Background: an optimization exercise with open tools, aiming at small area. Do not read the settings as production practice. RTL that was checked went through simulation tests only; none was proved equivalent to the original. Some runs may be left out. An edit can pass the tests and still lose a function that they never use. Function not checked in runs 5 to 8: the RTL went through the layout flow alone. The clock port is modelled as an ideal driver; clocking choices that lean on that would not hold on a real chip.

==> flow/design.v <==
module LFSR(i_Clk, i_Rst, o_Rand);
    input  wire       i_Clk;   
    input  wire       i_Rst;    
    output wire [7:0] o_Rand; 
    reg  [15:0] r_LFSR;      
    wire        w_Feedback;
    assign w_Feedback = r_LFSR[15] ^ r_LFSR[13] ^ r_LFSR[12] ^ r_LFSR[10];
    always@(posedge i_Clk, negedge i_Rst)
    begin
        if (!i_Rst) begin
            r_LFSR <= 16'h1234; 
        end
        else begin
            r_LFSR <= {r_LFSR[14:0], w_Feedback};
        end
    end
    assign o_Rand = r_LFSR[7:0];
endmodule
module OnePushControl(
    input  wire i_Clk,
    input  wire i_Rst,       
    input  wire i_Push,      
    output reg  o_fPush      
);
    wire w_PushActiveHigh = ~i_Push; 
    parameter DEBOUNCE_MAX = 30;  
    reg r_PushSync0;
    reg r_PushSync1;
    always @(posedge i_Clk or negedge i_Rst) begin
        if (!i_Rst) begin
            r_PushSync0 <= 1'b0;
            r_PushSync1 <= 1'b0;
        end else begin
            r_PushSync0 <= w_PushActiveHigh;  
            r_PushSync1 <= r_PushSync0;
        end
    end
    wire w_Push = r_PushSync1;  
    localparam S_IDLE  = 2'd0;
    localparam S_PULSE = 2'd1;
    localparam S_WAIT  = 2'd2;
    reg [1:0]  r_State, r_NextState;
    reg [18:0] r_Cnt;  
    always @(posedge i_Clk or negedge i_Rst) begin
        if (!i_Rst) begin
            r_State <= S_IDLE;
            r_Cnt   <= 19'd0;
        end else begin
            r_State <= r_NextState;
            if (r_State == S_WAIT) begin
                if (r_Cnt < DEBOUNCE_MAX)
                    r_Cnt <= r_Cnt + 1'b1;
            end else begin
                r_Cnt <= 19'd0;  
            end
        end
    end
    always @(*) begin
        r_NextState = r_State;
        o_fPush     = 1'b0;
        case (r_State)
            S_IDLE: begin
                if (w_Push == 1'b1) 
                    r_NextState = S_PULSE;
            end
            S_PULSE: begin
                o_fPush     = 1'b1;
                r_NextState = S_WAIT;
            end
            S_WAIT: begin
                if (r_Cnt >= DEBOUNCE_MAX) begin
                    if (w_Push == 1'b0)
                        r_NextState = S_IDLE;
                end
            end
            default: r_NextState = S_IDLE;
        endcase
    end
endmodule
module PushControl (
    input  wire       i_Clk,
    input  wire       i_Rst,
    input  wire [3:0] i_Push,     
    output wire [3:0] o_fPush     
);
    OnePushControl u_Btn0 (
        .i_Clk(i_Clk), .i_Rst(i_Rst),
        .i_Push(i_Push[0]), .o_fPush(o_fPush[0])
    );
    OnePushControl u_Btn1 (
        .i_Clk(i_Clk), .i_Rst(i_Rst),
        .i_Push(i_Push[1]), .o_fPush(o_fPush[1])
    );
    OnePushControl u_Btn2 (
        .i_Clk(i_Clk), .i_Rst(i_Rst),
        .i_Push(i_Push[2]), .o_fPush(o_fPush[2])
    );
    OnePushControl u_Btn3 (
        .i_Clk(i_Clk), .i_Rst(i_Rst),
        .i_Push(i_Push[3]), .o_fPush(o_fPush[3])
    );
endmodule
module GameLogic (
    input  wire        i_Clk,         
    input  wire        i_Rst,         
    input  wire [3:0]  i_Pulse,       
    input  wire [7:0]  i_Rand_Val,    
    input  wire [1:0]  i_Speed_Opt,   
    input  wire        i_View_Mode,   
    input  wire        i_Start_Btn,   
    output reg  [63:0] o_Map_Data,    
    output reg  [15:0] o_Score,
    output reg  [7:0]  o_Combo,
    output reg  [9:0]  o_HP,
    output reg  [1:0]  o_Sound_Cmd    
);
    localparam S_IDLE     = 2'd0;
    localparam S_PLAY     = 2'd1;
    localparam S_GAMEOVER = 2'd2;
    localparam SPEED_BASE_1X = 32'd1000;   
    localparam SPEED_LIMIT   = 32'd200;    
    localparam SPEED_STEP    = 32'd2;      
    reg [1:0]  r_State;
    reg [31:0] r_Wait_Cnt;
    reg [15:0] r_Score, r_HighScore; 
    reg [7:0]  r_Combo, r_HighCombo;
    reg [9:0]  r_HP;
    reg [63:0] r_Map;        
    reg [31:0] r_Speed_Cnt;
    reg [31:0] r_Speed_Max;
    reg [63:0] v_Map_Temp; 
    reg [7:0]  v_New_Row;
    always @(posedge i_Clk or negedge i_Rst) begin
        if (!i_Rst) begin
            r_State     <= S_IDLE;
            r_Score     <= 0;
            r_Combo     <= 0;
            r_HP        <= 10'b11_1111_1111;  
            r_Map       <= 64'd0;
            r_Speed_Cnt <= 0;
            r_Speed_Max <= SPEED_BASE_1X;
            o_Sound_Cmd <= 2'd0;
            r_HighScore <= 0;   
            r_HighCombo <= 0;
        end
        else begin
            o_Sound_Cmd <= 2'd0; 
            case (r_State)
                S_IDLE: begin
                    case (i_Speed_Opt)
                        2'b00: r_Speed_Max <= SPEED_BASE_1X;
                        2'b01: r_Speed_Max <= SPEED_BASE_1X >> 1;  
                        2'b10: r_Speed_Max <= SPEED_BASE_1X >> 2;  
                        default: r_Speed_Max <= SPEED_BASE_1X;
                    endcase
                    if (i_Start_Btn) begin
                        r_Score <= 0;
                        r_Combo <= 0;
                        r_HP    <= 10'b11_1111_1111;
                        r_Map   <= 64'd0;
                        r_State <= S_PLAY;
                    end
                end
                S_PLAY: begin
                    v_Map_Temp = r_Map;
                    if (r_HP == 10'd0) begin
                        r_State    <= S_GAMEOVER;
                        r_Wait_Cnt <= 0;
                        if (r_Score > r_HighScore) r_HighScore <= r_Score;
                    end
                    else begin
                        if (i_Pulse[3]) begin
                            if (v_Map_Temp[1:0] != 2'b00) begin  
                                if (r_Speed_Cnt > (r_Speed_Max >> 3) && r_Speed_Cnt < (r_Speed_Max >> 1)) begin
                                    r_Score <= r_Score + 10; o_Sound_Cmd <= 2'd1;  
                                end else begin
                                    r_Score <= r_Score + 5;  o_Sound_Cmd <= 2'd2;  
                                end
                                if (r_Combo < 8'd99) begin
                                    r_Combo <= r_Combo + 1;
                                end
                                v_Map_Temp[1:0] = 2'b00;  
                                if (r_Speed_Max > SPEED_LIMIT) r_Speed_Max <= r_Speed_Max - SPEED_STEP;
                            end else begin
                                r_HP <= {r_HP[8:0], 1'b0}; r_Combo <= 0; o_Sound_Cmd <= 2'd3;
                            end
                        end
                        if (i_Pulse[2]) begin
                            if (v_Map_Temp[3:2] != 2'b00) begin
                                if (r_Speed_Cnt > (r_Speed_Max >> 3) && r_Speed_Cnt < (r_Speed_Max >> 1)) begin
                                    r_Score <= r_Score + 10; o_Sound_Cmd <= 2'd1;
                                end else begin
                                    r_Score <= r_Score + 5;  o_Sound_Cmd <= 2'd2;
                                end
                                if (r_Combo < 8'd99) begin
                                    r_Combo <= r_Combo + 1;
                                end
                                v_Map_Temp[3:2] = 2'b00;
                                if (r_Speed_Max > SPEED_LIMIT) r_Speed_Max <= r_Speed_Max - SPEED_STEP;
                            end else begin
                                r_HP <= {r_HP[8:0], 1'b0}; r_Combo <= 0; o_Sound_Cmd <= 2'd3;
                            end
                        end
                        if (i_Pulse[1]) begin
                            if (v_Map_Temp[5:4] != 2'b00) begin
                                if (r_Speed_Cnt > (r_Speed_Max >> 3) && r_Speed_Cnt < (r_Speed_Max >> 1)) begin
                                    r_Score <= r_Score + 10; o_Sound_Cmd <= 2'd1;
                                end else begin
                                    r_Score <= r_Score + 5;  o_Sound_Cmd <= 2'd2;
                                end
                                if (r_Combo < 8'd99) begin
                                    r_Combo <= r_Combo + 1;
                                end
                                v_Map_Temp[5:4] = 2'b00;
                                if (r_Speed_Max > SPEED_LIMIT) r_Speed_Max <= r_Speed_Max - SPEED_STEP;
                            end else begin
                                r_HP <= {r_HP[8:0], 1'b0}; r_Combo <= 0; o_Sound_Cmd <= 2'd3;
                            end
                        end
                        if (i_Pulse[0]) begin
                            if (v_Map_Temp[7:6] != 2'b00) begin
                                if (r_Speed_Cnt > (r_Speed_Max >> 3) && r_Speed_Cnt < (r_Speed_Max >> 1)) begin
                                    r_Score <= r_Score + 10; o_Sound_Cmd <= 2'd1;
                                end else begin
                                    r_Score <= r_Score + 5;  o_Sound_Cmd <= 2'd2;
                                end
                                if (r_Combo < 8'd99) begin
                                    r_Combo <= r_Combo + 1;
                                end
                                v_Map_Temp[7:6] = 2'b00;
                                if (r_Speed_Max > SPEED_LIMIT) r_Speed_Max <= r_Speed_Max - SPEED_STEP;
                            end else begin
                                r_HP <= {r_HP[8:0], 1'b0}; r_Combo <= 0; o_Sound_Cmd <= 2'd3;
                            end
                        end
                        if (r_Speed_Cnt < r_Speed_Max) begin
                            r_Speed_Cnt <= r_Speed_Cnt + 1;
                            r_Map       <= v_Map_Temp;  
                        end
                        else begin
                            r_Speed_Cnt <= 0;
                            if (v_Map_Temp[7:0] != 8'd0) begin
                                r_HP    <= {r_HP[8:0], 1'b0}; 
                                r_Combo <= 0;
                                o_Sound_Cmd <= 2'd3;
                            end
                            v_New_Row = 8'd0;  
                            if (i_Rand_Val[3:0] > 4'd7) begin  
                                v_New_Row[7:6] = i_Rand_Val[7] ? 2'b11 : 2'b00;
                                v_New_Row[5:4] = i_Rand_Val[6] ? 2'b11 : 2'b00;
                                v_New_Row[3:2] = i_Rand_Val[5] ? 2'b11 : 2'b00;
                                v_New_Row[1:0] = i_Rand_Val[4] ? 2'b11 : 2'b00;
                            end
                            r_Map <= {v_New_Row, v_Map_Temp[63:8]};
                        end
                    end
                    if (r_Combo > r_HighCombo) begin
                        r_HighCombo <= r_Combo;
                    end
                end
                S_GAMEOVER: begin
                    if (r_Wait_Cnt < 32'd1500)  
                        r_Wait_Cnt <= r_Wait_Cnt + 1;
                    else 
                        r_State <= S_IDLE;
                end
            endcase
        end
    end
    always @(*) begin
        o_Map_Data = r_Map;
        o_HP       = r_HP;
        if (i_View_Mode) begin
            o_Score = r_HighScore;   
            o_Combo = r_HighCombo;   
        end else begin
            o_Score = r_Score;       
            o_Combo = r_Combo;       
        end
    end
endmodule
module DotMatrix(i_Clk, i_Rst, i_Data, o_DM_Col, o_DM_Row, o_fDone);
 input i_Clk;
 input i_Rst;
 input [63:0] i_Data;
 output wire [7:0] o_DM_Col, o_DM_Row;
 output wire o_fDone;
 reg [7:0] c_Row, n_Row;
 reg [16:0] c_Cnt, n_Cnt;
 wire f2ms;
 assign o_fDone = c_Row[7] && f2ms;
 assign o_DM_Row = ~c_Row;
wire [7:0] w_Col_Data;
assign w_Col_Data =
    (c_Row[7] ? i_Data[8*7+:8] : 0) |
    (c_Row[6] ? i_Data[8*6+:8] : 0) |
    (c_Row[5] ? i_Data[8*5+:8] : 0) |
    (c_Row[4] ? i_Data[8*4+:8] : 0) |
    (c_Row[3] ? i_Data[8*3+:8] : 0) |
    (c_Row[2] ? i_Data[8*2+:8] : 0) |
    (c_Row[1] ? i_Data[8*1+:8] : 0) |
    (c_Row[0] ? i_Data[8*0+:8] : 0);
assign o_DM_Col = w_Col_Data; 
 assign f2ms = c_Cnt== 12 -1;  
 always@(posedge i_Clk, negedge i_Rst)
 if(!i_Rst) begin
    c_Row <= 1;
    c_Cnt <= 0;
    end
    else begin
        c_Row <= n_Row;
        c_Cnt <= n_Cnt;
    end
 always@*
    begin
        n_Cnt = f2ms ? 0 : c_Cnt+ 1;
        n_Row = f2ms ? {c_Row[6:0], c_Row[7]} : c_Row;
    end
 endmodule
module FND(sel, o_FND);
input wire [3:0] sel;
output reg [6:0] o_FND;
always@*
    case(sel)
        4'h0 : o_FND = 7'b1000000;
        4'h1 : o_FND = 7'b1111001;
        4'h2 : o_FND = 7'b0100100;
        4'h3 : o_FND = 7'b0110000;
        4'h4 : o_FND = 7'b0011001;
        4'h5 : o_FND = 7'b0010010;
        4'h6 : o_FND = 7'b0000010;
        4'h7 : o_FND = 7'b1011000;
        4'h8 : o_FND = 7'b0000000;
        4'h9 : o_FND = 7'b0011000;
        4'hA : o_FND = 7'b0001000;
        4'hB : o_FND = 7'b0000011;
        4'hC : o_FND = 7'b0100110;
        4'hD : o_FND = 7'b0010001;
        4'hE : o_FND = 7'b0000110;
        4'hF : o_FND = 7'b0001110;
    endcase
endmodule
module Sound (
    input  wire       i_Clk,         
    input  wire       i_Rst_n,
    input  wire [1:0] i_Sound_Cmd,   
    output reg        o_Piezo
);
    localparam [17:0] TONE_DIV_PERF_1 = 18'd24;    
    localparam [17:0] TONE_DIV_PERF_2 = 18'd16;    
    localparam [17:0] TONE_DIV_GOOD   = 18'd48;    
    localparam [17:0] TONE_DIV_MISS   = 18'd62;    
    localparam [23:0] DUR_PERF = 24'd150;   
    localparam [23:0] DUR_GOOD = 24'd112;   
    localparam [23:0] DUR_MISS = 24'd200;   
    reg        r_active;        
    reg [1:0]  r_current_cmd;   
    reg [17:0] r_tone_max;     
    reg [17:0] r_tone_cnt;
    reg [23:0] r_dur_max;
    reg [23:0] r_dur_cnt;
    always @(posedge i_Clk or negedge i_Rst_n) begin
        if (!i_Rst_n) begin
            r_active      <= 1'b0;
            r_current_cmd <= 2'd0;
            r_tone_max    <= 18'd0;
            r_tone_cnt    <= 18'd0;
            r_dur_max     <= 24'd0;
            r_dur_cnt     <= 24'd0;
            o_Piezo       <= 1'b0;
        end else begin
            if (i_Sound_Cmd != 2'd0) begin
                r_active      <= 1'b1;
                r_current_cmd <= i_Sound_Cmd;  
                r_tone_cnt    <= 18'd0;
                r_dur_cnt     <= 24'd0;
                o_Piezo       <= 1'b0;
                case (i_Sound_Cmd)
                    2'd1: r_dur_max <= DUR_PERF;  
                    2'd2: r_dur_max <= DUR_GOOD;  
                    2'd3: r_dur_max <= DUR_MISS;  
                    default: r_dur_max <= 24'd0;
                endcase
            end 
            else if (r_active) begin
                if (r_dur_cnt >= r_dur_max) begin
                    r_active <= 1'b0;
                    o_Piezo  <= 1'b0;
                end else begin
                    r_dur_cnt <= r_dur_cnt + 1'b1;
                    if (r_current_cmd == 2'd1) begin
                        if (r_dur_cnt < (DUR_PERF / 2)) 
                            r_tone_max <= TONE_DIV_PERF_1;  
                        else 
                            r_tone_max <= TONE_DIV_PERF_2;  
                    end
                    else if (r_current_cmd == 2'd2) begin
                        r_tone_max <= TONE_DIV_GOOD;
                    end
                    else if (r_current_cmd == 2'd3) begin
                        r_tone_max <= TONE_DIV_MISS;
                    end
                    if (r_tone_max != 18'd0) begin
                        if (r_tone_cnt >= r_tone_max) begin
                            r_tone_cnt <= 18'd0;
                            o_Piezo    <= ~o_Piezo;  
                        end else begin
                            r_tone_cnt <= r_tone_cnt + 1'b1;
                        end
                    end
                end
            end 
            else begin
                o_Piezo <= 1'b0;
            end
        end
    end
endmodule
module UI (
    input  wire        i_Clk,
    input  wire        i_Rst_n,
    input  wire [15:0] i_Score,       
    input  wire [7:0]  i_Combo,       
    input  wire [1:0]  i_Sound_Cmd,   
    output wire [6:0]  o_HEX0, o_HEX1, o_HEX2, o_HEX3,  
    output wire [6:0]  o_HEX4, o_HEX5,                  
    output wire        o_Piezo                          
);
    wire [3:0] score_1    = i_Score % 10;
    wire [3:0] score_10   = (i_Score / 10) % 10;
    wire [3:0] score_100  = (i_Score / 100) % 10;
    wire [3:0] score_1000 = (i_Score / 1000) % 10;
    wire [3:0] combo_1    = i_Combo % 10;
    wire [3:0] combo_10   = (i_Combo / 10) % 10;
    FND u_Score_0 (.sel(score_1),    .o_FND(o_HEX0));
    FND u_Score_1 (.sel(score_10),   .o_FND(o_HEX1));
    FND u_Score_2 (.sel(score_100),  .o_FND(o_HEX2));
    FND u_Score_3 (.sel(score_1000), .o_FND(o_HEX3));
    FND u_Combo_0 (.sel(combo_1),    .o_FND(o_HEX4));
    FND u_Combo_1 (.sel(combo_10),   .o_FND(o_HEX5));
    Sound u_Sound (
        .i_Clk      (i_Clk),
        .i_Rst_n    (i_Rst_n),
        .i_Sound_Cmd(i_Sound_Cmd),
        .o_Piezo    (o_Piezo)
    );
endmodule
module RhythmGame_Top (
    input  wire        CLOCK_50,     
    input  wire [3:0]  KEY,          
    input  wire [9:0]  SW,           
    output wire [6:0]  HEX0, HEX1, HEX2, HEX3, HEX4, HEX5,  
    output wire [9:0]  LEDR,         
    output wire [7:0]  o_DM_Row, 
    output wire [7:0]  o_DM_Col,
    output wire        o_Piezo       
);
    wire        w_Rst_n;       
    wire [3:0]  w_Push_Pulse;  
    wire [7:0]  w_Rand_Val;    
    wire [63:0] w_Map_Data;    
    wire [15:0] w_Score;
    wire [7:0]  w_Combo;
    wire [1:0]  w_Sound_Cmd;
    wire [9:0]  w_HP;
    assign w_Rst_n = SW[9];
    LFSR u_LFSR (
        .i_Clk   (CLOCK_50),
        .i_Rst   (w_Rst_n),
        .o_Rand  (w_Rand_Val)
    );
    PushControl u_Input (
        .i_Clk   (CLOCK_50),
        .i_Rst   (w_Rst_n),
        .i_Push  (KEY),          
        .o_fPush (w_Push_Pulse)
    );
    GameLogic u_GameCore (
        .i_Clk       (CLOCK_50),
        .i_Rst       (w_Rst_n),
        .i_Pulse     (w_Push_Pulse),
        .i_Rand_Val  (w_Rand_Val),
        .i_Speed_Opt (SW[1:0]),      
        .i_View_Mode (SW[2]),        
        .i_Start_Btn (SW[8]),        
        .o_Map_Data  (w_Map_Data),
        .o_Score     (w_Score),
        .o_Combo     (w_Combo),
        .o_HP        (w_HP),
        .o_Sound_Cmd (w_Sound_Cmd)
    );
    DotMatrix u_Display (
        .i_Clk      (CLOCK_50),
        .i_Rst      (w_Rst_n),
        .i_Data     (w_Map_Data),
        .o_DM_Col   (o_DM_Col),      
        .o_DM_Row   (o_DM_Row),      
        .o_fDone    ()               
    );
    UI u_UI (
        .i_Clk       (CLOCK_50),
        .i_Rst_n     (w_Rst_n),
        .i_Score     (w_Score),
        .i_Combo     (w_Combo),
        .i_Sound_Cmd (w_Sound_Cmd),
        .o_HEX0(HEX0), .o_HEX1(HEX1), .o_HEX2(HEX2), .o_HEX3(HEX3),
        .o_HEX4(HEX4), .o_HEX5(HEX5),
        .o_Piezo(o_Piezo)
    );
    assign LEDR = w_HP;
endmodule
==> flow/run.sh <==
#!/bin/bash
# synth_recipe.tcl (not shown) runs the flow's synth.tcl, then flattens the netlist and writes it again
# the make line also repeats each setting of config.mk as NAME=value (left out here)
make -C /OpenROAD-flow-scripts/flow DESIGN_CONFIG=/design/flow/config.mk WORK_HOME=/design/flow/orfs CLKGATE_MAP_FILE= SYNTH_SCRIPT=/design/flow/synth_recipe.tcl finish
==> flow/config.mk <==
export PLATFORM = sky130hd
export DESIGN_NAME = RhythmGame_Top
export DESIGN_NICKNAME = RhythmGame_Top
export VERILOG_FILES = /design/flow/design.v
export SDC_FILE = /design/flow/constraint.sdc
export NUM_CORES = 4
export LEC_CHECK = 0
export CAP_MARGIN = 20
export CORE_MARGIN = 2
export CORE_UTILIZATION = 40
export SLEW_MARGIN = 20
==> flow/constraint.sdc <==
create_clock -name core_clock -period 25.0 [get_ports {CLOCK_50}]
set_input_delay 5.0000 -clock core_clock [delete_from_list [all_inputs] [get_ports {CLOCK_50}]]
set_output_delay 5.0000 -clock core_clock [all_outputs]
set_load 0.01 [all_outputs]
### Cell classes on the final placement, run 1

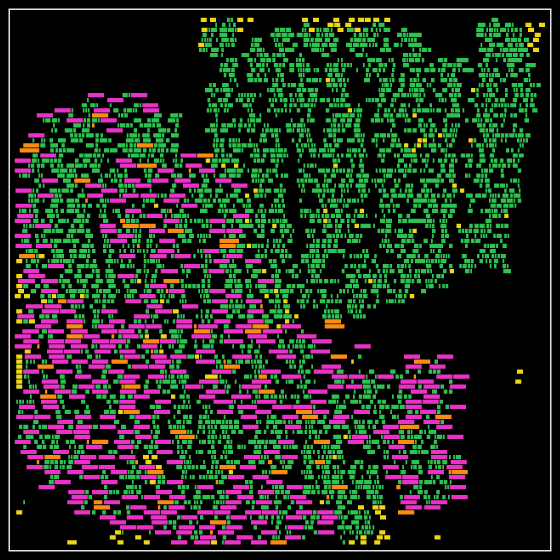
all other logic: marked green, cells 3491. other buffers and delay cells: marked yellow, cells 133. flip-flops: marked magenta, cells 382. clock drivers and dummy loads: marked orange, cells 81.
core area: 82200 sq um
sequential share of cell area: 26.7%
Final Cell Area: 36500 sq um

### The metal 3 layer, run 1

Scale bar: 100 um.
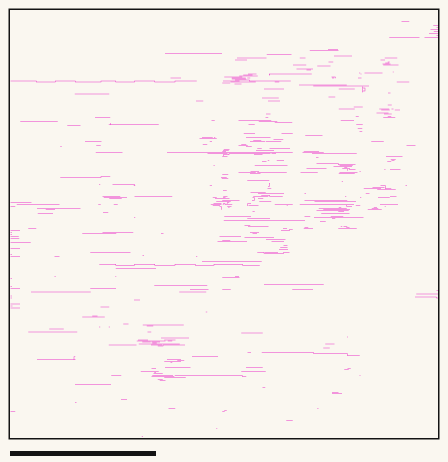
259 nets have wire on it. The longest straight run is 85.6 um. The wires run mostly horizontal. The layer carries 3750 um of wire. The layer holds 4.3% of the routed length.
final wirelength: 86900 um
M3 GR Usage: 1.95%

### Clock wiring as the flow saved it, run 1

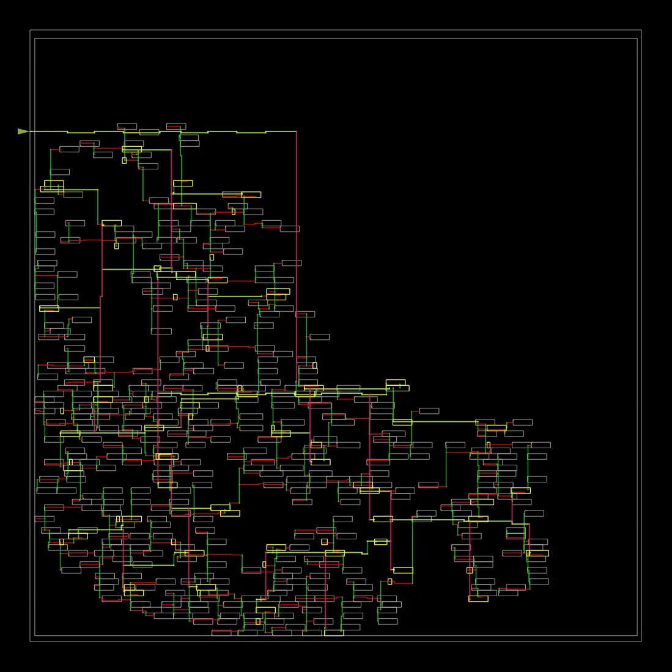
clk latency of the worst-skew pair: 590 ps
TritonCTS Buffers: 44

### Where the registers sit, run 1

Scale bar: 100 um. Other sequential cells in the stronger grey, the rest of the logic in the fainter grey.
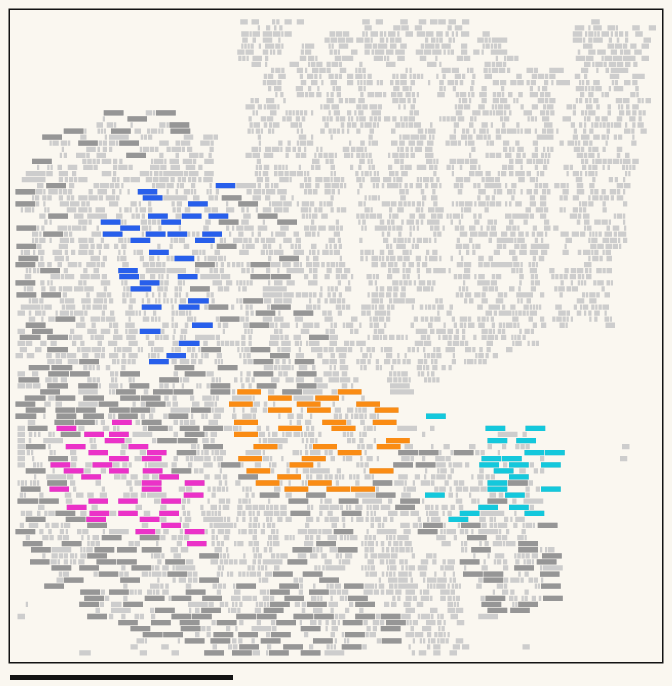
u_GameCore.r_Wait_Cnt: marked orange, flops 32. u_GameCore.r_Speed_Max: marked blue, flops 31. u_UI.u_Sound.r_dur_cnt: marked cyan, flops 24. u_GameCore.r_Map: marked magenta, flops 36, where lower left.
Another 259 sequential cells are not coloured.

==> run 1: layout by cell type (no fill, tap or decap), types with 45 or more instances in the layout <==
cell / netlist / final
nor2_1: 381 / 381
nand2_1: 368 / 368
dfrtp_1: 328 / 328
o21ai_0: 269 / 269
a21oi_1: 255 / 255
ha_1: 218 / 218
inv_1: 176 / 176
nand3_1: 128 / 128
xnor2_1: 128 / 128
and2_1: 114 / 113
nor3_1: 98 / 98
nand4_1: 90 / 90
xor2_1: 83 / 83
clkdlybuf4s50_1: 0 / 76
nand2b_1: 65 / 65
mux2i_1: 71 / 64
nor2b_1: 59 / 59
a211oi_1: 56 / 56
nor4_1: 56 / 56
buf_4: 5 / 54
a21o_1: 49 / 49
clkbuf_16: 0 / 46
a22o_1: 45 / 45
==> run 1: worst max-delay path: cells and delay by family <==
kind,cells,cell delay (ps)
fa+ha+maj,3,980
compound gates,14,3450
xor+xnor,2,660
buf+inv,6,1670
simple gates,12,5650
mux,4,1310
==> run 1: per-stage QoR <==
step           area (sq um)  hold slack [ps]  worst slack (ps)
3_3_place_gp          35000              332              1460
4_1_cts               36500              346              1330
3_5_place_dp          35000              335              1310
5_1_grt               36500              361              24.8
6_report              36500              344              1250
2_1_floorplan         33200              331              3990
==> run 1: layer usage <==
layer / vias up / part of all wire, % / global-route usage [%]
met2: 710 / 45 / 32.3
li1: 15044 / - / -
met3: 91 / 4.3 / 1.95
met5: - / 0 / 0
met4: 0 / 1.7 / 4.53
met1: 14460 / 49 / 28.7
==> run 1: worst max-delay path by stage <==
stage | to | cells past startpoint | slack (ps)
finish | HEX1[3] | 41 | 1250
floorplan | HEX1[3] | 48 | 3990
global route | HEX2[3] | 48 | 20
global placement | HEX2[3] | 47 | 1460
CTS | HEX2[3] | 47 | 1330
detailed placement | HEX2[3] | 47 | 1310
==> run 1: kinds of logic after synthesis <==
group | count (synthesis) | share of synthesized area [%]
compound gates | 1193 | 24.4
simple gates | 1556 | 23.7
xor+xnor | 215 | 5.76
flops | 382 | 29.3
fa+ha+maj | 230 | 8.57
mux | 115 | 3.72
buf+inv | 372 | 4.52
==> impl_metrics.env, run 1 <==
export IMPL_design_seq_count=382
export IMPL_cap_violations=0
export IMPL_final_hold_viol_count=0
export IMPL_yosys_warnings=6
export IMPL_reg2reg_from="u_GameCore.r_Speed_Max[3]$_DFFE_PN1P_"
export IMPL_num_vias=30305
export IMPL_regArea_sq_um=9750
export IMPL_crit_fanout=25
export IMPL_cp_arrival_ps=18750
export IMPL_n_fill_cell=8200
export IMPL_whs_endpoint="u_Input.u_Btn3.r_PushSync1$_DFF_PN0_"
export IMPL_gp_congestion=0.903
export IMPL_synth_ff_latch_count=382
export IMPL_overflow=0
export IMPL_syn_avg_cell_area_sq_um=8.18
export IMPL_rows=105
export IMPL_drtPass1Iterations=6
export IMPL_rr_endpoint="u_GameCore.r_Score[14]$_DFFE_PN0P_"
export IMPL_required_ps=20000
export IMPL_cp_end_kind="output port"
export IMPL_die_y_um=292
export IMPL_multi_input_area_share_pct=60.4
export IMPL_syn_area_sq_um=33200
export IMPL_n_all_buffers=133
export IMPL_fin_cells=5157
export IMPL_via_per_inst=5.88
export IMPL_critPathSlowestCell="nor4b_4"
export IMPL_largest_reg_flops=36
export IMPL_first_iter_violations=2063
export IMPL_remaining_drc_errors=0
export IMPL_synthTopCellsByCount="nor2_1 (381), nand2_1 (368), dfrtp_1 (328)"
export IMPL_synth_most_common_cell="nor2_1"
export IMPL_setup_viol=0
export IMPL_syn_inst=4063
export IMPL_finalCriticalPeriod_ps=23750
export IMPL_ys_flop_type="dfrtp_1"
export IMPL_postCtsHoldBufs=0
export IMPL_outcome="no timing/DRC/antenna violations"
export IMPL_root_buffer="clkbuf_16"
export IMPL_synth_top_area_share_pct=24.7
### Clock tree branches, run 1

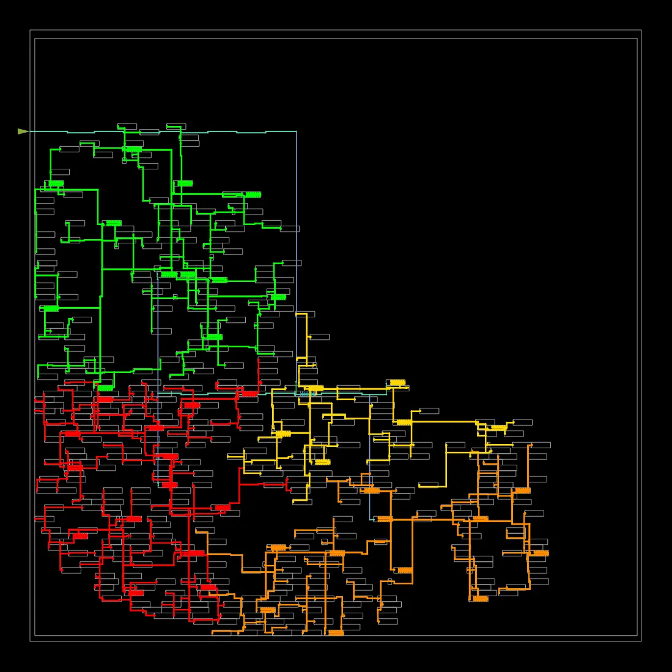

==> run 2: a larger rewrite; changed files in full <==
removed: flow/run.sh
==> flow/design.v <==
module LFSR(i_Clk, i_Rst, o_Rand);
    input  wire       i_Clk;   
    input  wire       i_Rst;    
    output wire [7:0] o_Rand; 
    reg  [15:0] r_LFSR;      
    wire        w_Feedback;
    assign w_Feedback = r_LFSR[15] ^ r_LFSR[13] ^ r_LFSR[12] ^ r_LFSR[10];
    always@(posedge i_Clk, negedge i_Rst)
    begin
        if (!i_Rst) begin
            r_LFSR <= 16'h1234; 
        end
        else begin
            r_LFSR <= {r_LFSR[14:0], w_Feedback};
        end
    end
    assign o_Rand = r_LFSR[7:0];
endmodule
module OnePushControl(
    input  wire i_Clk,
    input  wire i_Rst,
    input  wire i_Push,
    output wire o_fPush
);
    reg       r_PushSync0, r_PushSync1;
    reg       r_Wait;
    reg [4:0] r_Cnt;
    wire w_Fb = (r_Cnt[4] ^ r_Cnt[2]) & (|r_Cnt[3:0]);
    always @(posedge i_Clk or negedge i_Rst) begin
        if (!i_Rst) begin
            r_PushSync0 <= 1'b0;
            r_PushSync1 <= 1'b0;
            r_Wait      <= 1'b0;
            r_Cnt       <= 5'd0;
        end else begin
            r_PushSync0 <= ~i_Push;
            r_PushSync1 <= r_PushSync0;
            r_Wait      <= r_PushSync1 | (r_Wait & (|r_Cnt));
            r_Cnt       <= {r_Cnt[3:0], w_Fb | (~r_Wait & r_PushSync1)};
        end
    end
    assign o_fPush = (r_Cnt == 5'b00001);
endmodule
module PushControl (
    input  wire       i_Clk,
    input  wire       i_Rst,
    input  wire [3:0] i_Push,
    output wire [3:0] o_fPush
);
    OnePushControl u_Btn0 (.i_Clk(i_Clk), .i_Rst(i_Rst), .i_Push(i_Push[0]), .o_fPush(o_fPush[0]));
    OnePushControl u_Btn1 (.i_Clk(i_Clk), .i_Rst(i_Rst), .i_Push(i_Push[1]), .o_fPush(o_fPush[1]));
    OnePushControl u_Btn2 (.i_Clk(i_Clk), .i_Rst(i_Rst), .i_Push(i_Push[2]), .o_fPush(o_fPush[2]));
    OnePushControl u_Btn3 (.i_Clk(i_Clk), .i_Rst(i_Rst), .i_Push(i_Push[3]), .o_fPush(o_fPush[3]));
endmodule
module GameLogic (
    input  wire        i_Clk,
    input  wire        i_Rst,
    input  wire [3:0]  i_Pulse,
    input  wire [7:0]  i_Rand_Val,
    input  wire [1:0]  i_Speed_Opt,
    input  wire        i_View_Mode,
    input  wire        i_Start_Btn,
    output wire [31:0] o_Map,
    output wire        o_Map_Valid,
    output wire [15:0] o_Score,       
    output wire [7:0]  o_Combo,       
    output wire [9:0]  o_HP,
    output reg  [1:0]  o_Sound_Cmd
);
    reg [1:0]  r_State;
    reg [10:0] r_Half;
    reg [9:0]  r_Speed_Cnt;
    reg [18:0] r_Score, r_HighScore;    
    reg [7:0]  r_Combo, r_HighCombo;
    reg [3:0]  r_Miss;
    reg [31:0] r_Map;
    wire w_Idle = ~(r_State[1] ^ r_State[0]);
    wire w_Play = ~r_State[1] & r_State[0];
    wire w_Over = r_State[1] & ~r_State[0];
    wire w_Hp0  = r_Miss[3] & r_Miss[1];             
    wire w_Act  = w_Play & ~w_Hp0;
    wire [3:0] w_P    = {i_Pulse[0], i_Pulse[1], i_Pulse[2], i_Pulse[3]};
    wire [3:0] w_Row0 = r_Map[3:0];
    wire [3:0] w_Hit  = w_P & w_Row0;
    wire [3:0] w_Mis  = w_P & ~w_Row0;
    wire w_AnyHit  = |w_Hit;
    wire w_AnyMis  = |w_Mis;
    wire w_AnyP    = |w_P;
    wire w_LastHit = w_P[3] ? w_Row0[3] : w_P[2] ? w_Row0[2] : w_P[1] ? w_Row0[1] : w_Row0[0];
    wire [8:0] w_H = r_Half[8:0];
    wire w_Tick    = (r_Speed_Cnt[9:1] >= w_H);      
    wire w_Perfect = (r_Speed_Cnt > {3'b0, w_H[8:2]}) && (r_Speed_Cnt < {1'b0, w_H});
    wire w_BotMiss = w_Tick & (|(w_Row0 & ~w_Hit));
    wire w_Lose    = w_AnyMis | w_BotMiss;
    wire w_ComboUp = ~w_BotMiss & w_AnyP & w_LastHit;
    wire w_ComboClr = w_BotMiss | (w_AnyP & ~w_LastHit);
    wire [2:0] s4 = r_Score[18:16];
    wire [3:0] s3 = r_Score[15:12], s2 = r_Score[11:8], s1 = r_Score[7:4], s0 = r_Score[3:0];
    wire w_Add10 = w_AnyHit & w_Perfect;
    wire       c1   = w_Add10 | (s0 >= 4'd5);
    wire [3:0] n0   = w_Add10 ? s0 : ((s0 >= 4'd5) ? s0 - 4'd5 : s0 + 4'd5);
    wire       c2   = c1 & (s1 == 4'd9);
    wire [3:0] n1   = c1 ? ((s1 == 4'd9) ? 4'd0 : s1 + 4'd1) : s1;
    wire       c3   = c2 & (s2 == 4'd9);
    wire [3:0] n2   = c2 ? ((s2 == 4'd9) ? 4'd0 : s2 + 4'd1) : s2;
    wire       c4   = c3 & (s3 == 4'd9);
    wire [3:0] n3   = c3 ? ((s3 == 4'd9) ? 4'd0 : s3 + 4'd1) : s3;
    wire [2:0] n4   = c4 ? s4 + 3'd1 : s4;
    wire w_Top  = (s4 == 3'd6) & (s3 == 4'd5) & (s2 == 4'd5);
    wire w_Wrap = w_Top & (w_Add10 ? ((s1 == 4'd3) | ((s1 == 4'd2) & (s0 >= 4'd6)))
                                   : ((s1 == 4'd3) & (s0 != 4'd0)));
    wire [3:0] w_WrapOnes = w_Add10 ? ((s1 == 4'd3) ? s0 + 4'd4 : s0 - 4'd6) : s0 - 4'd1;
    wire [18:0] w_ScoreAdd = w_Wrap ? {15'd0, w_WrapOnes} : {n4, n3, n2, n1, n0};
    wire [3:0] k1 = r_Combo[7:4], k0 = r_Combo[3:0];
    wire w_C99 = (k1 == 4'd9) & (k0 == 4'd9);
    wire [7:0] w_ComboInc = w_C99 ? r_Combo :
                            (k0 == 4'd9) ? {k1 + 4'd1, 4'd0} : {k1, k0 + 4'd1};
    reg [8:0] w_OptHalf;
    always @(*) begin
        case (i_Speed_Opt)
            2'b01:   w_OptHalf = 9'd250;
            2'b10:   w_OptHalf = 9'd125;
            default: w_OptHalf = 9'd500;
        endcase
    end
    always @(posedge i_Clk or negedge i_Rst) begin
        if (!i_Rst) begin
            r_State     <= 2'b00;
            r_Score     <= 19'd0;
            r_Combo     <= 8'd0;
            r_Miss      <= 4'd0;
            r_Speed_Cnt <= 10'd0;
            o_Sound_Cmd <= 2'd0;
            r_HighScore <= 19'd0;
            r_HighCombo <= 8'd0;
        end else begin
            o_Sound_Cmd <= 2'd0;
            if (w_Idle) begin
                if (i_Start_Btn) begin
                    r_Score <= 19'd0;
                    r_Combo <= 8'd0;
                    r_Miss  <= 4'd0;
                    r_State <= 2'b01;
                end
            end
            if (w_Play) begin
                if (w_Hp0) begin
                    r_State <= 2'b10;
                    if (r_Score > r_HighScore) r_HighScore <= r_Score;
                end else begin
                    if (w_AnyHit) r_Score <= w_ScoreAdd;
                    if (w_ComboClr) r_Combo <= 8'd0;
                    else if (w_ComboUp) r_Combo <= w_ComboInc;
                    if (w_Lose) r_Miss <= r_Miss + 4'd1;
                    r_Speed_Cnt <= w_Tick ? 10'd0 : r_Speed_Cnt + 10'd1;
                    if (w_BotMiss | (w_AnyP & ~w_LastHit)) o_Sound_Cmd <= 2'd3;
                    else if (w_AnyP) o_Sound_Cmd <= w_Perfect ? 2'd1 : 2'd2;
                end
                if (r_Combo > r_HighCombo) r_HighCombo <= r_Combo;
            end
            if (w_Over && r_Half == 11'd0) r_State <= 2'b11;
        end
    end
    always @(posedge i_Clk) begin
        if (w_Idle)
            r_Half <= {2'b00, w_OptHalf};
        else if (w_Play & w_Hp0)
            r_Half <= 11'd1500;
        else if (w_Over | (w_Act & w_AnyHit & (w_H != 9'd100)))
            r_Half <= r_Half - 11'd1;
        if (w_Idle & i_Start_Btn)
            r_Map <= 32'd0;
        else if (w_Act) begin
            if (w_Tick)
                r_Map <= {i_Rand_Val[7:4] & {4{i_Rand_Val[3]}}, r_Map[31:4]};
            else
                r_Map[3:0] <= w_Row0 & ~w_Hit;
        end
    end
    assign o_Map       = r_Map;
    assign o_Map_Valid = r_State[1] | r_State[0];
    assign o_HP        = 10'h3ff << r_Miss;
    assign o_Score     = i_View_Mode ? r_HighScore[15:0] : r_Score[15:0];
    assign o_Combo     = i_View_Mode ? r_HighCombo : r_Combo;
endmodule
module DotMatrix(
    input  wire        i_Clk,
    input  wire        i_Rst,
    input  wire [31:0] i_Map,
    input  wire        i_Valid,
    output wire [7:0]  o_DM_Col,
    output wire [7:0]  o_DM_Row
);
    reg [3:0] r_Cnt;
    reg [2:0] r_Row;
    wire w_Wrap = r_Cnt[3] & r_Cnt[1] & r_Cnt[0];    
    always @(posedge i_Clk or negedge i_Rst) begin
        if (!i_Rst) begin
            r_Cnt <= 4'd0;
            r_Row <= 3'd0;
        end else begin
            r_Cnt <= w_Wrap ? 4'd0 : r_Cnt + 4'd1;
            if (w_Wrap) r_Row <= r_Row + 3'd1;
        end
    end
    genvar i;
    generate
        for (i = 0; i < 8; i = i + 1) begin : g_row
            assign o_DM_Row[i] = ~(r_Row == i);
        end
        for (i = 0; i < 4; i = i + 1) begin : g_col
            wire w_Bit = i_Valid & i_Map[{r_Row, 2'b00} + i];
            assign o_DM_Col[2*i]   = w_Bit;
            assign o_DM_Col[2*i+1] = w_Bit;
        end
    endgenerate
endmodule
module FND(sel, o_FND);
input  wire [3:0] sel;
output wire [6:0] o_FND;
wire [3:0] s = sel;
assign o_FND[0] = ~(s[3] | s[1] | ~(s[2] ^ s[0]));
assign o_FND[1] = ~(~s[2] | ~(s[1] ^ s[0]));
assign o_FND[2] = ~s[2] & s[1] & ~s[0];
assign o_FND[3] = (~s[2] & ~s[1] & s[0]) | (s[2] & ~s[1] & ~s[0]) | (s[2] & s[1] & s[0]);
assign o_FND[4] = (s[2] & ~s[1]) | s[0];
assign o_FND[5] = ~s[3] & ~s[2] & (s[1] | s[0]);
assign o_FND[6] = (~s[3] & ~s[2] & ~s[1]) | (s[2] & s[1] & s[0]);
endmodule
module Sound (
    input  wire       i_Clk,
    input  wire       i_Rst_n,
    input  wire [1:0] i_Sound_Cmd,
    output reg        o_Piezo
);
    reg [1:0] r_Cur;
    reg       r_Played;
    reg [7:0] r_Dur;
    reg [5:0] r_Tone;
    wire w_End = (r_Cur == 2'd1 & r_Dur[7] & r_Dur[4] & r_Dur[2] & r_Dur[1])    
               | (r_Cur == 2'd2 & r_Dur[6] & r_Dur[5] & r_Dur[4])               
               | (r_Cur == 2'd3 & r_Dur[7] & r_Dur[6] & r_Dur[3]);              
    wire w_Top = (r_Cur == 2'd1) ? ((r_Dur < 8'd76) ? (r_Tone[4] & r_Tone[3])      
                                                    : (r_Tone[5] | r_Tone[4]))     
               : (r_Cur == 2'd2) ? (r_Tone[5] & r_Tone[4])                         
               :                   (&r_Tone[5:1]);                                 
    always @(posedge i_Clk or negedge i_Rst_n) begin
        if (!i_Rst_n) begin
            r_Cur    <= 2'd0;
            r_Played <= 1'b0;
            o_Piezo  <= 1'b0;
        end else if (i_Sound_Cmd != 2'd0) begin
            r_Cur   <= i_Sound_Cmd;
            o_Piezo <= 1'b0;
        end else if (r_Cur != 2'd0) begin
            if (w_End) begin
                r_Cur   <= 2'd0;
                o_Piezo <= 1'b0;
            end else begin
                r_Played <= 1'b1;
                if (r_Played & w_Top) o_Piezo <= ~o_Piezo;
            end
        end
    end
    always @(posedge i_Clk) begin
        if (i_Sound_Cmd != 2'd0) begin
            r_Dur  <= 8'd0;
            r_Tone <= 6'd0;
        end else if (r_Cur != 2'd0 && !w_End) begin
            r_Dur <= r_Dur + 8'd1;
            if (r_Played) r_Tone <= w_Top ? 6'd0 : r_Tone + 6'd1;
        end
    end
endmodule
module UI (
    input  wire        i_Clk,
    input  wire        i_Rst_n,
    input  wire [15:0] i_Score,       
    input  wire [7:0]  i_Combo,       
    input  wire [1:0]  i_Sound_Cmd,
    output wire [6:0]  o_HEX0, o_HEX1, o_HEX2, o_HEX3,
    output wire [6:0]  o_HEX4, o_HEX5,
    output wire        o_Piezo
);
    FND u_Score_0 (.sel(i_Score[3:0]),   .o_FND(o_HEX0));
    FND u_Score_1 (.sel(i_Score[7:4]),   .o_FND(o_HEX1));
    FND u_Score_2 (.sel(i_Score[11:8]),  .o_FND(o_HEX2));
    FND u_Score_3 (.sel(i_Score[15:12]), .o_FND(o_HEX3));
    FND u_Combo_0 (.sel(i_Combo[3:0]),   .o_FND(o_HEX4));
    FND u_Combo_1 (.sel(i_Combo[7:4]),   .o_FND(o_HEX5));
    Sound u_Sound (
        .i_Clk      (i_Clk),
        .i_Rst_n    (i_Rst_n),
        .i_Sound_Cmd(i_Sound_Cmd),
        .o_Piezo    (o_Piezo)
    );
endmodule
module RhythmGame_Top (
    input  wire        CLOCK_50,
    input  wire [3:0]  KEY,
    input  wire [9:0]  SW,
    output wire [6:0]  HEX0, HEX1, HEX2, HEX3, HEX4, HEX5,
    output wire [9:0]  LEDR,
    output wire [7:0]  o_DM_Row,
    output wire [7:0]  o_DM_Col,
    output wire        o_Piezo
);
    wire        w_Rst_n = SW[9];
    wire [3:0]  w_Push_Pulse;
    wire [7:0]  w_Rand_Val;
    wire [31:0] w_Map;
    wire        w_Map_Valid;
    wire [15:0] w_Score;
    wire [7:0]  w_Combo;
    wire [1:0]  w_Sound_Cmd;
    wire [9:0]  w_HP;
    LFSR u_LFSR (
        .i_Clk   (CLOCK_50),
        .i_Rst   (w_Rst_n),
        .o_Rand  (w_Rand_Val)
    );
    PushControl u_Input (
        .i_Clk   (CLOCK_50),
        .i_Rst   (w_Rst_n),
        .i_Push  (KEY),
        .o_fPush (w_Push_Pulse)
    );
    GameLogic u_GameCore (
        .i_Clk       (CLOCK_50),
        .i_Rst       (w_Rst_n),
        .i_Pulse     (w_Push_Pulse),
        .i_Rand_Val  (w_Rand_Val),
        .i_Speed_Opt (SW[1:0]),
        .i_View_Mode (SW[2]),
        .i_Start_Btn (SW[8]),
        .o_Map       (w_Map),
        .o_Map_Valid (w_Map_Valid),
        .o_Score     (w_Score),
        .o_Combo     (w_Combo),
        .o_HP        (w_HP),
        .o_Sound_Cmd (w_Sound_Cmd)
    );
    DotMatrix u_Display (
        .i_Clk    (CLOCK_50),
        .i_Rst    (w_Rst_n),
        .i_Map    (w_Map),
        .i_Valid  (w_Map_Valid),
        .o_DM_Col (o_DM_Col),
        .o_DM_Row (o_DM_Row)
    );
    UI u_UI (
        .i_Clk       (CLOCK_50),
        .i_Rst_n     (w_Rst_n),
        .i_Score     (w_Score),
        .i_Combo     (w_Combo),
        .i_Sound_Cmd (w_Sound_Cmd),
        .o_HEX0(HEX0), .o_HEX1(HEX1), .o_HEX2(HEX2), .o_HEX3(HEX3),
        .o_HEX4(HEX4), .o_HEX5(HEX5),
        .o_Piezo(o_Piezo)
    );
    assign LEDR = w_HP;
endmodule
==> flow/flow/run.sh <==
#!/bin/bash
# Standard synthesis, then the combinational logic is re-mapped for area with
# ABC (flip-flops untouched), then the standard layout steps. Ports are
# buffered with the smallest buffer.
set -euo pipefail
HERE=$(pwd)
RES=$HERE/orfs/results/$FLOW_PLATFORM/RhythmGame_Top/base
bash standard.sh $RES/1_2_yosys.v > synth.log 2>&1
cp $RES/1_2_yosys.v $HERE/1_2_yosys_standard.v
export REOPT_LIB=$FLOW_HOME/platforms/$FLOW_PLATFORM/lib/sky130_fd_sc_hd__tt_025C_1v80.lib
export REOPT_IN=$HERE/1_2_yosys_standard.v
export REOPT_OUT=$RES/1_2_yosys.v
export REOPT_ABC=$HERE/flow/reopt.abc
export REOPT_DONT_USE="$(make -s -C $FLOW_HOME DESIGN_CONFIG=$FLOW_CONFIG print-DONT_USE_CELLS 2>/dev/null | sed "s/^DONT_USE_CELLS: //")"
echo "dont use: $REOPT_DONT_USE" > reopt.log
yosys -c flow/reopt.tcl >> reopt.log 2>&1
touch $RES/1_2_yosys.v
bash standard.sh "BUFFER_PORTS_ARGS=-buffer_cell sky130_fd_sc_hd__buf_1" finish > layout.log 2>&1
==> flow/flow/reopt.abc <==
strash; &get -n; &deepsyn -T 30; &put; dch -f; amap
==> flow/flow/reopt.tcl <==
# Re-optimise the combinational logic of the standard synthesis netlist.
# Flip-flops and tie cells stay as they are (same instances, names and types);
# every other cell is read as its liberty function, flattened and re-mapped.
yosys -import
set lib $::env(REOPT_LIB)
set in  $::env(REOPT_IN)
set out $::env(REOPT_OUT)
read_liberty -ignore_miss_func $lib
read_verilog $in
hierarchy -top $::env(FLOW_TOP)
blackbox sky130_fd_sc_hd__df* sky130_fd_sc_hd__edf* sky130_fd_sc_hd__sdf* sky130_fd_sc_hd__conb_1
flatten
hierarchy -top $::env(FLOW_TOP)
opt -purge
set du {}
foreach c $::env(REOPT_DONT_USE) { lappend du -dont_use $c }
abc -liberty $lib {*}$du -script $::env(REOPT_ABC)
opt_clean -purge
hierarchy -top $::env(FLOW_TOP)
stat -liberty $lib
write_verilog -noattr -nohex -nodec $out
==> flow/standard.sh <==
#!/bin/bash
# synth_recipe.tcl (not shown) runs the flow's synth.tcl, then flattens the netlist and writes it again
# the make line also repeats each setting of config.mk as NAME=value (left out here)
make -C /OpenROAD-flow-scripts/flow DESIGN_CONFIG=/design/flow/config.mk WORK_HOME=/design/flow/orfs CLKGATE_MAP_FILE= SYNTH_SCRIPT=/design/flow/synth_recipe.tcl "${@:-finish}"
==> flow/config.mk <==
export PLATFORM = sky130hd
export DESIGN_NAME = RhythmGame_Top
export DESIGN_NICKNAME = RhythmGame_Top
export VERILOG_FILES = /design/flow/design.v
export SDC_FILE = /design/flow/constraint.sdc
export NUM_CORES = 4
export LEC_CHECK = 0
export CAP_MARGIN = 20
export CORE_MARGIN = 2
export CORE_UTILIZATION = 65
export CTS_BUF_LIST = sky130_fd_sc_hd__clkbuf_8
export SLEW_MARGIN = 20
### Clock tree branches, run 2

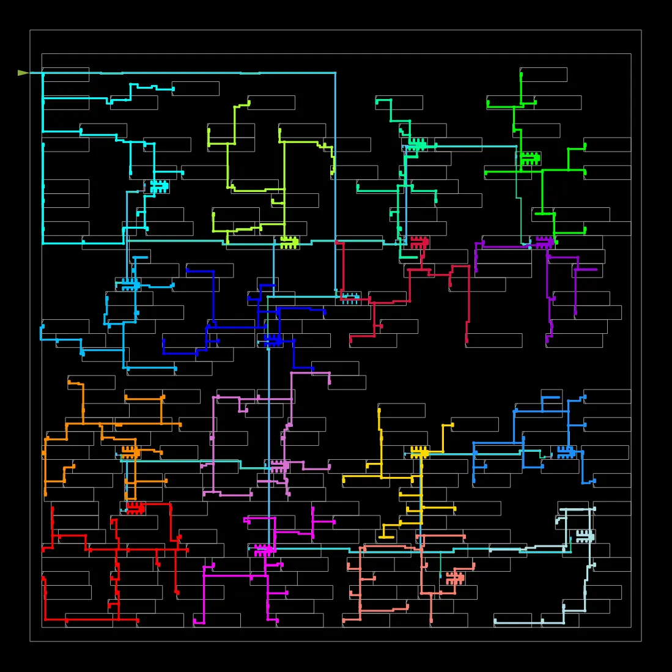
htree depth: 4
Sink Count: 188
clock root buffer: clkbuf_8
Seq cells: 188
TritonCTS Buffers: 17

### Where the registers sit, run 2

Scale bar: 20 um. Other sequential cells in the stronger grey, the rest of the logic in the fainter grey.
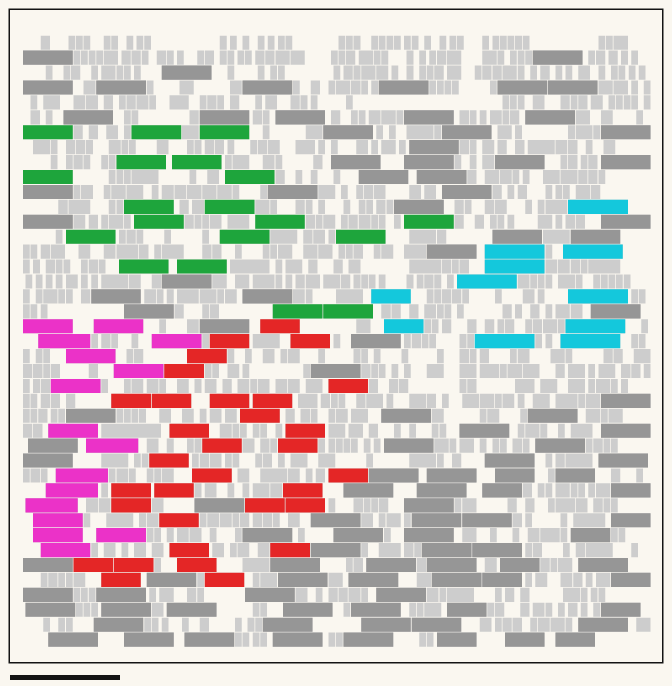
u_GameCore.r_Score: marked green, flops 19. u_LFSR.r_LFSR: marked magenta, flops 16. u_GameCore.r_Map: marked red, flops 32. u_GameCore.r_Half: marked cyan, flops 11, where middle right.
Another 110 sequential cells are not coloured.
Final Util: 74.8%
Seq. cell area: 4520 sq um

==> run 2 against run 1 <==
Net effect: synthesized area shrank 74%; wire length is 79% lower; register-to-register slack better by 580 ps; die area decreased by 83%; non-clock buffer count fell by 52; sequential share of layout area rose by 21 points; design area is 74% lower; synthesized cell count decreased by 75%.
==> impl_metrics.env, run 2 <==
export IMPL_cp_end_kind="output port"
export IMPL_top_usage_layer="met2"
export IMPL_outcome="no timing/DRC/antenna violations"
export IMPL_syn_inst=1016
export IMPL_largest_reg_flops=32
export IMPL_setup_viol=0
export IMPL_first_iter_violations=501
export IMPL_use_met2_pct=42.5
export IMPL_die_y_um=119
export IMPL_gp_congestion=0.879
export IMPL_yosys_warnings=5
export IMPL_fp_coreArea_sq_um=12800
export IMPL_via_per_inst=5.79
export IMPL_finalCriticalPeriod_ps=12480
export IMPL_finalWirelength_um=18100
export IMPL_postCtsHoldBufs=0
export IMPL_cap_violations=0
export IMPL_drtPass1Iterations=5
export IMPL_nNetsFinal=1131
export IMPL_clk_latency_ps=490
export IMPL_overflow=0
export IMPL_cp_arrival_ps=7480
export IMPL_remaining_drc_errors=0
export IMPL_num_vias=7533
export IMPL_use_met3_pct=6.70
### The metal 3 layer, run 2

Scale bar: 20 um.
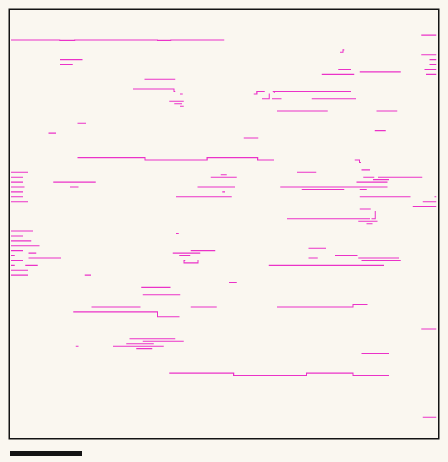
The wires run mostly horizontal. The layer holds 4.6% of the routed length.

run 2: critical path, cell delays in order:
cell	delay [ps]
buf_1	60
buf_4	270
clkinv_1	680
o22ai_1	560
clkinv_1	200
o21ai_0	320
nand2_1	120
nor2_1	90
buf_1	160
run 2: final timing paths:
kind / end / startpoint / slack, ps / cells after the start
min reg2reg: u_LFSR.r_LFSR[15]$_DFF_PN0_ / u_LFSR.r_LFSR[14]$_DFF_PN0_ / 350 / 0
min: u_LFSR.r_LFSR[15]$_DFF_PN0_ / u_LFSR.r_LFSR[14]$_DFF_PN0_ / 350 / 0
min in group asynchronous: u_UI.u_Sound.r_Played$_DFFE_PN0P_ / SW[9] / 4560 / 1
max reg2reg: u_GameCore.r_Map[3]$_SDFFE_PP0P_ / u_GameCore.r_Speed_Cnt[2]$_DFFE_PN0P_ / 20050 / 14
max in group asynchronous: u_LFSR.r_LFSR[10]$_DFF_PN0_ / SW[9] / 19260 / 2
max: HEX0[1] / SW[2] / 12520 / 9
run 2: final cells by class:
class                      count  area share, %
multi-input combinational    665           36.2
clock buffer                  17           2.45
timing repair buffer          81           3.38
tap                          172           2.25
inverter                     163           6.41
clock inverter                15           2.00
sequential                   188           47.3
run 2: layer usage:
metal | vias up | share of wire (%)
met5 | - | 0
met4 | 0 | 1.1
met1 | 3521 | 47
met2 | 179 | 47
li1 | 3811 | -
met3 | 22 | 4.6
run 2: stage by stage:
step           util [%]  setup WS, ps  hold slack (ps)  cell area, sq um
2_1_floorplan         -         13510              331              8570
3_3_place_gp       71.4         12530              332              9120
3_5_place_dp       71.4         12550              336              9120
4_1_cts            74.7         12540              359              9550
5_1_grt            74.8         12250              368              9550
6_report           74.8         12520              355              9550
### Clock wiring as the flow saved it, run 2

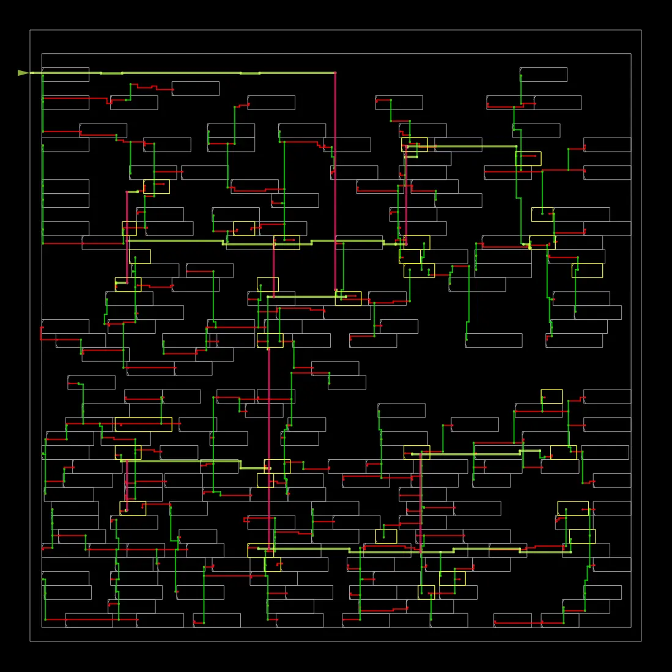

==> run 3, diff against run 2 <==
--- a/flow/flow/run.sh
+++ b/flow/flow/run.sh
@@ -2,5 +2,5 @@
 # Standard synthesis, then the combinational logic is re-mapped for area with
 # ABC (flip-flops untouched), then the standard layout steps. Ports are
-# buffered with the smallest buffer.
+# buffered with the smallest buffer; CTS takes the arguments in cts_args.txt.
 set -euo pipefail
 HERE=$(pwd)
@@ -16,3 +16,4 @@
 yosys -c flow/reopt.tcl >> reopt.log 2>&1
 touch $RES/1_2_yosys.v
-bash standard.sh "BUFFER_PORTS_ARGS=-buffer_cell sky130_fd_sc_hd__buf_1" finish > layout.log 2>&1
+bash standard.sh "BUFFER_PORTS_ARGS=-buffer_cell sky130_fd_sc_hd__buf_1" \
+  "CTS_ARGS=$(cat flow/cts_args.txt)" finish > layout.log 2>&1
==> flow/flow/cts_args.txt (new file) <==
-sink_clustering_enable -repair_clock_nets -buf_list sky130_fd_sc_hd__clkbuf_8 -dont_use_dummy_load
--- a/flow/config.mk
+++ b/flow/config.mk
@@ -9,4 +9,3 @@
 export CORE_MARGIN = 2
 export CORE_UTILIZATION = 65
-export CTS_BUF_LIST = sky130_fd_sc_hd__clkbuf_8
 export SLEW_MARGIN = 20
### Clock wiring as the flow saved it, run 3

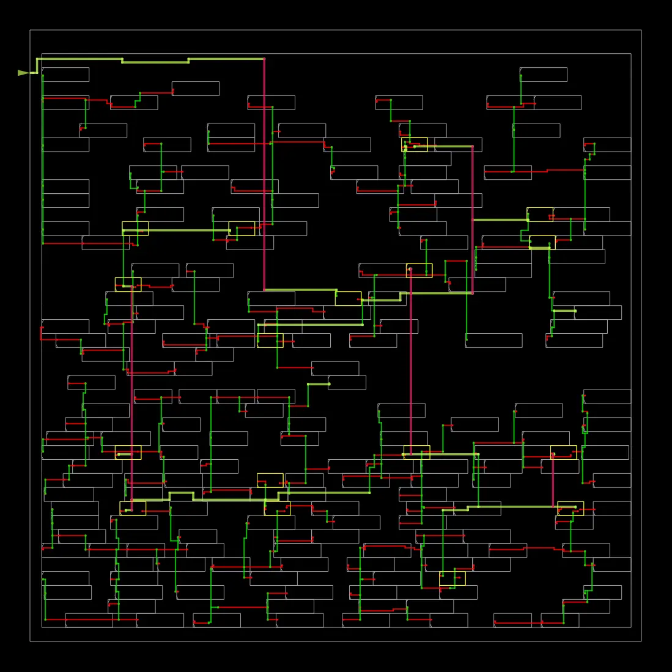
clk latency of the worst-skew pair: 480 ps
clk_buf instances: 17

### Clock tree branches, run 3

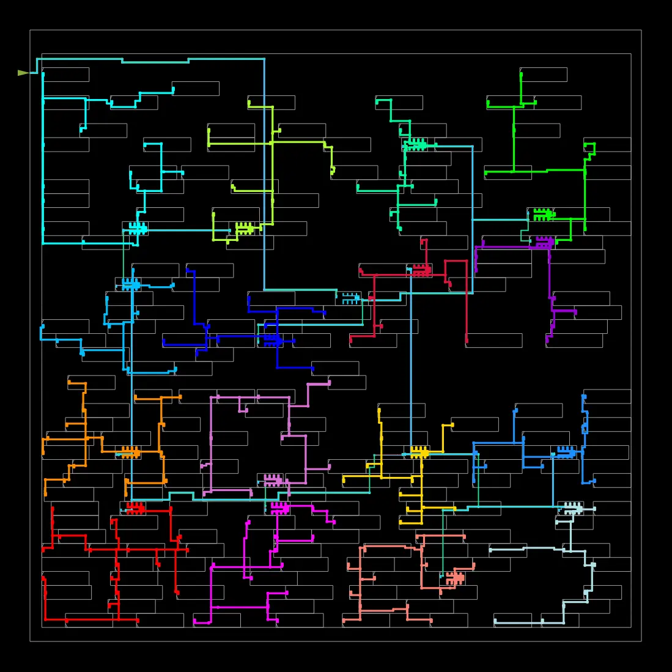

==> run 3 against run 2 <==
Net effect: sequential share of layout area increased by 0.97 points; critical path depth did not move; synthesized cell count did not move; first-iteration DRC count grew 2.4%; wire length down 0.64%; utilization decreased by 1.5 points.
==> impl_metrics.env, run 3 <==
export IMPL_first_iter_violations=513
export IMPL_cp_end_kind="output port"
export IMPL_reg2reg_from="u_GameCore.r_Speed_Cnt[2]$_DFFE_PN0P_"
export IMPL_nNetsFinal=1131
export IMPL_outcome="no timing/DRC/antenna violations"
export IMPL_remaining_drc_errors=0
export IMPL_cap_violations=0
export IMPL_cp_arrival_ps=7500
export IMPL_cp_startpoint="SW[2]"
export IMPL_cts_sinks=188
export IMPL_crit_path_cell_trace="buf_1 > buf_4 > clkinv_1 > o22ai_1 > clkinv_1 > o21ai_0 > nand2_1 > nor2_1 > buf_1"
export IMPL_die_y_um=119
export IMPL_yosys_warnings=5
export IMPL_postCtsHoldBufs=0
export IMPL_num_vias=7520
export IMPL_overflow=0
export IMPL_required_ps=20000
export IMPL_min_from="u_Input.u_Btn0.r_PushSync0$_DFF_PN0_"
export IMPL_final_hold_viol_count=0
export IMPL_finalWirelength_um=18000
export IMPL_final_common_cell="nor2_1"
export IMPL_mostFrequentLayoutCells="nor2_1 (195), clkinv_1 (163), dfrtp_1 (126)"
export IMPL_holdWs_ps=352
export IMPL_cpPeakStageDelay_ps=700
export IMPL_critPathSlowestCell="clkinv_1"
export IMPL_syn_avg_cell_area_sq_um=8.44
export IMPL_largest_reg_flops=32
export IMPL_finalCriticalPeriod_ps=12500
### Where the registers sit, run 3

Scale bar: 20 um. Other sequential cells in the stronger grey, the rest of the logic in the fainter grey.
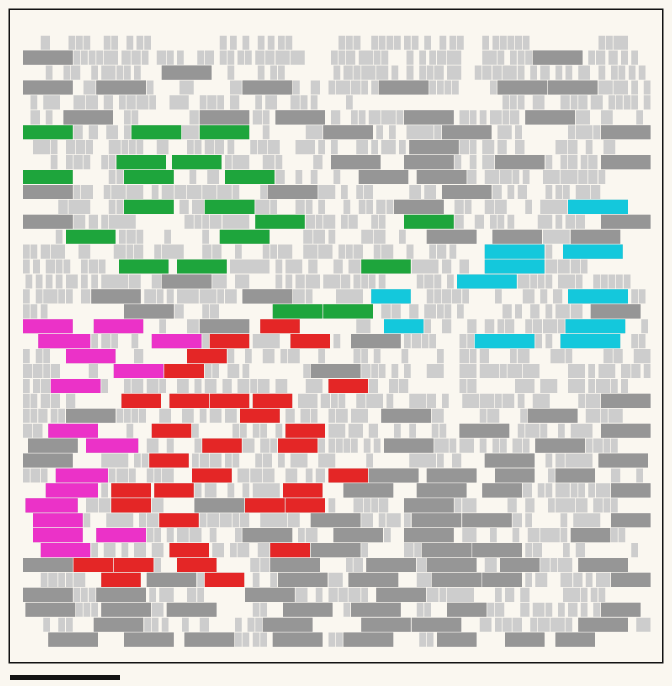
u_GameCore.r_Score: marked green, flops 19. u_LFSR.r_LFSR: marked magenta, flops 16. u_GameCore.r_Half: marked cyan, flops 11, where middle right. u_GameCore.r_Map: marked red, flops 32.
Final Util: 73.3%
sequential share of cell area: 48.3%

## run 3: final cells by class
| type | count | area (sq um) |
|---|---|---|
| flip-flops and latches | 188 | 4520 |
| clock buffers | 17 | 234 |
| repair buffers | 81 | 323 |
| inverters | 163 | 612 |
| multi-input cells | 665 | 3460 |
| well taps | 172 | 215 |
| fillers | 990 | 3420 |
## run 3: metrics by stage
step / setup slack [ps] / cell area, sq um
global route: 12250 / 9360
floorplan: 13510 / 8570
detailed placement: 12550 / 9120
global placement: 12530 / 9120
finish: 12500 / 9360
CTS: 12540 / 9350
## run 3: worst max-delay path: cells and delay by family
| family | cells | cell delay [ps] |
|---|---|---|
| AND/OR/NAND/NOR | 2 | 210 |
| buffers and inverters | 5 | 1400 |
| AO/OA/AOI/OAI | 2 | 870 |
## run 3: layer usage
layer | up-vias | GRT usage (%) | part of all wire [%]
met5 | - | 0 | 0
met4 | 0 | 7.74 | 1.3
met3 | 20 | 5.27 | 4.8
met2 | 186 | 41.6 | 47
met1 | 3536 | 37.0 | 47
li1 | 3778 | - | -
## run 3: path summary, 6_finish.rpt
path / endpoint / cells past startpoint
setup / recovery: HEX0[1] / 9
hold / removal: u_Input.u_Btn0.r_PushSync1$_DFF_PN0_ / 0
setup reg to reg: u_GameCore.r_Map[3]$_SDFFE_PP0P_ / 14
hold reg to reg: u_Input.u_Btn0.r_PushSync1$_DFF_PN0_ / 0
max in group asynchronous: u_GameCore.r_HighScore[16]$_DFFE_PN0P_ / 2
min in group asynchronous: u_Input.u_Btn1.r_Cnt[1]$_DFF_PN0_ / 1
### Routed metal per tile, run 3

The die is cut into 24 by 24 equal tiles; dark purple is low, yellow is high, scaled to the fullest tile. Values are wire area over tile area, all layers added.
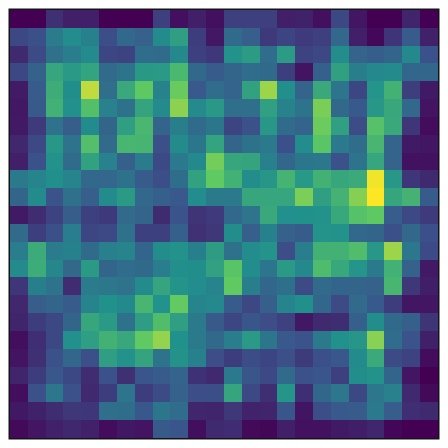

==> run 4, diff against run 3 <==
==> flow/run.sh (new file) <==
#!/bin/bash
# synth_recipe.tcl (not shown) runs the flow's synth.tcl, then flattens the netlist and writes it again
# the make line also repeats each setting of config.mk as NAME=value (left out here)
make -C /OpenROAD-flow-scripts/flow DESIGN_CONFIG=/design/flow/config.mk WORK_HOME=/design/flow/orfs CLKGATE_MAP_FILE= SYNTH_SCRIPT=/design/flow/synth_recipe.tcl finish
--- a/flow/config.mk
+++ b/flow/config.mk
@@ -8,4 +8,4 @@
 export CAP_MARGIN = 20
 export CORE_MARGIN = 2
-export CORE_UTILIZATION = 65
+export CORE_UTILIZATION = 40
 export SLEW_MARGIN = 20
removed: flow/flow/run.sh
removed: flow/flow/cts_args.txt
removed: flow/flow/reopt.abc
removed: flow/flow/reopt.tcl
removed: flow/standard.sh
### Routed metal per tile, run 4

The die is cut into 34 by 34 equal tiles; dark purple is low, yellow is high, scaled to the fullest tile. Values are wire area over tile area, all layers added.
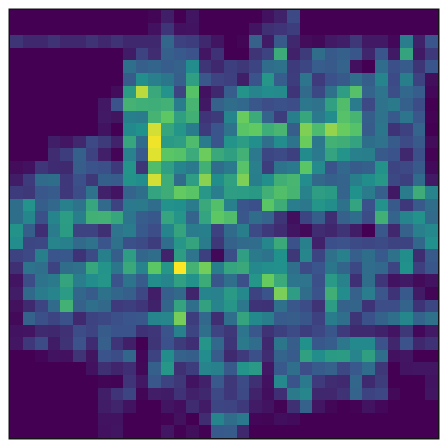
The fullest tile reaches 0.50. 20% of the tiles are nearly empty. The densest ninth of the die: centre. The mean over all tiles is 0.13. 14% of the tiles are over half the peak.

### Clock tree branches, run 4

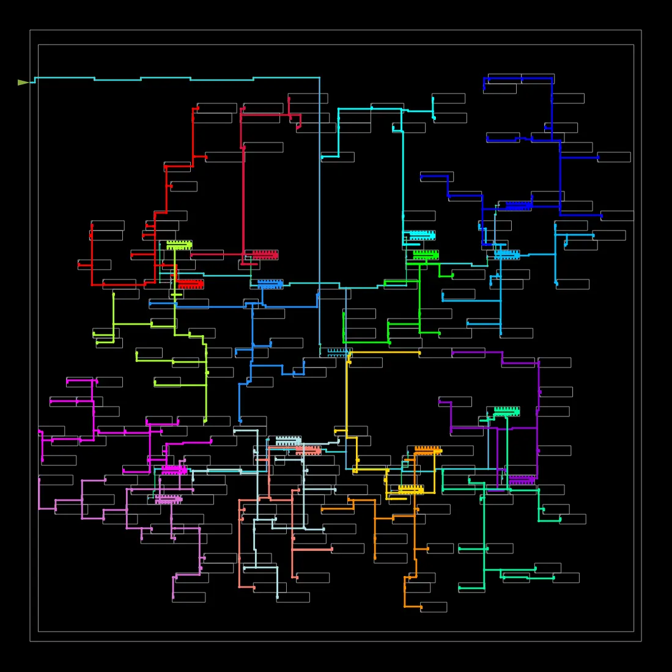
clock root buffer: clkbuf_16

==> run 4 against run 3 <==
Net effect: fmax rose by 0.72%; synthesized area grew 29%; hold slack got worse by 4.8 ps; die area increased by 100%; register-to-register slack gained 1500 ps; first-iteration DRC count down 2.3%; setup slack improved by 89 ps; global-route usage shrank 9.3 points; utilization down 26 points; highest routed layer unchanged.
==> impl_metrics.env, run 4 <==
export IMPL_outcome="no timing/DRC/antenna violations"
export IMPL_drtPass1Iterations=5
export IMPL_postCtsHoldBufs=0
export IMPL_reg2reg_depth=10
export IMPL_r2r_slack_ps=21660
export IMPL_setup_viol=0
export IMPL_mostFrequentLayoutCells="nand2_1 (160), dfrtp_1 (126), ha_1 (99)"
export IMPL_synth_compound_area_share_pct=14.2
export IMPL_synth_fa_ha_area_share_pct=11.3
export IMPL_rows=60
export IMPL_timing_final_ws_setup_ps=12590
export IMPL_first_iter_violations=501
export IMPL_holdWs_ps=347
export IMPL_fp_coreArea_sq_um=27000
export IMPL_muxShareOfSynthArea_pct=7.41
export IMPL_syn_avg_cell_area_sq_um=9.22
export IMPL_synth_most_common_cell="nand2_1"
export IMPL_pre_cts_ws_ps=12570
export IMPL_via_per_inst=5.28
export IMPL_finalCriticalPeriod_ps=12410
export IMPL_synth_ff_latch_count=188
export IMPL_fin_cells=1608
export IMPL_crit_fanout=26
export IMPL_largest_reg_flops=32
export IMPL_num_vias=8493
### Cell classes on the final placement, run 4

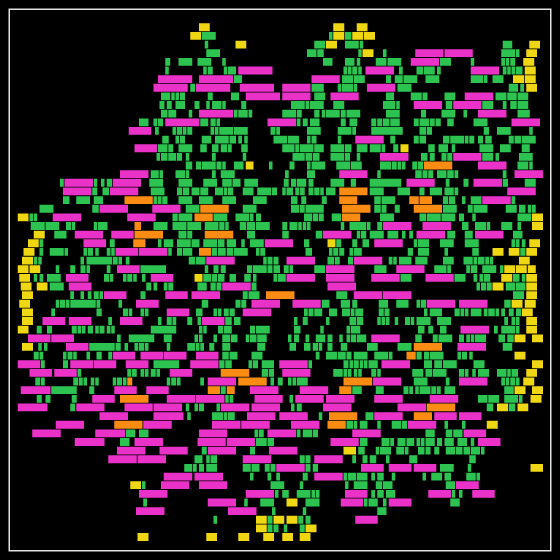
clock drivers and dummy loads: marked orange, cells 32. flip-flops: marked magenta, cells 188. all other logic: marked green, cells 963. other buffers and delay cells: marked yellow, cells 84.

==> run 4: changes by cell type in the layout (fill, tap and decap cells not counted), sizes merged, moves of 27 or more <==
cell	previous run	this run
ha	0	99
clkinv	163	9
nand3	18	52
buf	80	7
nand2	81	161
mux2i	0	49
nor2	195	82
o22ai	75	10
inv	0	95
a21oi	61	88
clkdlybuf4s50	0	77
==> run 4: kinds of logic (layout without fill, tap and decap cells) <==
group / count (synthesis) / in the layout
simple gates: 419 / 419
compound gates: 247 / 247
flops: 188 / 188
buf+inv: 134 / 206
fa+ha+maj: 100 / 100
mux: 70 / 70
xor+xnor: 37 / 37
==> run 4: worst max-delay path: stages <==
cell and delay [ps]:
clkdlybuf4s50_1 460, buf_4 390, mux2i_1 580, ha_1 340
nor2b_1 130, clkdlybuf4s50_1 500
==> run 4: area by class of cell <==
cell class	count	area, sq um	share of cell area [%]
tap	341	427	3.37
timing repair buffer	84	831	6.56
clock buffer	17	425	3.36
sequential	188	4520	35.7
inverter	90	338	2.67
clock inverter	15	174	1.37
multi-input combinational	873	5950	47.0
==> run 4: per-layer routing <==
metal	GRT usage, %	up-vias	share of wire (%)
met5	0	-	0
met4	4.09	0	1.0
met3	2.98	21	4.2
met2	28.4	161	47
met1	23.1	4024	48
li1	-	4287	-
==> run 4: path summary, 6_finish.rpt <==
kind / from / endpoint
setup / recovery: SW[2] / HEX2[1]
hold / removal: u_Input.u_Btn3.r_PushSync0$_DFF_PN0_ / u_Input.u_Btn3.r_PushSync1$_DFF_PN0_
setup reg to reg: u_GameCore.r_Score[4]$_DFFE_PN0P_ / u_GameCore.r_HighScore[18]$_DFFE_PN0P_
hold reg to reg: u_Input.u_Btn3.r_PushSync0$_DFF_PN0_ / u_Input.u_Btn3.r_PushSync1$_DFF_PN0_
max in group asynchronous: SW[9] / u_Display.r_Cnt[3]$_DFF_PN0_
min in group asynchronous: SW[9] / u_GameCore.r_HighCombo[6]$_DFFE_PN0P_
==> run 4: per-stage QoR <==
| step | area (sq um) | util (%) |
|---|---|---|
| floorplan | 11000 | - |
| global placement | 12100 | 44.6 |
| detailed placement | 12100 | 44.6 |
| CTS | 12700 | 46.8 |
| global route | 12700 | 46.9 |
| finish | 12700 | 46.9 |
==> run 5, diff against run 4 <==
--- a/flow/design.v
+++ b/flow/design.v
@@ -71,5 +71,5 @@
     reg [10:0] r_Half;
     reg [9:0]  r_Speed_Cnt;
-    reg [18:0] r_Score, r_HighScore;    
+    reg [18:0] r_Score, r_HighScore;
     reg [7:0]  r_Combo, r_HighCombo;
     reg [3:0]  r_Miss;
@@ -96,24 +96,37 @@
     wire w_ComboClr = w_BotMiss | (w_AnyP & ~w_LastHit);
     wire [2:0] s4 = r_Score[18:16];
-    wire [3:0] s3 = r_Score[15:12], s2 = r_Score[11:8], s1 = r_Score[7:4], s0 = r_Score[3:0];
-    wire w_Add10 = w_AnyHit & w_Perfect;
-    wire       c1   = w_Add10 | (s0 >= 4'd5);
-    wire [3:0] n0   = w_Add10 ? s0 : ((s0 >= 4'd5) ? s0 - 4'd5 : s0 + 4'd5);
-    wire       c2   = c1 & (s1 == 4'd9);
-    wire [3:0] n1   = c1 ? ((s1 == 4'd9) ? 4'd0 : s1 + 4'd1) : s1;
-    wire       c3   = c2 & (s2 == 4'd9);
-    wire [3:0] n2   = c2 ? ((s2 == 4'd9) ? 4'd0 : s2 + 4'd1) : s2;
-    wire       c4   = c3 & (s3 == 4'd9);
-    wire [3:0] n3   = c3 ? ((s3 == 4'd9) ? 4'd0 : s3 + 4'd1) : s3;
-    wire [2:0] n4   = c4 ? s4 + 3'd1 : s4;
-    wire w_Top  = (s4 == 3'd6) & (s3 == 4'd5) & (s2 == 4'd5);
-    wire w_Wrap = w_Top & (w_Add10 ? ((s1 == 4'd3) | ((s1 == 4'd2) & (s0 >= 4'd6)))
-                                   : ((s1 == 4'd3) & (s0 != 4'd0)));
-    wire [3:0] w_WrapOnes = w_Add10 ? ((s1 == 4'd3) ? s0 + 4'd4 : s0 - 4'd6) : s0 - 4'd1;
-    wire [18:0] w_ScoreAdd = w_Wrap ? {15'd0, w_WrapOnes} : {n4, n3, n2, n1, n0};
+    wire [3:0] s3 = r_Score[15:12], s2 = r_Score[11:8], s1 = r_Score[7:4];
+    wire       sb = r_Score[3];
+    wire [2:0] sa = r_Score[2:0];
+    wire w_Add10 = w_Perfect;                          
+    wire       c1 = w_Add10 | sb;
+    wire       c2 = c1 & s1[3] & s1[0];                
+    wire       c3 = c2 & s2[3] & s2[0];
+    wire       c4 = c3 & s3[3] & s3[0];
+    wire [3:0] n1 = c1 ? bcd_inc(s1) : s1;
+    wire [3:0] n2 = c2 ? bcd_inc(s2) : s2;
+    wire [3:0] n3 = c3 ? bcd_inc(s3) : s3;
+    wire [2:0] n4 = c4 ? s4 + 3'd1 : s4;
+    wire w_Top   = s4[2] & s4[1] & s3[2] & s3[0] & s2[2] & s2[0] & s1[1];
+    wire w_ANz   = |sa;
+    wire w_Wrap  = w_Top & (w_Add10 ? (s1[0] | (sb & w_ANz)) : (s1[0] & (sb | w_ANz)));
+    wire       w_WrapB = w_Add10 & s1[0] & (sb | w_ANz);
+    wire [2:0] w_WrapA = {~w_ANz, sa[2] | (sa[1] & sa[0]), sa[2] | (sa[1] & ~sa[0])};   
+    wire [18:0] w_ScoreAdd = w_Wrap ? {15'd0, w_WrapB, w_WrapA}
+                                    : {n4, n3, n2, n1, sb ^ ~w_Add10, sa};
     wire [3:0] k1 = r_Combo[7:4], k0 = r_Combo[3:0];
-    wire w_C99 = (k1 == 4'd9) & (k0 == 4'd9);
+    wire w_K0Nine = k0[3] & k0[0];
+    wire w_C99 = w_K0Nine & k1[3] & k1[0];
     wire [7:0] w_ComboInc = w_C99 ? r_Combo :
-                            (k0 == 4'd9) ? {k1 + 4'd1, 4'd0} : {k1, k0 + 4'd1};
+                            w_K0Nine ? {bcd_inc(k1), 4'd0} : {k1, bcd_inc(k0)};
+    function [3:0] bcd_inc;      
+        input [3:0] d;
+        begin
+            bcd_inc[0] = ~d[0];
+            bcd_inc[1] = (~d[3] & ~d[1] & d[0]) | (d[1] & ~d[0]);
+            bcd_inc[2] = d[2] ^ (d[1] & d[0]);
+            bcd_inc[3] = (d[3] & ~d[0]) | (d[2] & d[1] & d[0]);
+        end
+    endfunction
     reg [8:0] w_OptHalf;
     always @(*) begin
@@ -228,4 +241,16 @@
 assign o_FND[6] = (~s[3] & ~s[2] & ~s[1]) | (s[2] & s[1] & s[0]);
 endmodule
+module FND5(sel, o_FND);
+input  wire [3:0] sel;
+output wire [6:0] o_FND;
+wire [3:0] s = sel;
+assign o_FND[0] = (~s[3] & s[2]) | (~s[3] & ~s[1] & s[0]);
+assign o_FND[1] = s[3] & ~s[2] & ~s[1];
+assign o_FND[2] = ~s[3] & s[1] & ~s[0];
+assign o_FND[3] = (~s[3] & ~s[1] & s[0]) | (s[3] & s[1] & ~s[0]) | s[2];
+assign o_FND[4] = ~((~s[3] & ~s[2] & ~s[0]) | (s[3] & s[0]));
+assign o_FND[5] = ~(s[3] | (~s[1] & ~s[0]));
+assign o_FND[6] = (~s[3] & ~s[2] & ~s[1]) | (s[3] & s[1] & ~s[0]);
+endmodule
 module Sound (
     input  wire       i_Clk,
@@ -283,5 +308,5 @@
     output wire        o_Piezo
 );
-    FND u_Score_0 (.sel(i_Score[3:0]),   .o_FND(o_HEX0));
+    FND5 u_Score_0 (.sel(i_Score[3:0]),   .o_FND(o_HEX0));
     FND u_Score_1 (.sel(i_Score[7:4]),   .o_FND(o_HEX1));
     FND u_Score_2 (.sel(i_Score[11:8]),  .o_FND(o_HEX2));
==> flow/flow/run.sh (new file) <==
#!/bin/bash
# Standard synthesis, then the combinational logic is re-mapped for area with
# ABC (flip-flops untouched), then the standard layout steps. Ports are
# buffered with the smallest buffer; CTS takes the arguments in cts_args.txt.
set -euo pipefail
HERE=$(pwd)
RES=$HERE/orfs/results/$FLOW_PLATFORM/RhythmGame_Top/base
bash standard.sh $RES/1_2_yosys.v > synth.log 2>&1
cp $RES/1_2_yosys.v $HERE/1_2_yosys_standard.v
export REOPT_LIB=$FLOW_HOME/platforms/$FLOW_PLATFORM/lib/sky130_fd_sc_hd__tt_025C_1v80.lib
export REOPT_IN=$HERE/1_2_yosys_standard.v
export REOPT_OUT=$RES/1_2_yosys.v
export REOPT_ABC=$HERE/flow/reopt.abc
export REOPT_DONT_USE="$(make -s -C $FLOW_HOME DESIGN_CONFIG=$FLOW_CONFIG print-DONT_USE_CELLS 2>/dev/null | sed "s/^DONT_USE_CELLS: //")"
echo "dont use: $REOPT_DONT_USE" > reopt.log
yosys -c flow/reopt.tcl >> reopt.log 2>&1
touch $RES/1_2_yosys.v
bash standard.sh "BUFFER_PORTS_ARGS=-buffer_cell sky130_fd_sc_hd__buf_1" \
  "CTS_ARGS=$(cat flow/cts_args.txt)" finish > layout.log 2>&1
==> flow/flow/cts_args.txt (new file) <==
-sink_clustering_enable -repair_clock_nets -buf_list sky130_fd_sc_hd__clkbuf_2 sky130_fd_sc_hd__clkbuf_4 sky130_fd_sc_hd__clkbuf_8 -dont_use_dummy_load -balance_levels
==> flow/flow/reopt.abc (new file) <==
strash; &get -n; &deepsyn -T 30; &put; dch -f; amap
==> flow/flow/reopt.tcl (new file) <==
# Re-optimise the combinational logic of the standard synthesis netlist.
# Flip-flops and tie cells stay as they are (same instances, names and types);
# every other cell is read as its liberty function, flattened and re-mapped.
yosys -import
set lib $::env(REOPT_LIB)
set in  $::env(REOPT_IN)
set out $::env(REOPT_OUT)
read_liberty -ignore_miss_func $lib
read_verilog $in
hierarchy -top $::env(FLOW_TOP)
blackbox sky130_fd_sc_hd__df* sky130_fd_sc_hd__edf* sky130_fd_sc_hd__sdf* sky130_fd_sc_hd__conb_1
flatten
hierarchy -top $::env(FLOW_TOP)
opt -purge
set du {}
foreach c $::env(REOPT_DONT_USE) { lappend du -dont_use $c }
abc -liberty $lib {*}$du -script $::env(REOPT_ABC)
opt_clean -purge
hierarchy -top $::env(FLOW_TOP)
stat -liberty $lib
write_verilog -noattr -nohex -nodec $out
==> flow/standard.sh (new file) <==
#!/bin/bash
# synth_recipe.tcl (not shown) runs the flow's synth.tcl, then flattens the netlist and writes it again
# the make line also repeats each setting of config.mk as NAME=value (left out here)
make -C /OpenROAD-flow-scripts/flow DESIGN_CONFIG=/design/flow/config.mk WORK_HOME=/design/flow/orfs CLKGATE_MAP_FILE= SYNTH_SCRIPT=/design/flow/synth_recipe.tcl "${@:-finish}"
--- a/flow/config.mk
+++ b/flow/config.mk
@@ -8,4 +8,4 @@
 export CAP_MARGIN = 20
 export CORE_MARGIN = 2
-export CORE_UTILIZATION = 40
+export CORE_UTILIZATION = 65
 export SLEW_MARGIN = 20
removed: flow/run.sh
==> run 5 against run 4 <==
Net effect: the run now fails in clock tree synthesis (4_1_cts); synthesized cell count decreased by 18%; synthesized area decreased by 23%.
==> impl_metrics.env, run 5 <==
export IMPL_syn_inst=976
export IMPL_syn_avg_cell_area_sq_um=8.64
export IMPL_gp_congestion=0.880
export IMPL_firstError="[ERROR STA-0564] clock_tree_synthesis positional arguments not supported."
export IMPL_die_w_um=118
export IMPL_ios=84
export IMPL_lastStage="clock tree synthesis (4_1_cts)"
export IMPL_pre_cts_ws_ps=13070
export IMPL_initial_utilization_pct=66.6
export IMPL_dp_hpwl_um=12100
export IMPL_die_y_um=118
export IMPL_yosys_warnings=5
export IMPL_syn_area_sq_um=8440
export IMPL_numPortBuffers=78
export IMPL_syn_nets=991
export IMPL_outcome="stopped before the end"
export IMPL_rows=41
==> run 5: stage by stage <==
stage	hold slack (ps)	instances	area, sq um	util (%)
floorplan	331	976	8440	-
detailed placement	338	1231	8990	70.9
global placement	332	1231	8990	70.9
==> run 5: worst max path at each step <==
stage | startpoint | end | slack (ps)
3_5_place_dp | SW[2] | HEX4[1] | 13070
3_3_place_gp | SW[2] | HEX4[1] | 13100
2_1_floorplan | SW[2] | HEX0[0] | 13440
==> run 6, diff against run 5 <==
==> flow/flow/cts_args.txt (replaced) <==
-sink_clustering_enable -repair_clock_nets -buf_list sky130_fd_sc_hd__clkbuf_4 sky130_fd_sc_hd__clkbuf_8 -dont_use_dummy_load
==> run 6 against run 5 <==
Net effect: the flow again stops in clock tree synthesis (4_1_cts); synthesized cell count unchanged; synthesized area unchanged.
==> impl_metrics.env, run 6 <==
export IMPL_dp_hpwl_um=12100
export IMPL_syn_area_sq_um=8440
export IMPL_numPortBuffers=78
export IMPL_outcome="stopped before the end"
export IMPL_rows=41
export IMPL_pre_cts_ws_ps=13070
export IMPL_yosys_warnings=5
export IMPL_postPlaceCellArea_sq_um=8990
export IMPL_syn_inst=976
export IMPL_syn_nets=991
export IMPL_initial_utilization_pct=66.6
export IMPL_syn_avg_cell_area_sq_um=8.64
export IMPL_die_y_um=118
export IMPL_firstError="[ERROR STA-0564] clock_tree_synthesis positional arguments not supported."
export IMPL_placed_cells=1231
export IMPL_ios=84
export IMPL_die_w_um=118
export IMPL_lastStage="clock tree synthesis (4_1_cts)"
export IMPL_gp_congestion=0.880
## run 6: worst max-delay path by stage
stage,endpoint,slack (ps),start,cells past startpoint
floorplan,HEX0[0],13440,SW[2],6
global placement,HEX4[1],13100,SW[2],12
detailed placement,HEX4[1],13070,SW[2],12
==> run 7, diff against run 6 <==
==> flow/flow/cts_args.txt (replaced) <==
-sink_clustering_enable -repair_clock_nets -buf_list {sky130_fd_sc_hd__clkbuf_2 sky130_fd_sc_hd__clkbuf_4 sky130_fd_sc_hd__clkbuf_8} -dont_use_dummy_load -balance_levels
### Cell classes on the final placement, run 7

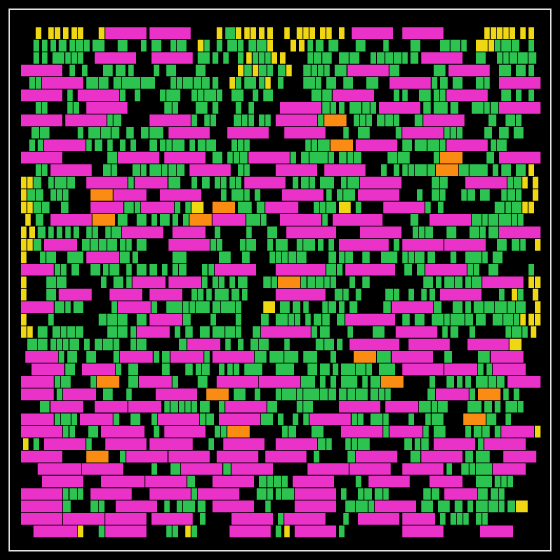
all other logic: marked green, cells 788. other buffers and delay cells: marked yellow, cells 83. cells driving clock nets: marked orange, cells 17. flip-flops: marked magenta, cells 188.
core area: 12700 sq um
number of core rows: 41
sequential share of cell area: 49.0%
Final Cell Area: 9220 sq um

### Routed metal per tile, run 7

The die is cut into 24 by 24 equal tiles; dark purple is low, yellow is high, scaled to the fullest tile. Values are wire area over tile area, all layers added.
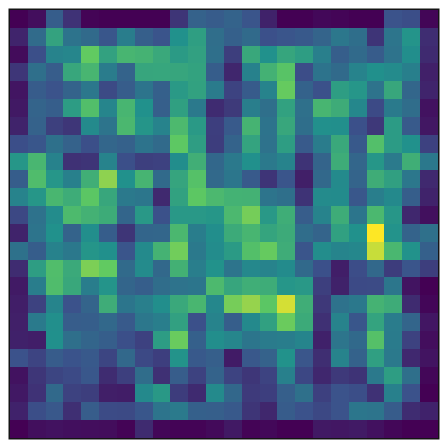
26% of the tiles are over half the peak. 4.7% of the tiles are nearly empty. The emptiest ninth of the die: lower left. The densest ninth of the die: centre.
final wirelength: 17200 um
vias: 7174

==> run 7 against run 6 <==
Net effect: the run now finishes clean; synthesized area unchanged; synthesized cell count is the same.
==> impl_metrics.env, run 7 <==
export IMPL_outcome="no timing/DRC/antenna violations"
export IMPL_first_iter_violations=470
export IMPL_initial_utilization_pct=66.6
export IMPL_drtPass1Iterations=5
export IMPL_crit_fanout=25
export IMPL_clk_latency_ps=460
export IMPL_cts_buffers=17
export IMPL_die_y_um=118
export IMPL_cts_sinks=188
export IMPL_numPortBuffers=78
export IMPL_via_per_inst=5.75
export IMPL_timing_final_ws_setup_ps=13050
export IMPL_required_ps=20000
export IMPL_reg2reg_from="u_GameCore.r_Speed_Cnt[2]$_DFFE_PN0P_"
export IMPL_cp_end_kind="output port"
export IMPL_final_core_util_pct=72.8
export IMPL_reg2reg_depth=15
export IMPL_cap_violations=0
export IMPL_placed_cells=1231
export IMPL_postPlaceCellArea_sq_um=8990
export IMPL_syn_inst=976
export IMPL_final_common_cell="clkinv_1"
export IMPL_htreeDepth=4
export IMPL_syn_avg_cell_area_sq_um=8.64
export IMPL_setup_viol=0
export IMPL_min_from="u_LFSR.r_LFSR[0]$_DFF_PN0_"
export IMPL_postCtsHoldBufs=0
export IMPL_mostFrequentLayoutCells="clkinv_1 (171), nor2_1 (164), dfrtp_1 (126)"
export IMPL_largest_reg_flops=32
export IMPL_nNetsFinal=1093
export IMPL_holdPathStages=0
export IMPL_overflow=0
export IMPL_ios=84
### Clock tree branches, run 7

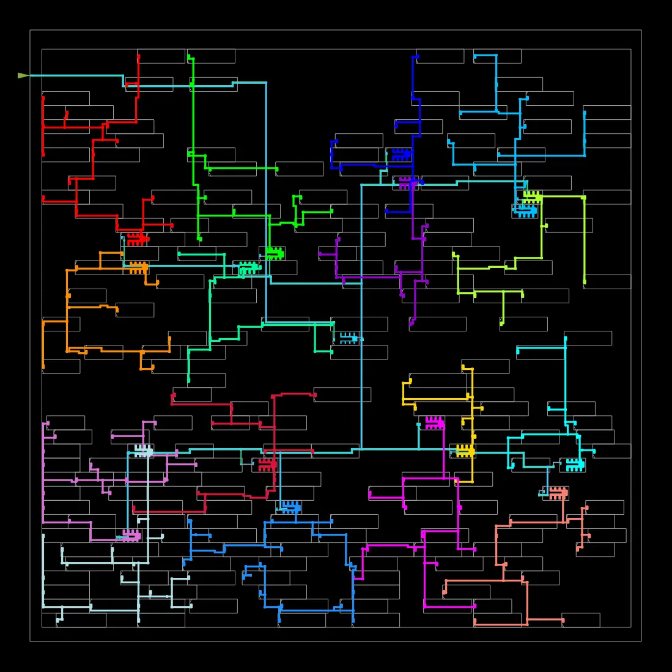
clock root buffer: clkbuf_8

[run 7: metal layers]
metal  GRT usage, %  part of all wire, %  vias to the layer above
met4           6.25                 0.94                        0
met1           35.0                   48                     3401
met2           42.5                   48                      125
met3           4.75                  3.4                       16
li1               -                    -                     3632
met5              0                    0                        -
[run 7: final cells by class]
class                           instances  share of cell area [%]
Sequential cell                       188                    49.0
Tap cell                              172                    2.33
Clock buffer                           17                    2.54
Multi-Input combinational cell        617                    35.6
Timing Repair Buffer                   83                    3.62
Inverter                              171                    6.96
[run 7: how the worst max path moves through the flow]
stage                    to  slack (ps)
floorplan           HEX0[0]       13440
global placement    HEX4[1]       13100
detailed placement  HEX4[1]       13070
CTS                 HEX4[1]       13050
global route        HEX4[1]       12770
finish              HEX4[1]       13050
[run 7: worst max-delay path, cell delays in order]
cell      delay [ps]
buf_1             70
buf_4            290
clkinv_1         100
buf_4            230
o22ai_1          390
clkinv_1         160
nor2_1           140
nor2_1            60
o21ai_0          130
nand2_1          110
nor2_1            90
buf_1            150
==> run 8, diff against run 7 <==
==> flow/flow/cts_args.txt (replaced) <==
-sink_clustering_enable -repair_clock_nets -buf_list {sky130_fd_sc_hd__clkbuf_4 sky130_fd_sc_hd__clkbuf_8} -dont_use_dummy_load
### Clock wiring as the flow saved it, run 8

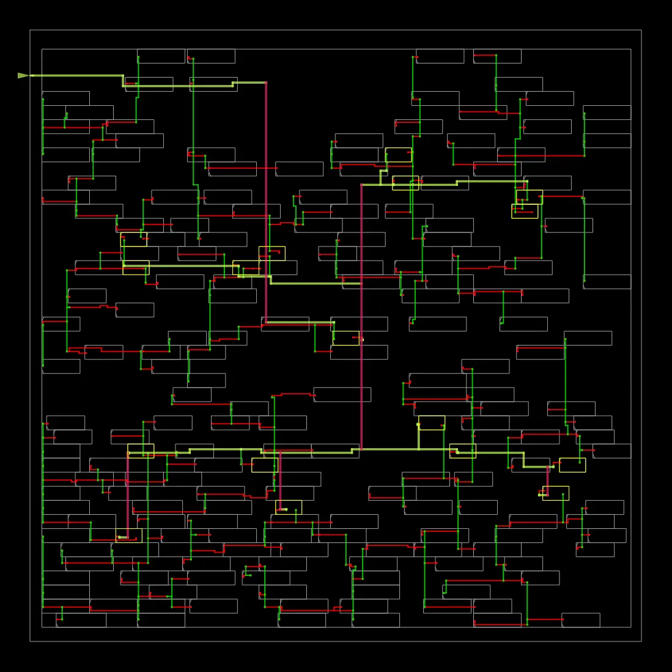
Worst Skew: 35.5 ps
clk latency of the worst-skew pair: 460 ps

### The metal 3 layer, run 8

Scale bar: 20 um.
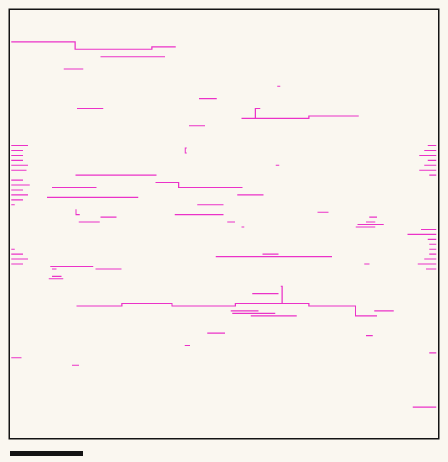
The layer carries 587 um of wire. The wires run mostly horizontal. The longest straight run is 31.7 um.

==> run 8 against run 7 <==
Net effect: setup slack stayed put; register-to-register slack about the same; synthesized area unchanged; first-iteration DRC count is the same; hold slack unchanged; sequential cell count is the same; utilization unchanged; clock skew did not move; critical endpoint unchanged; largest cell class unchanged.
==> impl_metrics.env, run 8 <==
export IMPL_outcome="no timing/DRC/antenna violations"
export IMPL_crit_family="buffers and inverters"
export IMPL_num_vias=7174
export IMPL_finalWirelength_um=17200
export IMPL_remaining_drc_errors=0
export IMPL_root_buffer="clkbuf_8"
export IMPL_cp_arrival_ps=6950
export IMPL_die_w_um=118
export IMPL_ios=84
export IMPL_final_common_cell="clkinv_1"
export IMPL_largest_reg_flops=32
export IMPL_critPathSlowestCell="o22ai_1"
export IMPL_setup_viol=0
export IMPL_initial_utilization_pct=66.6
export IMPL_dp_hpwl_um=12100
export IMPL_syn_area_sq_um=8440
export IMPL_final_cell_area_sq_um=9220
export IMPL_via_per_inst=5.75
export IMPL_rows=41
export IMPL_nNetsFinal=1093
export IMPL_finalCriticalPeriod_ps=11950
export IMPL_overflow=0
export IMPL_pre_cts_ws_ps=13070
export IMPL_gp_congestion=0.880
export IMPL_cts_sinks=188
export IMPL_fin_cells=1248
export IMPL_cp_end_kind="output port"
export IMPL_first_iter_violations=470
export IMPL_cpMostUsedCell="nor2_1"
export IMPL_syn_avg_cell_area_sq_um=8.64
export IMPL_drtPass1Iterations=5
export IMPL_syn_nets=991
### Where the registers sit, run 8

Scale bar: 20 um. Other sequential cells in the stronger grey, the rest of the logic in the fainter grey.
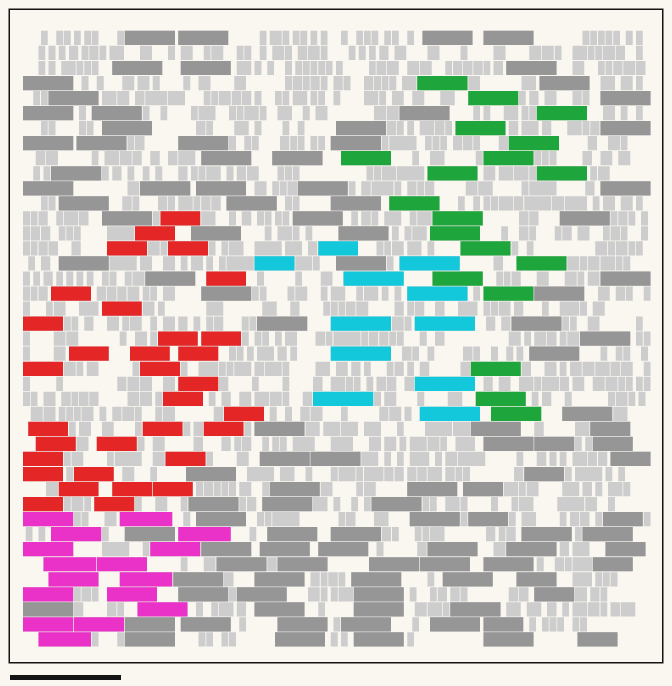
u_GameCore.r_Map: marked red, flops 32. u_GameCore.r_Half: marked cyan, flops 11, where centre. u_GameCore.r_Score: marked green, flops 19. u_LFSR.r_LFSR: marked magenta, flops 16, where lower left.
Final Util: 72.8%

[run 8: worst register-to-register path: cells and delay by family, from the launching register on]
kind	cells	cell delay, ps
AOI/OAI and AO/OA	10	1630
DFF	1	380
buffers and inverters	2	1130
and+or+nand+nor	3	1930
[run 8: layout make-up]
class / count / area, sq um
Fill cell: 1011 / 3450
Clock buffer: 17 / 234
Tap cell: 172 / 215
Multi-Input combinational cell: 617 / 3280
Inverter: 171 / 642
Timing Repair Buffer: 83 / 334
Sequential cell: 188 / 4520
[run 8: worst paths after layout]
kind / endpoint / cells after the start / slack, ps / startpoint
setup / recovery: HEX4[1] / 12 / 13050 / SW[2]
hold / removal: u_LFSR.r_LFSR[1]$_DFF_PN0_ / 0 / 360 / u_LFSR.r_LFSR[0]$_DFF_PN0_
setup reg to reg: u_GameCore.r_Map[2]$_SDFFE_PP0P_ / 15 / 19800 / u_GameCore.r_Speed_Cnt[2]$_DFFE_PN0P_
hold reg to reg: u_LFSR.r_LFSR[1]$_DFF_PN0_ / 0 / 360 / u_LFSR.r_LFSR[0]$_DFF_PN0_
max in group asynchronous: u_GameCore.r_HighCombo[5]$_DFFE_PN0P_ / 2 / 18950 / SW[9]
min in group asynchronous: u_Input.u_Btn1.r_Cnt[3]$_DFF_PN0_ / 1 / 4690 / SW[9]
[run 8: metal layers]
layer	vias to the layer above	routed length (um)	GRT usage, %
li1	3632	-	-
met1	3401	8240	35.0
met2	125	8260	42.5
met3	16	587	4.75
met4	0	162	6.25
met5	-	0	0
==> run 9, diff against run 8 <==
--- a/flow/design.v
+++ b/flow/design.v
@@ -270,4 +270,6 @@
                : (r_Cur == 2'd2) ? (r_Tone[5] & r_Tone[4])                         
                :                   (&r_Tone[5:1]);                                 
+    wire w_Start = (i_Sound_Cmd != 2'd0);
+    wire w_Act   = (r_Cur != 2'd0);
     always @(posedge i_Clk or negedge i_Rst_n) begin
         if (!i_Rst_n) begin
@@ -275,25 +277,22 @@
             r_Played <= 1'b0;
             o_Piezo  <= 1'b0;
-        end else if (i_Sound_Cmd != 2'd0) begin
-            r_Cur   <= i_Sound_Cmd;
-            o_Piezo <= 1'b0;
-        end else if (r_Cur != 2'd0) begin
-            if (w_End) begin
-                r_Cur   <= 2'd0;
+        end else begin
+            if (w_Act & ~w_Start) r_Played <= 1'b1;
+            if (w_Start) begin
+                r_Cur   <= i_Sound_Cmd;
                 o_Piezo <= 1'b0;
-            end else begin
-                r_Played <= 1'b1;
-                if (r_Played & w_Top) o_Piezo <= ~o_Piezo;
+            end else if (w_Act) begin
+                if (w_End) begin
+                    r_Cur   <= 2'd0;
+                    o_Piezo <= 1'b0;
+                end else if (r_Played & w_Top) begin
+                    o_Piezo <= ~o_Piezo;
+                end
             end
         end
     end
     always @(posedge i_Clk) begin
-        if (i_Sound_Cmd != 2'd0) begin
-            r_Dur  <= 8'd0;
-            r_Tone <= 6'd0;
-        end else if (r_Cur != 2'd0 && !w_End) begin
-            r_Dur <= r_Dur + 8'd1;
-            if (r_Played) r_Tone <= w_Top ? 6'd0 : r_Tone + 6'd1;
-        end
+        r_Dur  <= w_Start ? 8'd0 : r_Dur + 8'd1;
+        r_Tone <= (w_Start | ~r_Played | w_Top) ? 6'd0 : r_Tone + 6'd1;
     end
 endmodule
==> flow/flow/cts_args.txt (replaced) <==
-sink_clustering_enable -repair_clock_nets -buf_list sky130_fd_sc_hd__clkbuf_4 -dont_use_dummy_load
--- a/flow/config.mk
+++ b/flow/config.mk
@@ -8,4 +8,5 @@
 export CAP_MARGIN = 20
 export CORE_MARGIN = 2
-export CORE_UTILIZATION = 65
+export CORE_UTILIZATION = 85
+export PLACE_DENSITY = 0.9
 export SLEW_MARGIN = 20
==> run 9 against run 8 <==
Net effect: the run now fails in global placement (3_3_place_gp); synthesized cell count down 0.41%; synthesized area down 0.47%.
==> impl_metrics.env, run 9 <==
export IMPL_syn_avg_cell_area_sq_um=8.64
export IMPL_die_y_um=103
export IMPL_rows=36
export IMPL_syn_inst=972
export IMPL_ios=84
export IMPL_initial_utilization_pct=86.7
export IMPL_lastStage="global placement (3_3_place_gp)"
export IMPL_outcome="stopped before the end"
export IMPL_numPortBuffers=78
export IMPL_firstError="[ERROR GPL-0301] Utilization 101.015 % exceeds 100%."
export IMPL_syn_nets=987
export IMPL_yosys_warnings=5
export IMPL_die_w_um=103
export IMPL_syn_area_sq_um=8400
==> run 10, diff against run 9 <==
==> flow/flow/cts_args.txt (replaced) <==
-sink_clustering_enable -repair_clock_nets -buf_list sky130_fd_sc_hd__clkbuf_8 -dont_use_dummy_load
--- a/flow/config.mk
+++ b/flow/config.mk
@@ -8,5 +8,4 @@
 export CAP_MARGIN = 20
 export CORE_MARGIN = 2
-export CORE_UTILIZATION = 85
-export PLACE_DENSITY = 0.9
+export CORE_UTILIZATION = 65
 export SLEW_MARGIN = 20
### Cell classes on the final placement, run 10

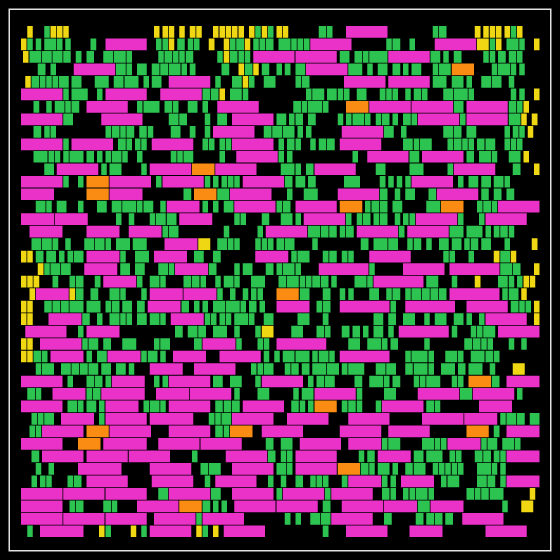
sequential share of cell area: 49.2%
Final Util: 72.7%

### Where the registers sit, run 10

Scale bar: 20 um. Other sequential cells in the stronger grey, the rest of the logic in the fainter grey.
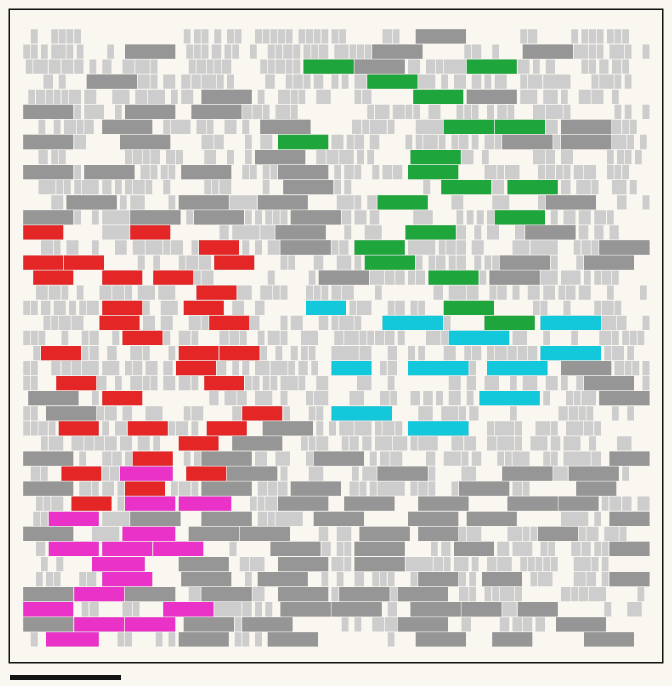
u_GameCore.r_Score: marked green, flops 19. u_LFSR.r_LFSR: marked magenta, flops 16, where lower left. u_GameCore.r_Map: marked red, flops 32, where middle left. u_GameCore.r_Half: marked cyan, flops 11.
Another 110 sequential cells are not coloured.

==> run 10 against run 9 <==
Net effect: the run now finishes clean; synthesized cell count stayed put; synthesized area stayed put.
==> impl_metrics.env, run 10 <==
export IMPL_rows=41
export IMPL_yosys_warnings=5
export IMPL_mostFrequentLayoutCells="nor2_1 (172), clkinv_1 (166), dfrtp_1 (126)"
export IMPL_syn_area_sq_um=8400
export IMPL_cap_violations=0
export IMPL_ios=84
export IMPL_top_usage_layer="met2"
export IMPL_fin_skew_ps=37.7
export IMPL_use_met3_pct=5.67
export IMPL_final_common_cell="nor2_1"
export IMPL_use_met2_pct=40.4
export IMPL_drtPass1Iterations=5
export IMPL_timing_final_ws_setup_ps=12460
export IMPL_fin_cells=1243
export IMPL_num_vias=7134
export IMPL_nNetsFinal=1088
export IMPL_fp_coreArea_sq_um=12600
export IMPL_gp_congestion=0.878
export IMPL_cts_buffers=17
export IMPL_setup_viol=0
export IMPL_finalCriticalPeriod_ps=12540
export IMPL_crit_fanout=27
export IMPL_clk_latency_ps=470
export IMPL_first_iter_violations=479
export IMPL_finalWirelength_um=17100
export IMPL_placed_cells=1226
export IMPL_initial_utilization_pct=66.5
export IMPL_dp_hpwl_um=12200
export IMPL_numPortBuffers=78
export IMPL_outcome="no timing/DRC/antenna violations"
export IMPL_cp_arrival_ps=7540
export IMPL_globalRouteMet1Util_pct=36.7
export IMPL_root_buffer="clkbuf_8"
export IMPL_cts_sinks=188
export IMPL_remaining_drc_errors=0
### Clock tree branches, run 10

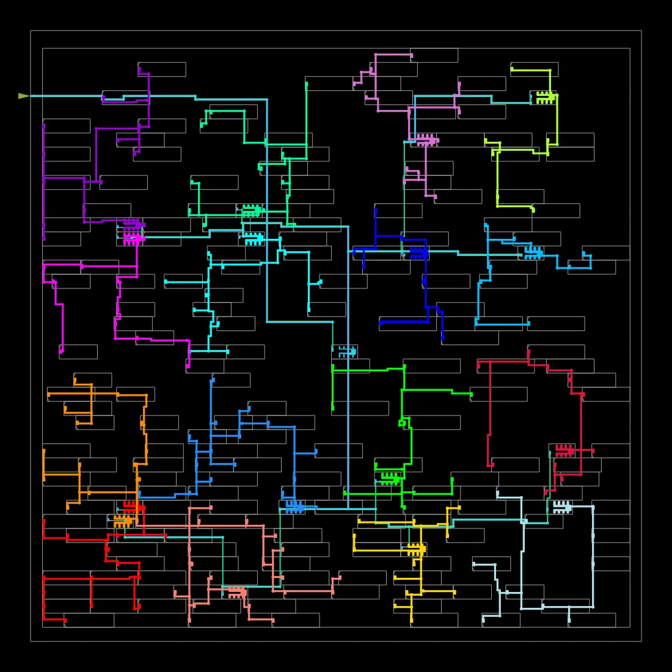

-- run 10: layout make-up --
type / count / area [sq um]
fillers: 1007 / 3450
clock buffers: 17 / 234
multi-input cells: 618 / 3260
inverters: 166 / 623
flip-flops and latches: 188 / 4520
repair buffers: 82 / 327
well taps: 172 / 215
-- run 10: critical path, cell delays in order --
cell and delay (ps):
buf_1 70, buf_4 270, clkinv_1 730, o22ai_1 620, clkinv_1 160, o21ai_0 290, nand2_1 120, nor2_1 100
buf_1 160
-- run 10: path summary, 6_finish.rpt --
check / startpoint / endpoint / depth (start not counted)
max: SW[2] / HEX3[1] / 9
min: u_LFSR.r_LFSR[14]$_DFF_PN0_ / u_LFSR.r_LFSR[15]$_DFF_PN0_ / 0
max reg2reg: u_GameCore.r_Score[2]$_DFFE_PN0P_ / u_GameCore.r_HighScore[0]$_DFFE_PN0P_ / 26
min reg2reg: u_LFSR.r_LFSR[14]$_DFF_PN0_ / u_LFSR.r_LFSR[15]$_DFF_PN0_ / 0
max in group asynchronous: SW[9] / u_GameCore.r_Score[3]$_DFF_PN0_ / 2
min in group asynchronous: SW[9] / u_Input.u_Btn1.r_Cnt[0]$_DFF_PN0_ / 1
-- run 10: per-layer routing --
metal / wire length (um) / vias to the layer above / part of all wire (%)
met5: 0 / - / 0
met4: 177 / 0 / 1.0
met3: 969 / 14 / 5.7
met2: 7850 / 190 / 46
met1: 8060 / 3315 / 47
li1: - / 3615 / -
-- run 10: metrics by stage --
step / hold slack [ps] / utilization, % / area, sq um
final: 337 / 72.7 / 9170
after global routing: 359 / 72.7 / 9170
after CTS: 341 / 72.7 / 9170
after detailed placement: 338 / 70.8 / 8940
after global placement: 332 / 70.8 / 8940
after floorplan: 331 / - / 8400
### Clock wiring as the flow saved it, run 10

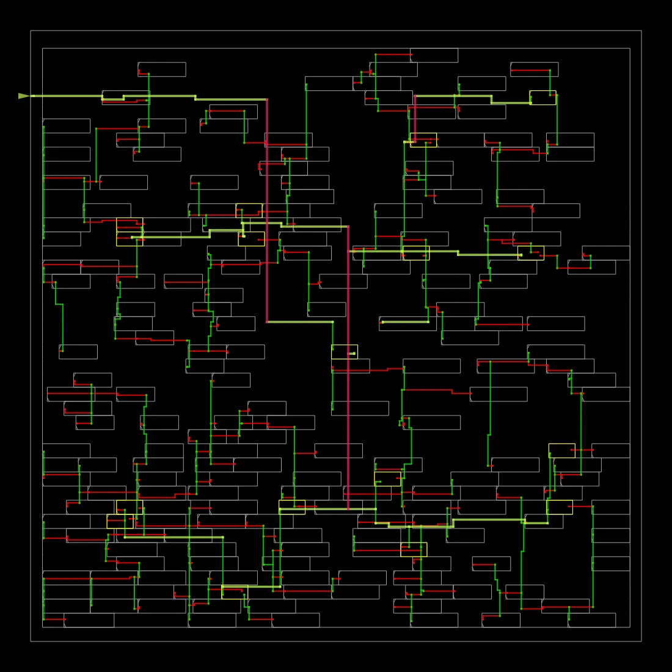

==> run 11, diff against run 10 <==
--- a/flow/design.v
+++ b/flow/design.v
@@ -23,19 +23,20 @@
     output wire o_fPush
 );
-    reg       r_PushSync0, r_PushSync1;
+    reg       r_KeySync0, r_KeySync1;      
     reg       r_Wait;
     reg [4:0] r_Cnt;
+    wire w_Pressed = ~r_KeySync1;
     wire w_Fb = (r_Cnt[4] ^ r_Cnt[2]) & (|r_Cnt[3:0]);
     always @(posedge i_Clk or negedge i_Rst) begin
         if (!i_Rst) begin
-            r_PushSync0 <= 1'b0;
-            r_PushSync1 <= 1'b0;
+            r_KeySync0  <= 1'b1;
+            r_KeySync1  <= 1'b1;
             r_Wait      <= 1'b0;
             r_Cnt       <= 5'd0;
         end else begin
-            r_PushSync0 <= ~i_Push;
-            r_PushSync1 <= r_PushSync0;
-            r_Wait      <= r_PushSync1 | (r_Wait & (|r_Cnt));
-            r_Cnt       <= {r_Cnt[3:0], w_Fb | (~r_Wait & r_PushSync1)};
+            r_KeySync0  <= i_Push;
+            r_KeySync1  <= r_KeySync0;
+            r_Wait      <= w_Pressed | (r_Wait & (|r_Cnt));
+            r_Cnt       <= {r_Cnt[3:0], w_Fb | (~r_Wait & w_Pressed)};
         end
     end
@@ -69,10 +70,11 @@
 );
     reg [1:0]  r_State;
-    reg [10:0] r_Half;
+    reg [10:0] r_NHalf;
+    wire [10:0] r_Half = ~r_NHalf;
     reg [9:0]  r_Speed_Cnt;
     reg [18:0] r_Score, r_HighScore;
     reg [7:0]  r_Combo, r_HighCombo;
     reg [3:0]  r_Miss;
-    reg [31:0] r_Map;
+    reg [31:0] r_NoNote;     
     wire w_Idle = ~(r_State[1] ^ r_State[0]);
     wire w_Play = ~r_State[1] & r_State[0];
@@ -81,4 +83,5 @@
     wire w_Act  = w_Play & ~w_Hp0;
     wire [3:0] w_P    = {i_Pulse[0], i_Pulse[1], i_Pulse[2], i_Pulse[3]};
+    wire [31:0] r_Map = ~r_NoNote;
     wire [3:0] w_Row0 = r_Map[3:0];
     wire [3:0] w_Hit  = w_P & w_Row0;
@@ -89,4 +92,5 @@
     wire w_LastHit = w_P[3] ? w_Row0[3] : w_P[2] ? w_Row0[2] : w_P[1] ? w_Row0[1] : w_Row0[0];
     wire [8:0] w_H = r_Half[8:0];
+    wire w_HAbove100 = w_H[8] | w_H[7] | w_H[4] | w_H[3] | w_H[1] | w_H[0];
     wire w_Tick    = (r_Speed_Cnt[9:1] >= w_H);      
     wire w_Perfect = (r_Speed_Cnt > {3'b0, w_H[8:2]}) && (r_Speed_Cnt < {1'b0, w_H});
@@ -177,16 +181,16 @@
     always @(posedge i_Clk) begin
         if (w_Idle)
-            r_Half <= {2'b00, w_OptHalf};
+            r_NHalf <= ~{2'b00, w_OptHalf};
         else if (w_Play & w_Hp0)
-            r_Half <= 11'd1500;
-        else if (w_Over | (w_Act & w_AnyHit & (w_H != 9'd100)))
-            r_Half <= r_Half - 11'd1;
+            r_NHalf <= ~11'd1500;
+        else if (w_Over | (w_Act & w_AnyHit & w_HAbove100))
+            r_NHalf <= ~(r_Half - 11'd1);
         if (w_Idle & i_Start_Btn)
-            r_Map <= 32'd0;
+            r_NoNote <= 32'hffffffff;
         else if (w_Act) begin
             if (w_Tick)
-                r_Map <= {i_Rand_Val[7:4] & {4{i_Rand_Val[3]}}, r_Map[31:4]};
+                r_NoNote <= {~(i_Rand_Val[7:4] & {4{i_Rand_Val[3]}}), r_NoNote[31:4]};
             else
-                r_Map[3:0] <= w_Row0 & ~w_Hit;
+                r_NoNote[3:0] <= r_NoNote[3:0] | w_Hit;
         end
     end
--- a/flow/flow/run.sh
+++ b/flow/flow/run.sh
@@ -2,5 +2,6 @@
 # Standard synthesis, then the combinational logic is re-mapped for area with
 # ABC (flip-flops untouched), then the standard layout steps. Ports are
-# buffered with the smallest buffer; CTS takes the arguments in cts_args.txt.
+# buffered with the smallest buffer; CTS takes the arguments in cts_args.txt
+# and cts_post.tcl then shrinks clock buffers where the clock slew allows.
 set -euo pipefail
 HERE=$(pwd)
@@ -17,3 +18,4 @@
 touch $RES/1_2_yosys.v
 bash standard.sh "BUFFER_PORTS_ARGS=-buffer_cell sky130_fd_sc_hd__buf_1" \
-  "CTS_ARGS=$(cat flow/cts_args.txt)" finish > layout.log 2>&1
+  "CTS_ARGS=$(cat flow/cts_args.txt)" "POST_CTS_TCL=$HERE/flow/cts_post.tcl" \
+  finish > layout.log 2>&1
==> flow/flow/cts_post.tcl (new file) <==
set slew_limit 0.110
set sizes {sky130_fd_sc_hd__clkbuf_2 sky130_fd_sc_hd__clkbuf_4}
proc max_clk_slew {} {
  estimate_parasitics -placement
  set mx 0
  foreach p [get_pins -hierarchical */CLK] {
    set s [get_property $p slew_max]
    if { $s > $mx } { set mx $s }
  }
  return $mx
}
puts "cts_post: max clock pin slew before: [max_clk_slew]"
set bufs {}
foreach i [[ord::get_db_block] getInsts] {
  set m [[$i getMaster] getName]
  if { [string match clkbuf_* [$i getName]] && $m eq "sky130_fd_sc_hd__clkbuf_8" } {
    lappend bufs [$i getName]
  }
}
foreach b $bufs {
  set orig [[[[ord::get_db_block] findInst $b] getMaster] getName]
  set done 0
  foreach c $sizes {
    replace_cell $b $c
    set s [max_clk_slew]
    if { $s <= $slew_limit } {
      puts "cts_post: $b $orig -> $c (max slew $s)"
      set done 1
      break
    }
  }
  if { !$done } {
    replace_cell $b $orig
    puts "cts_post: $b stays $orig"
  }
}
puts "cts_post: max clock pin slew after: [max_clk_slew]"
detailed_placement
check_placement -verbose
### Clock wiring as the flow saved it, run 11

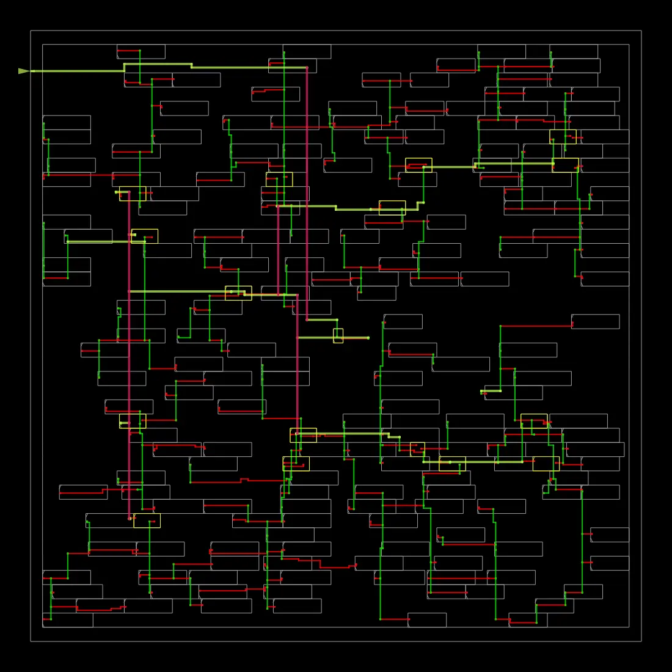
clk latency of the worst-skew pair: 810 ps
Worst Skew: 35.8 ps

### Cell classes on the final placement, run 11

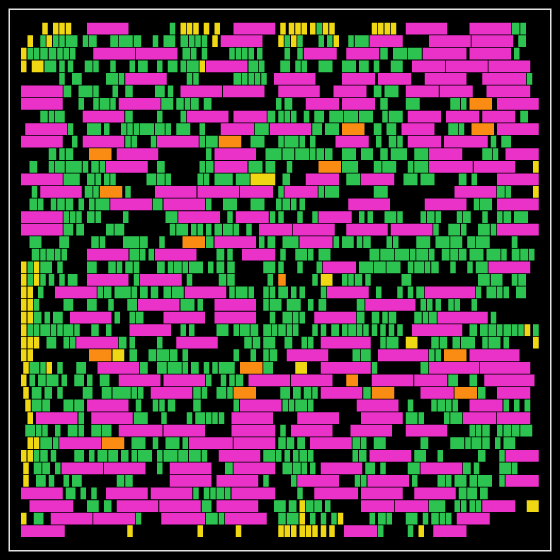
flip-flops: marked magenta, cells 188. all other logic: marked green, cells 739. cells driving clock nets: marked orange, cells 17. other buffers and delay cells: marked yellow, cells 84.

==> run 11 against run 10 <==
Net effect: clock skew decreased by 1.8 ps; setup slack improved by 180 ps; clock-buffer cell count unchanged; first-iteration DRC count is 3.5% higher; die area fell by 1.3%; sequential cell count unchanged; critical path type unchanged; largest cell class unchanged; highest routed layer unchanged.
==> impl_metrics.env, run 11 <==
export IMPL_final_common_cell="nor2_1"
export IMPL_area_growth_pct=9.45
export IMPL_cpMostUsedCell="nor2_1"
export IMPL_hp_class="flop to flop"
export IMPL_timing_final_ws_setup_ps=12640
export IMPL_cp_end_kind="output port"
export IMPL_postPlaceCellArea_sq_um=8830
export IMPL_mostFrequentLayoutCells="nor2_1 (169), dfrtp_1 (118), clkinv_1 (116)"
export IMPL_critPathSlowestCell="clkinv_1"
export IMPL_outcome="no timing/DRC/antenna violations"
export IMPL_pre_cts_ws_ps=12640
export IMPL_drtPass1Iterations=5
export IMPL_die_w_um=117
export IMPL_regMostFlops="u_GameCore.r_NoNote"
export IMPL_cpPeakStageDelay_ps=580
export IMPL_path_buf_inv=5
export IMPL_nNetsFinal=1045
export IMPL_rows=41
export IMPL_ios=84
export IMPL_via_per_inst=5.87
export IMPL_first_iter_violations=496
export IMPL_final_hold_viol_count=0
export IMPL_dp_hpwl_um=12400
export IMPL_cts_sinks=188
export IMPL_finalMaxSlewViolations=0
export IMPL_fin_cells=1200
export IMPL_final_cell_area_sq_um=9070
export IMPL_crit_family="buffers and inverters"
export IMPL_setup_viol=0
export IMPL_crit_path_cell_trace="buf_1 > buf_4 > clkinv_1 > o22ai_1 > clkinv_1 > nor2_1 > nor2_1 > o21ai_0 > nand2_1 > nor2_1 > buf_1"
export IMPL_cp_arrival_ps=7360
export IMPL_syn_nets=942
export IMPL_syn_avg_cell_area_sq_um=8.94
export IMPL_die_y_um=117
export IMPL_remaining_drc_errors=0
export IMPL_syn_area_sq_um=8290
export IMPL_numPortBuffers=78
export IMPL_crit_cells=11
export IMPL_largest_reg_flops=32
export IMPL_initial_utilization_pct=66.2
export IMPL_gp_congestion=0.891
export IMPL_yosys_warnings=5
export IMPL_reg2reg_depth=22
export IMPL_cap_violations=0
export IMPL_fp_coreArea_sq_um=12500
export IMPL_syn_inst=927
export IMPL_grt_pass1_wl_um=28800
export IMPL_overflow=0
### Routed metal per tile, run 11

The die is cut into 23 by 23 equal tiles; dark purple is low, yellow is high, scaled to the fullest tile. Values are wire area over tile area, all layers added.
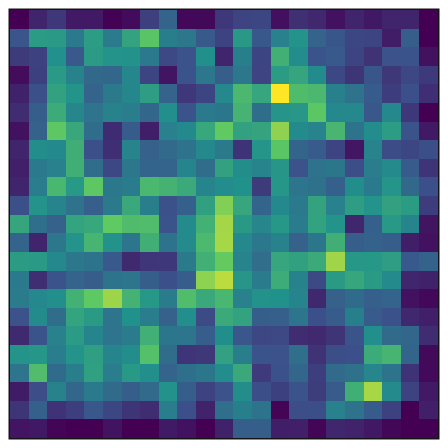
vias: 7038
final wirelength: 17400 um

[run 11: final timing paths]
| path | slack (ps) | end | from |
|---|---|---|---|
| worst max-delay path | 12640 | HEX1[1] | SW[2] |
| worst min-delay path | 360 | u_Input.u_Btn2.r_KeySync1$_DFF_PN1_ | u_Input.u_Btn2.r_KeySync0$_DFF_PN1_ |
| worst max register to register | 20740 | u_GameCore.r_HighScore[6]$_DFFE_PN0P_ | u_GameCore.r_Score[2]$_DFFE_PN0P_ |
| worst min register to register | 360 | u_Input.u_Btn2.r_KeySync1$_DFF_PN1_ | u_Input.u_Btn2.r_KeySync0$_DFF_PN1_ |
| max in group asynchronous | 19260 | u_GameCore.r_Score[18]$_DFFE_PN0P_ | SW[9] |
| min in group asynchronous | 4260 | u_Input.u_Btn3.r_Cnt[3]$_DFF_PN0_ | SW[9] |
[run 11: stage by stage]
stage	utilization (%)	hold WS, ps
3_5_place_dp	70.6	338
5_1_grt	72.5	361
6_report	72.5	361
2_1_floorplan	-	331
3_3_place_gp	70.6	333
[run 11: area by class of cell]
class	count	area [sq um]
fill	1012	3450
sequential	188	4550
clock buffer	17	219
tap	172	215
multi-input combinational	623	3300
inverter	116	435
timing repair buffer	84	349
[run 11: layer usage]
layer  GRT usage (%)  part of all wire [%]  wire length (um)  vias up
met3            5.05                   4.0               696       22
met5               0                     0                 0        -
met2            42.4                    47              8150      147
met1            37.7                    48              8250     3346
li1                -                     -                 -     3523
met4            7.61                   1.5               257        0

==> screenshots <==
Routed metal per tile.
shot_01.png
The die is cut into 24 by 24 equal tiles; dark purple is low, yellow is high, scaled to the fullest tile. Values are wire area over tile area, all layers added.
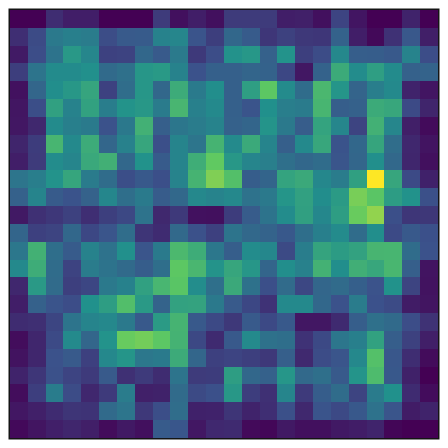
shot_02.png
The die is cut into 29 by 29 equal tiles; dark purple is low, yellow is high, scaled to the fullest tile. Values are wire area over tile area, all layers added.
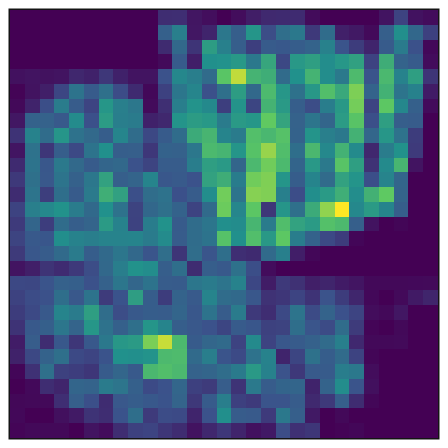
shot_03.png
The die is cut into 24 by 24 equal tiles; dark purple is low, yellow is high, scaled to the fullest tile. Values are wire area over tile area, all layers added.
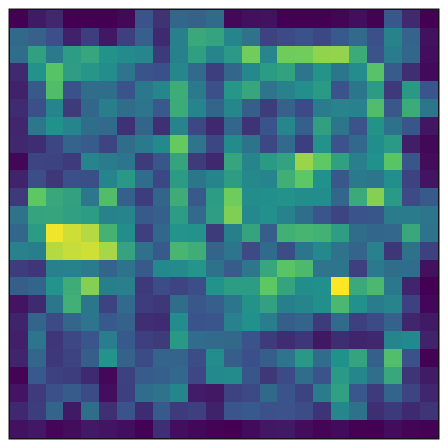
run 2 -> shot_01.png
run 1 -> shot_02.png
run 10 -> shot_03.png


==> layout pictures side by side <==
The metal 3 layer.
image #1
Scale bar: 20 um.
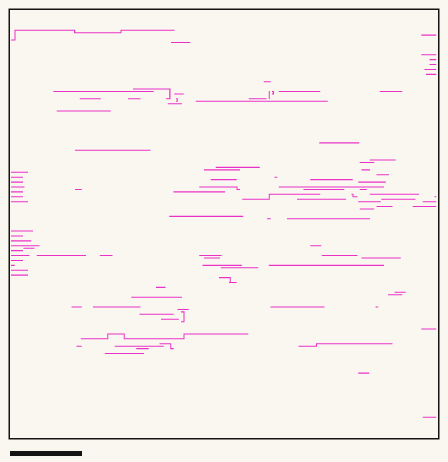
image #2
Scale bar: 50 um.
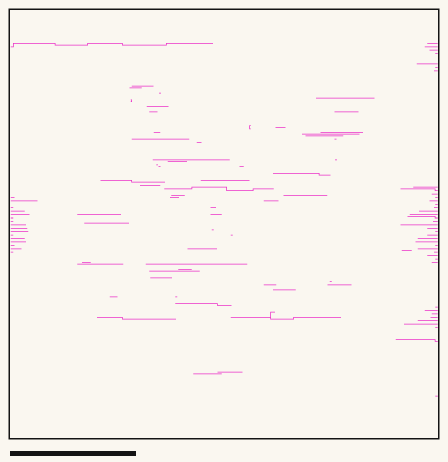
image #3
Scale bar: 20 um.
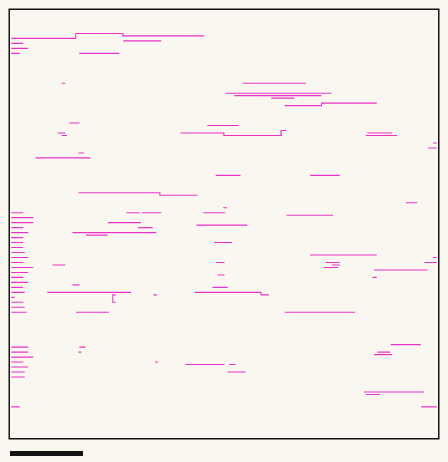
Run 11 is image #3.
Run 4 is image #2.
Run 3 is image #1.

## afterwards: timing with drivers on the ports
In the flow no input, the clock included, has a driving cell. The finished layouts below were timed again as built, in two steps. Step 1 (the two cells are an assumption about what drives the block):
set clk [get_ports {CLOCK_50}]
set_driving_cell -lib_cell sky130_fd_sc_hd__clkbuf_16 $clk
set_driving_cell -lib_cell sky130_fd_sc_hd__buf_2 [delete_from_list [all_inputs] $clk]
Step 2, shift: input delay + t, output delay - t, t = (earliest + latest rising clock arrival at the registers) / 2. This alone moves slack from input paths to output paths. Slacks: no drivers / after step 1 / after step 2; pairs: no drivers / after step 1.
| run | t, ns | setup WS [ns] | worst setup path at the end | clock arrival spread, ns |
|---|---|---|---|---|
| run 1 | 0.620 | 1.250 / 1.159 / 1.159 | input to output | 0.066 / 0.066 |
| run 2 | 0.522 | 12.516 / 12.490 / 12.490 | input to output | 0.017 / 0.016 |
| run 3 | 0.494 | 12.500 / 12.474 / 12.474 | input to output | 0.041 / 0.041 |
| run 4 | 0.478 | 12.590 / 12.562 / 12.562 | input to output | 0.010 / 0.010 |
| run 7 | 0.480 | 13.055 / 13.032 / 13.032 | input to output | 0.036 / 0.036 |
| run 8 | 0.480 | 13.055 / 13.032 / 13.032 | input to output | 0.036 / 0.036 |
| run 10 | 0.486 | 12.459 / 12.435 / 12.435 | input to output | 0.038 / 0.039 |
| run 11 | 0.828 | 12.639 / 12.618 / 12.618 | input to output | 0.036 / 0.036 |
After both steps every run listed still meets setup and hold. For run 1, which loses most, drivers alone change the setup slack by -0.091 ns; drivers and shift together by -0.091 ns.
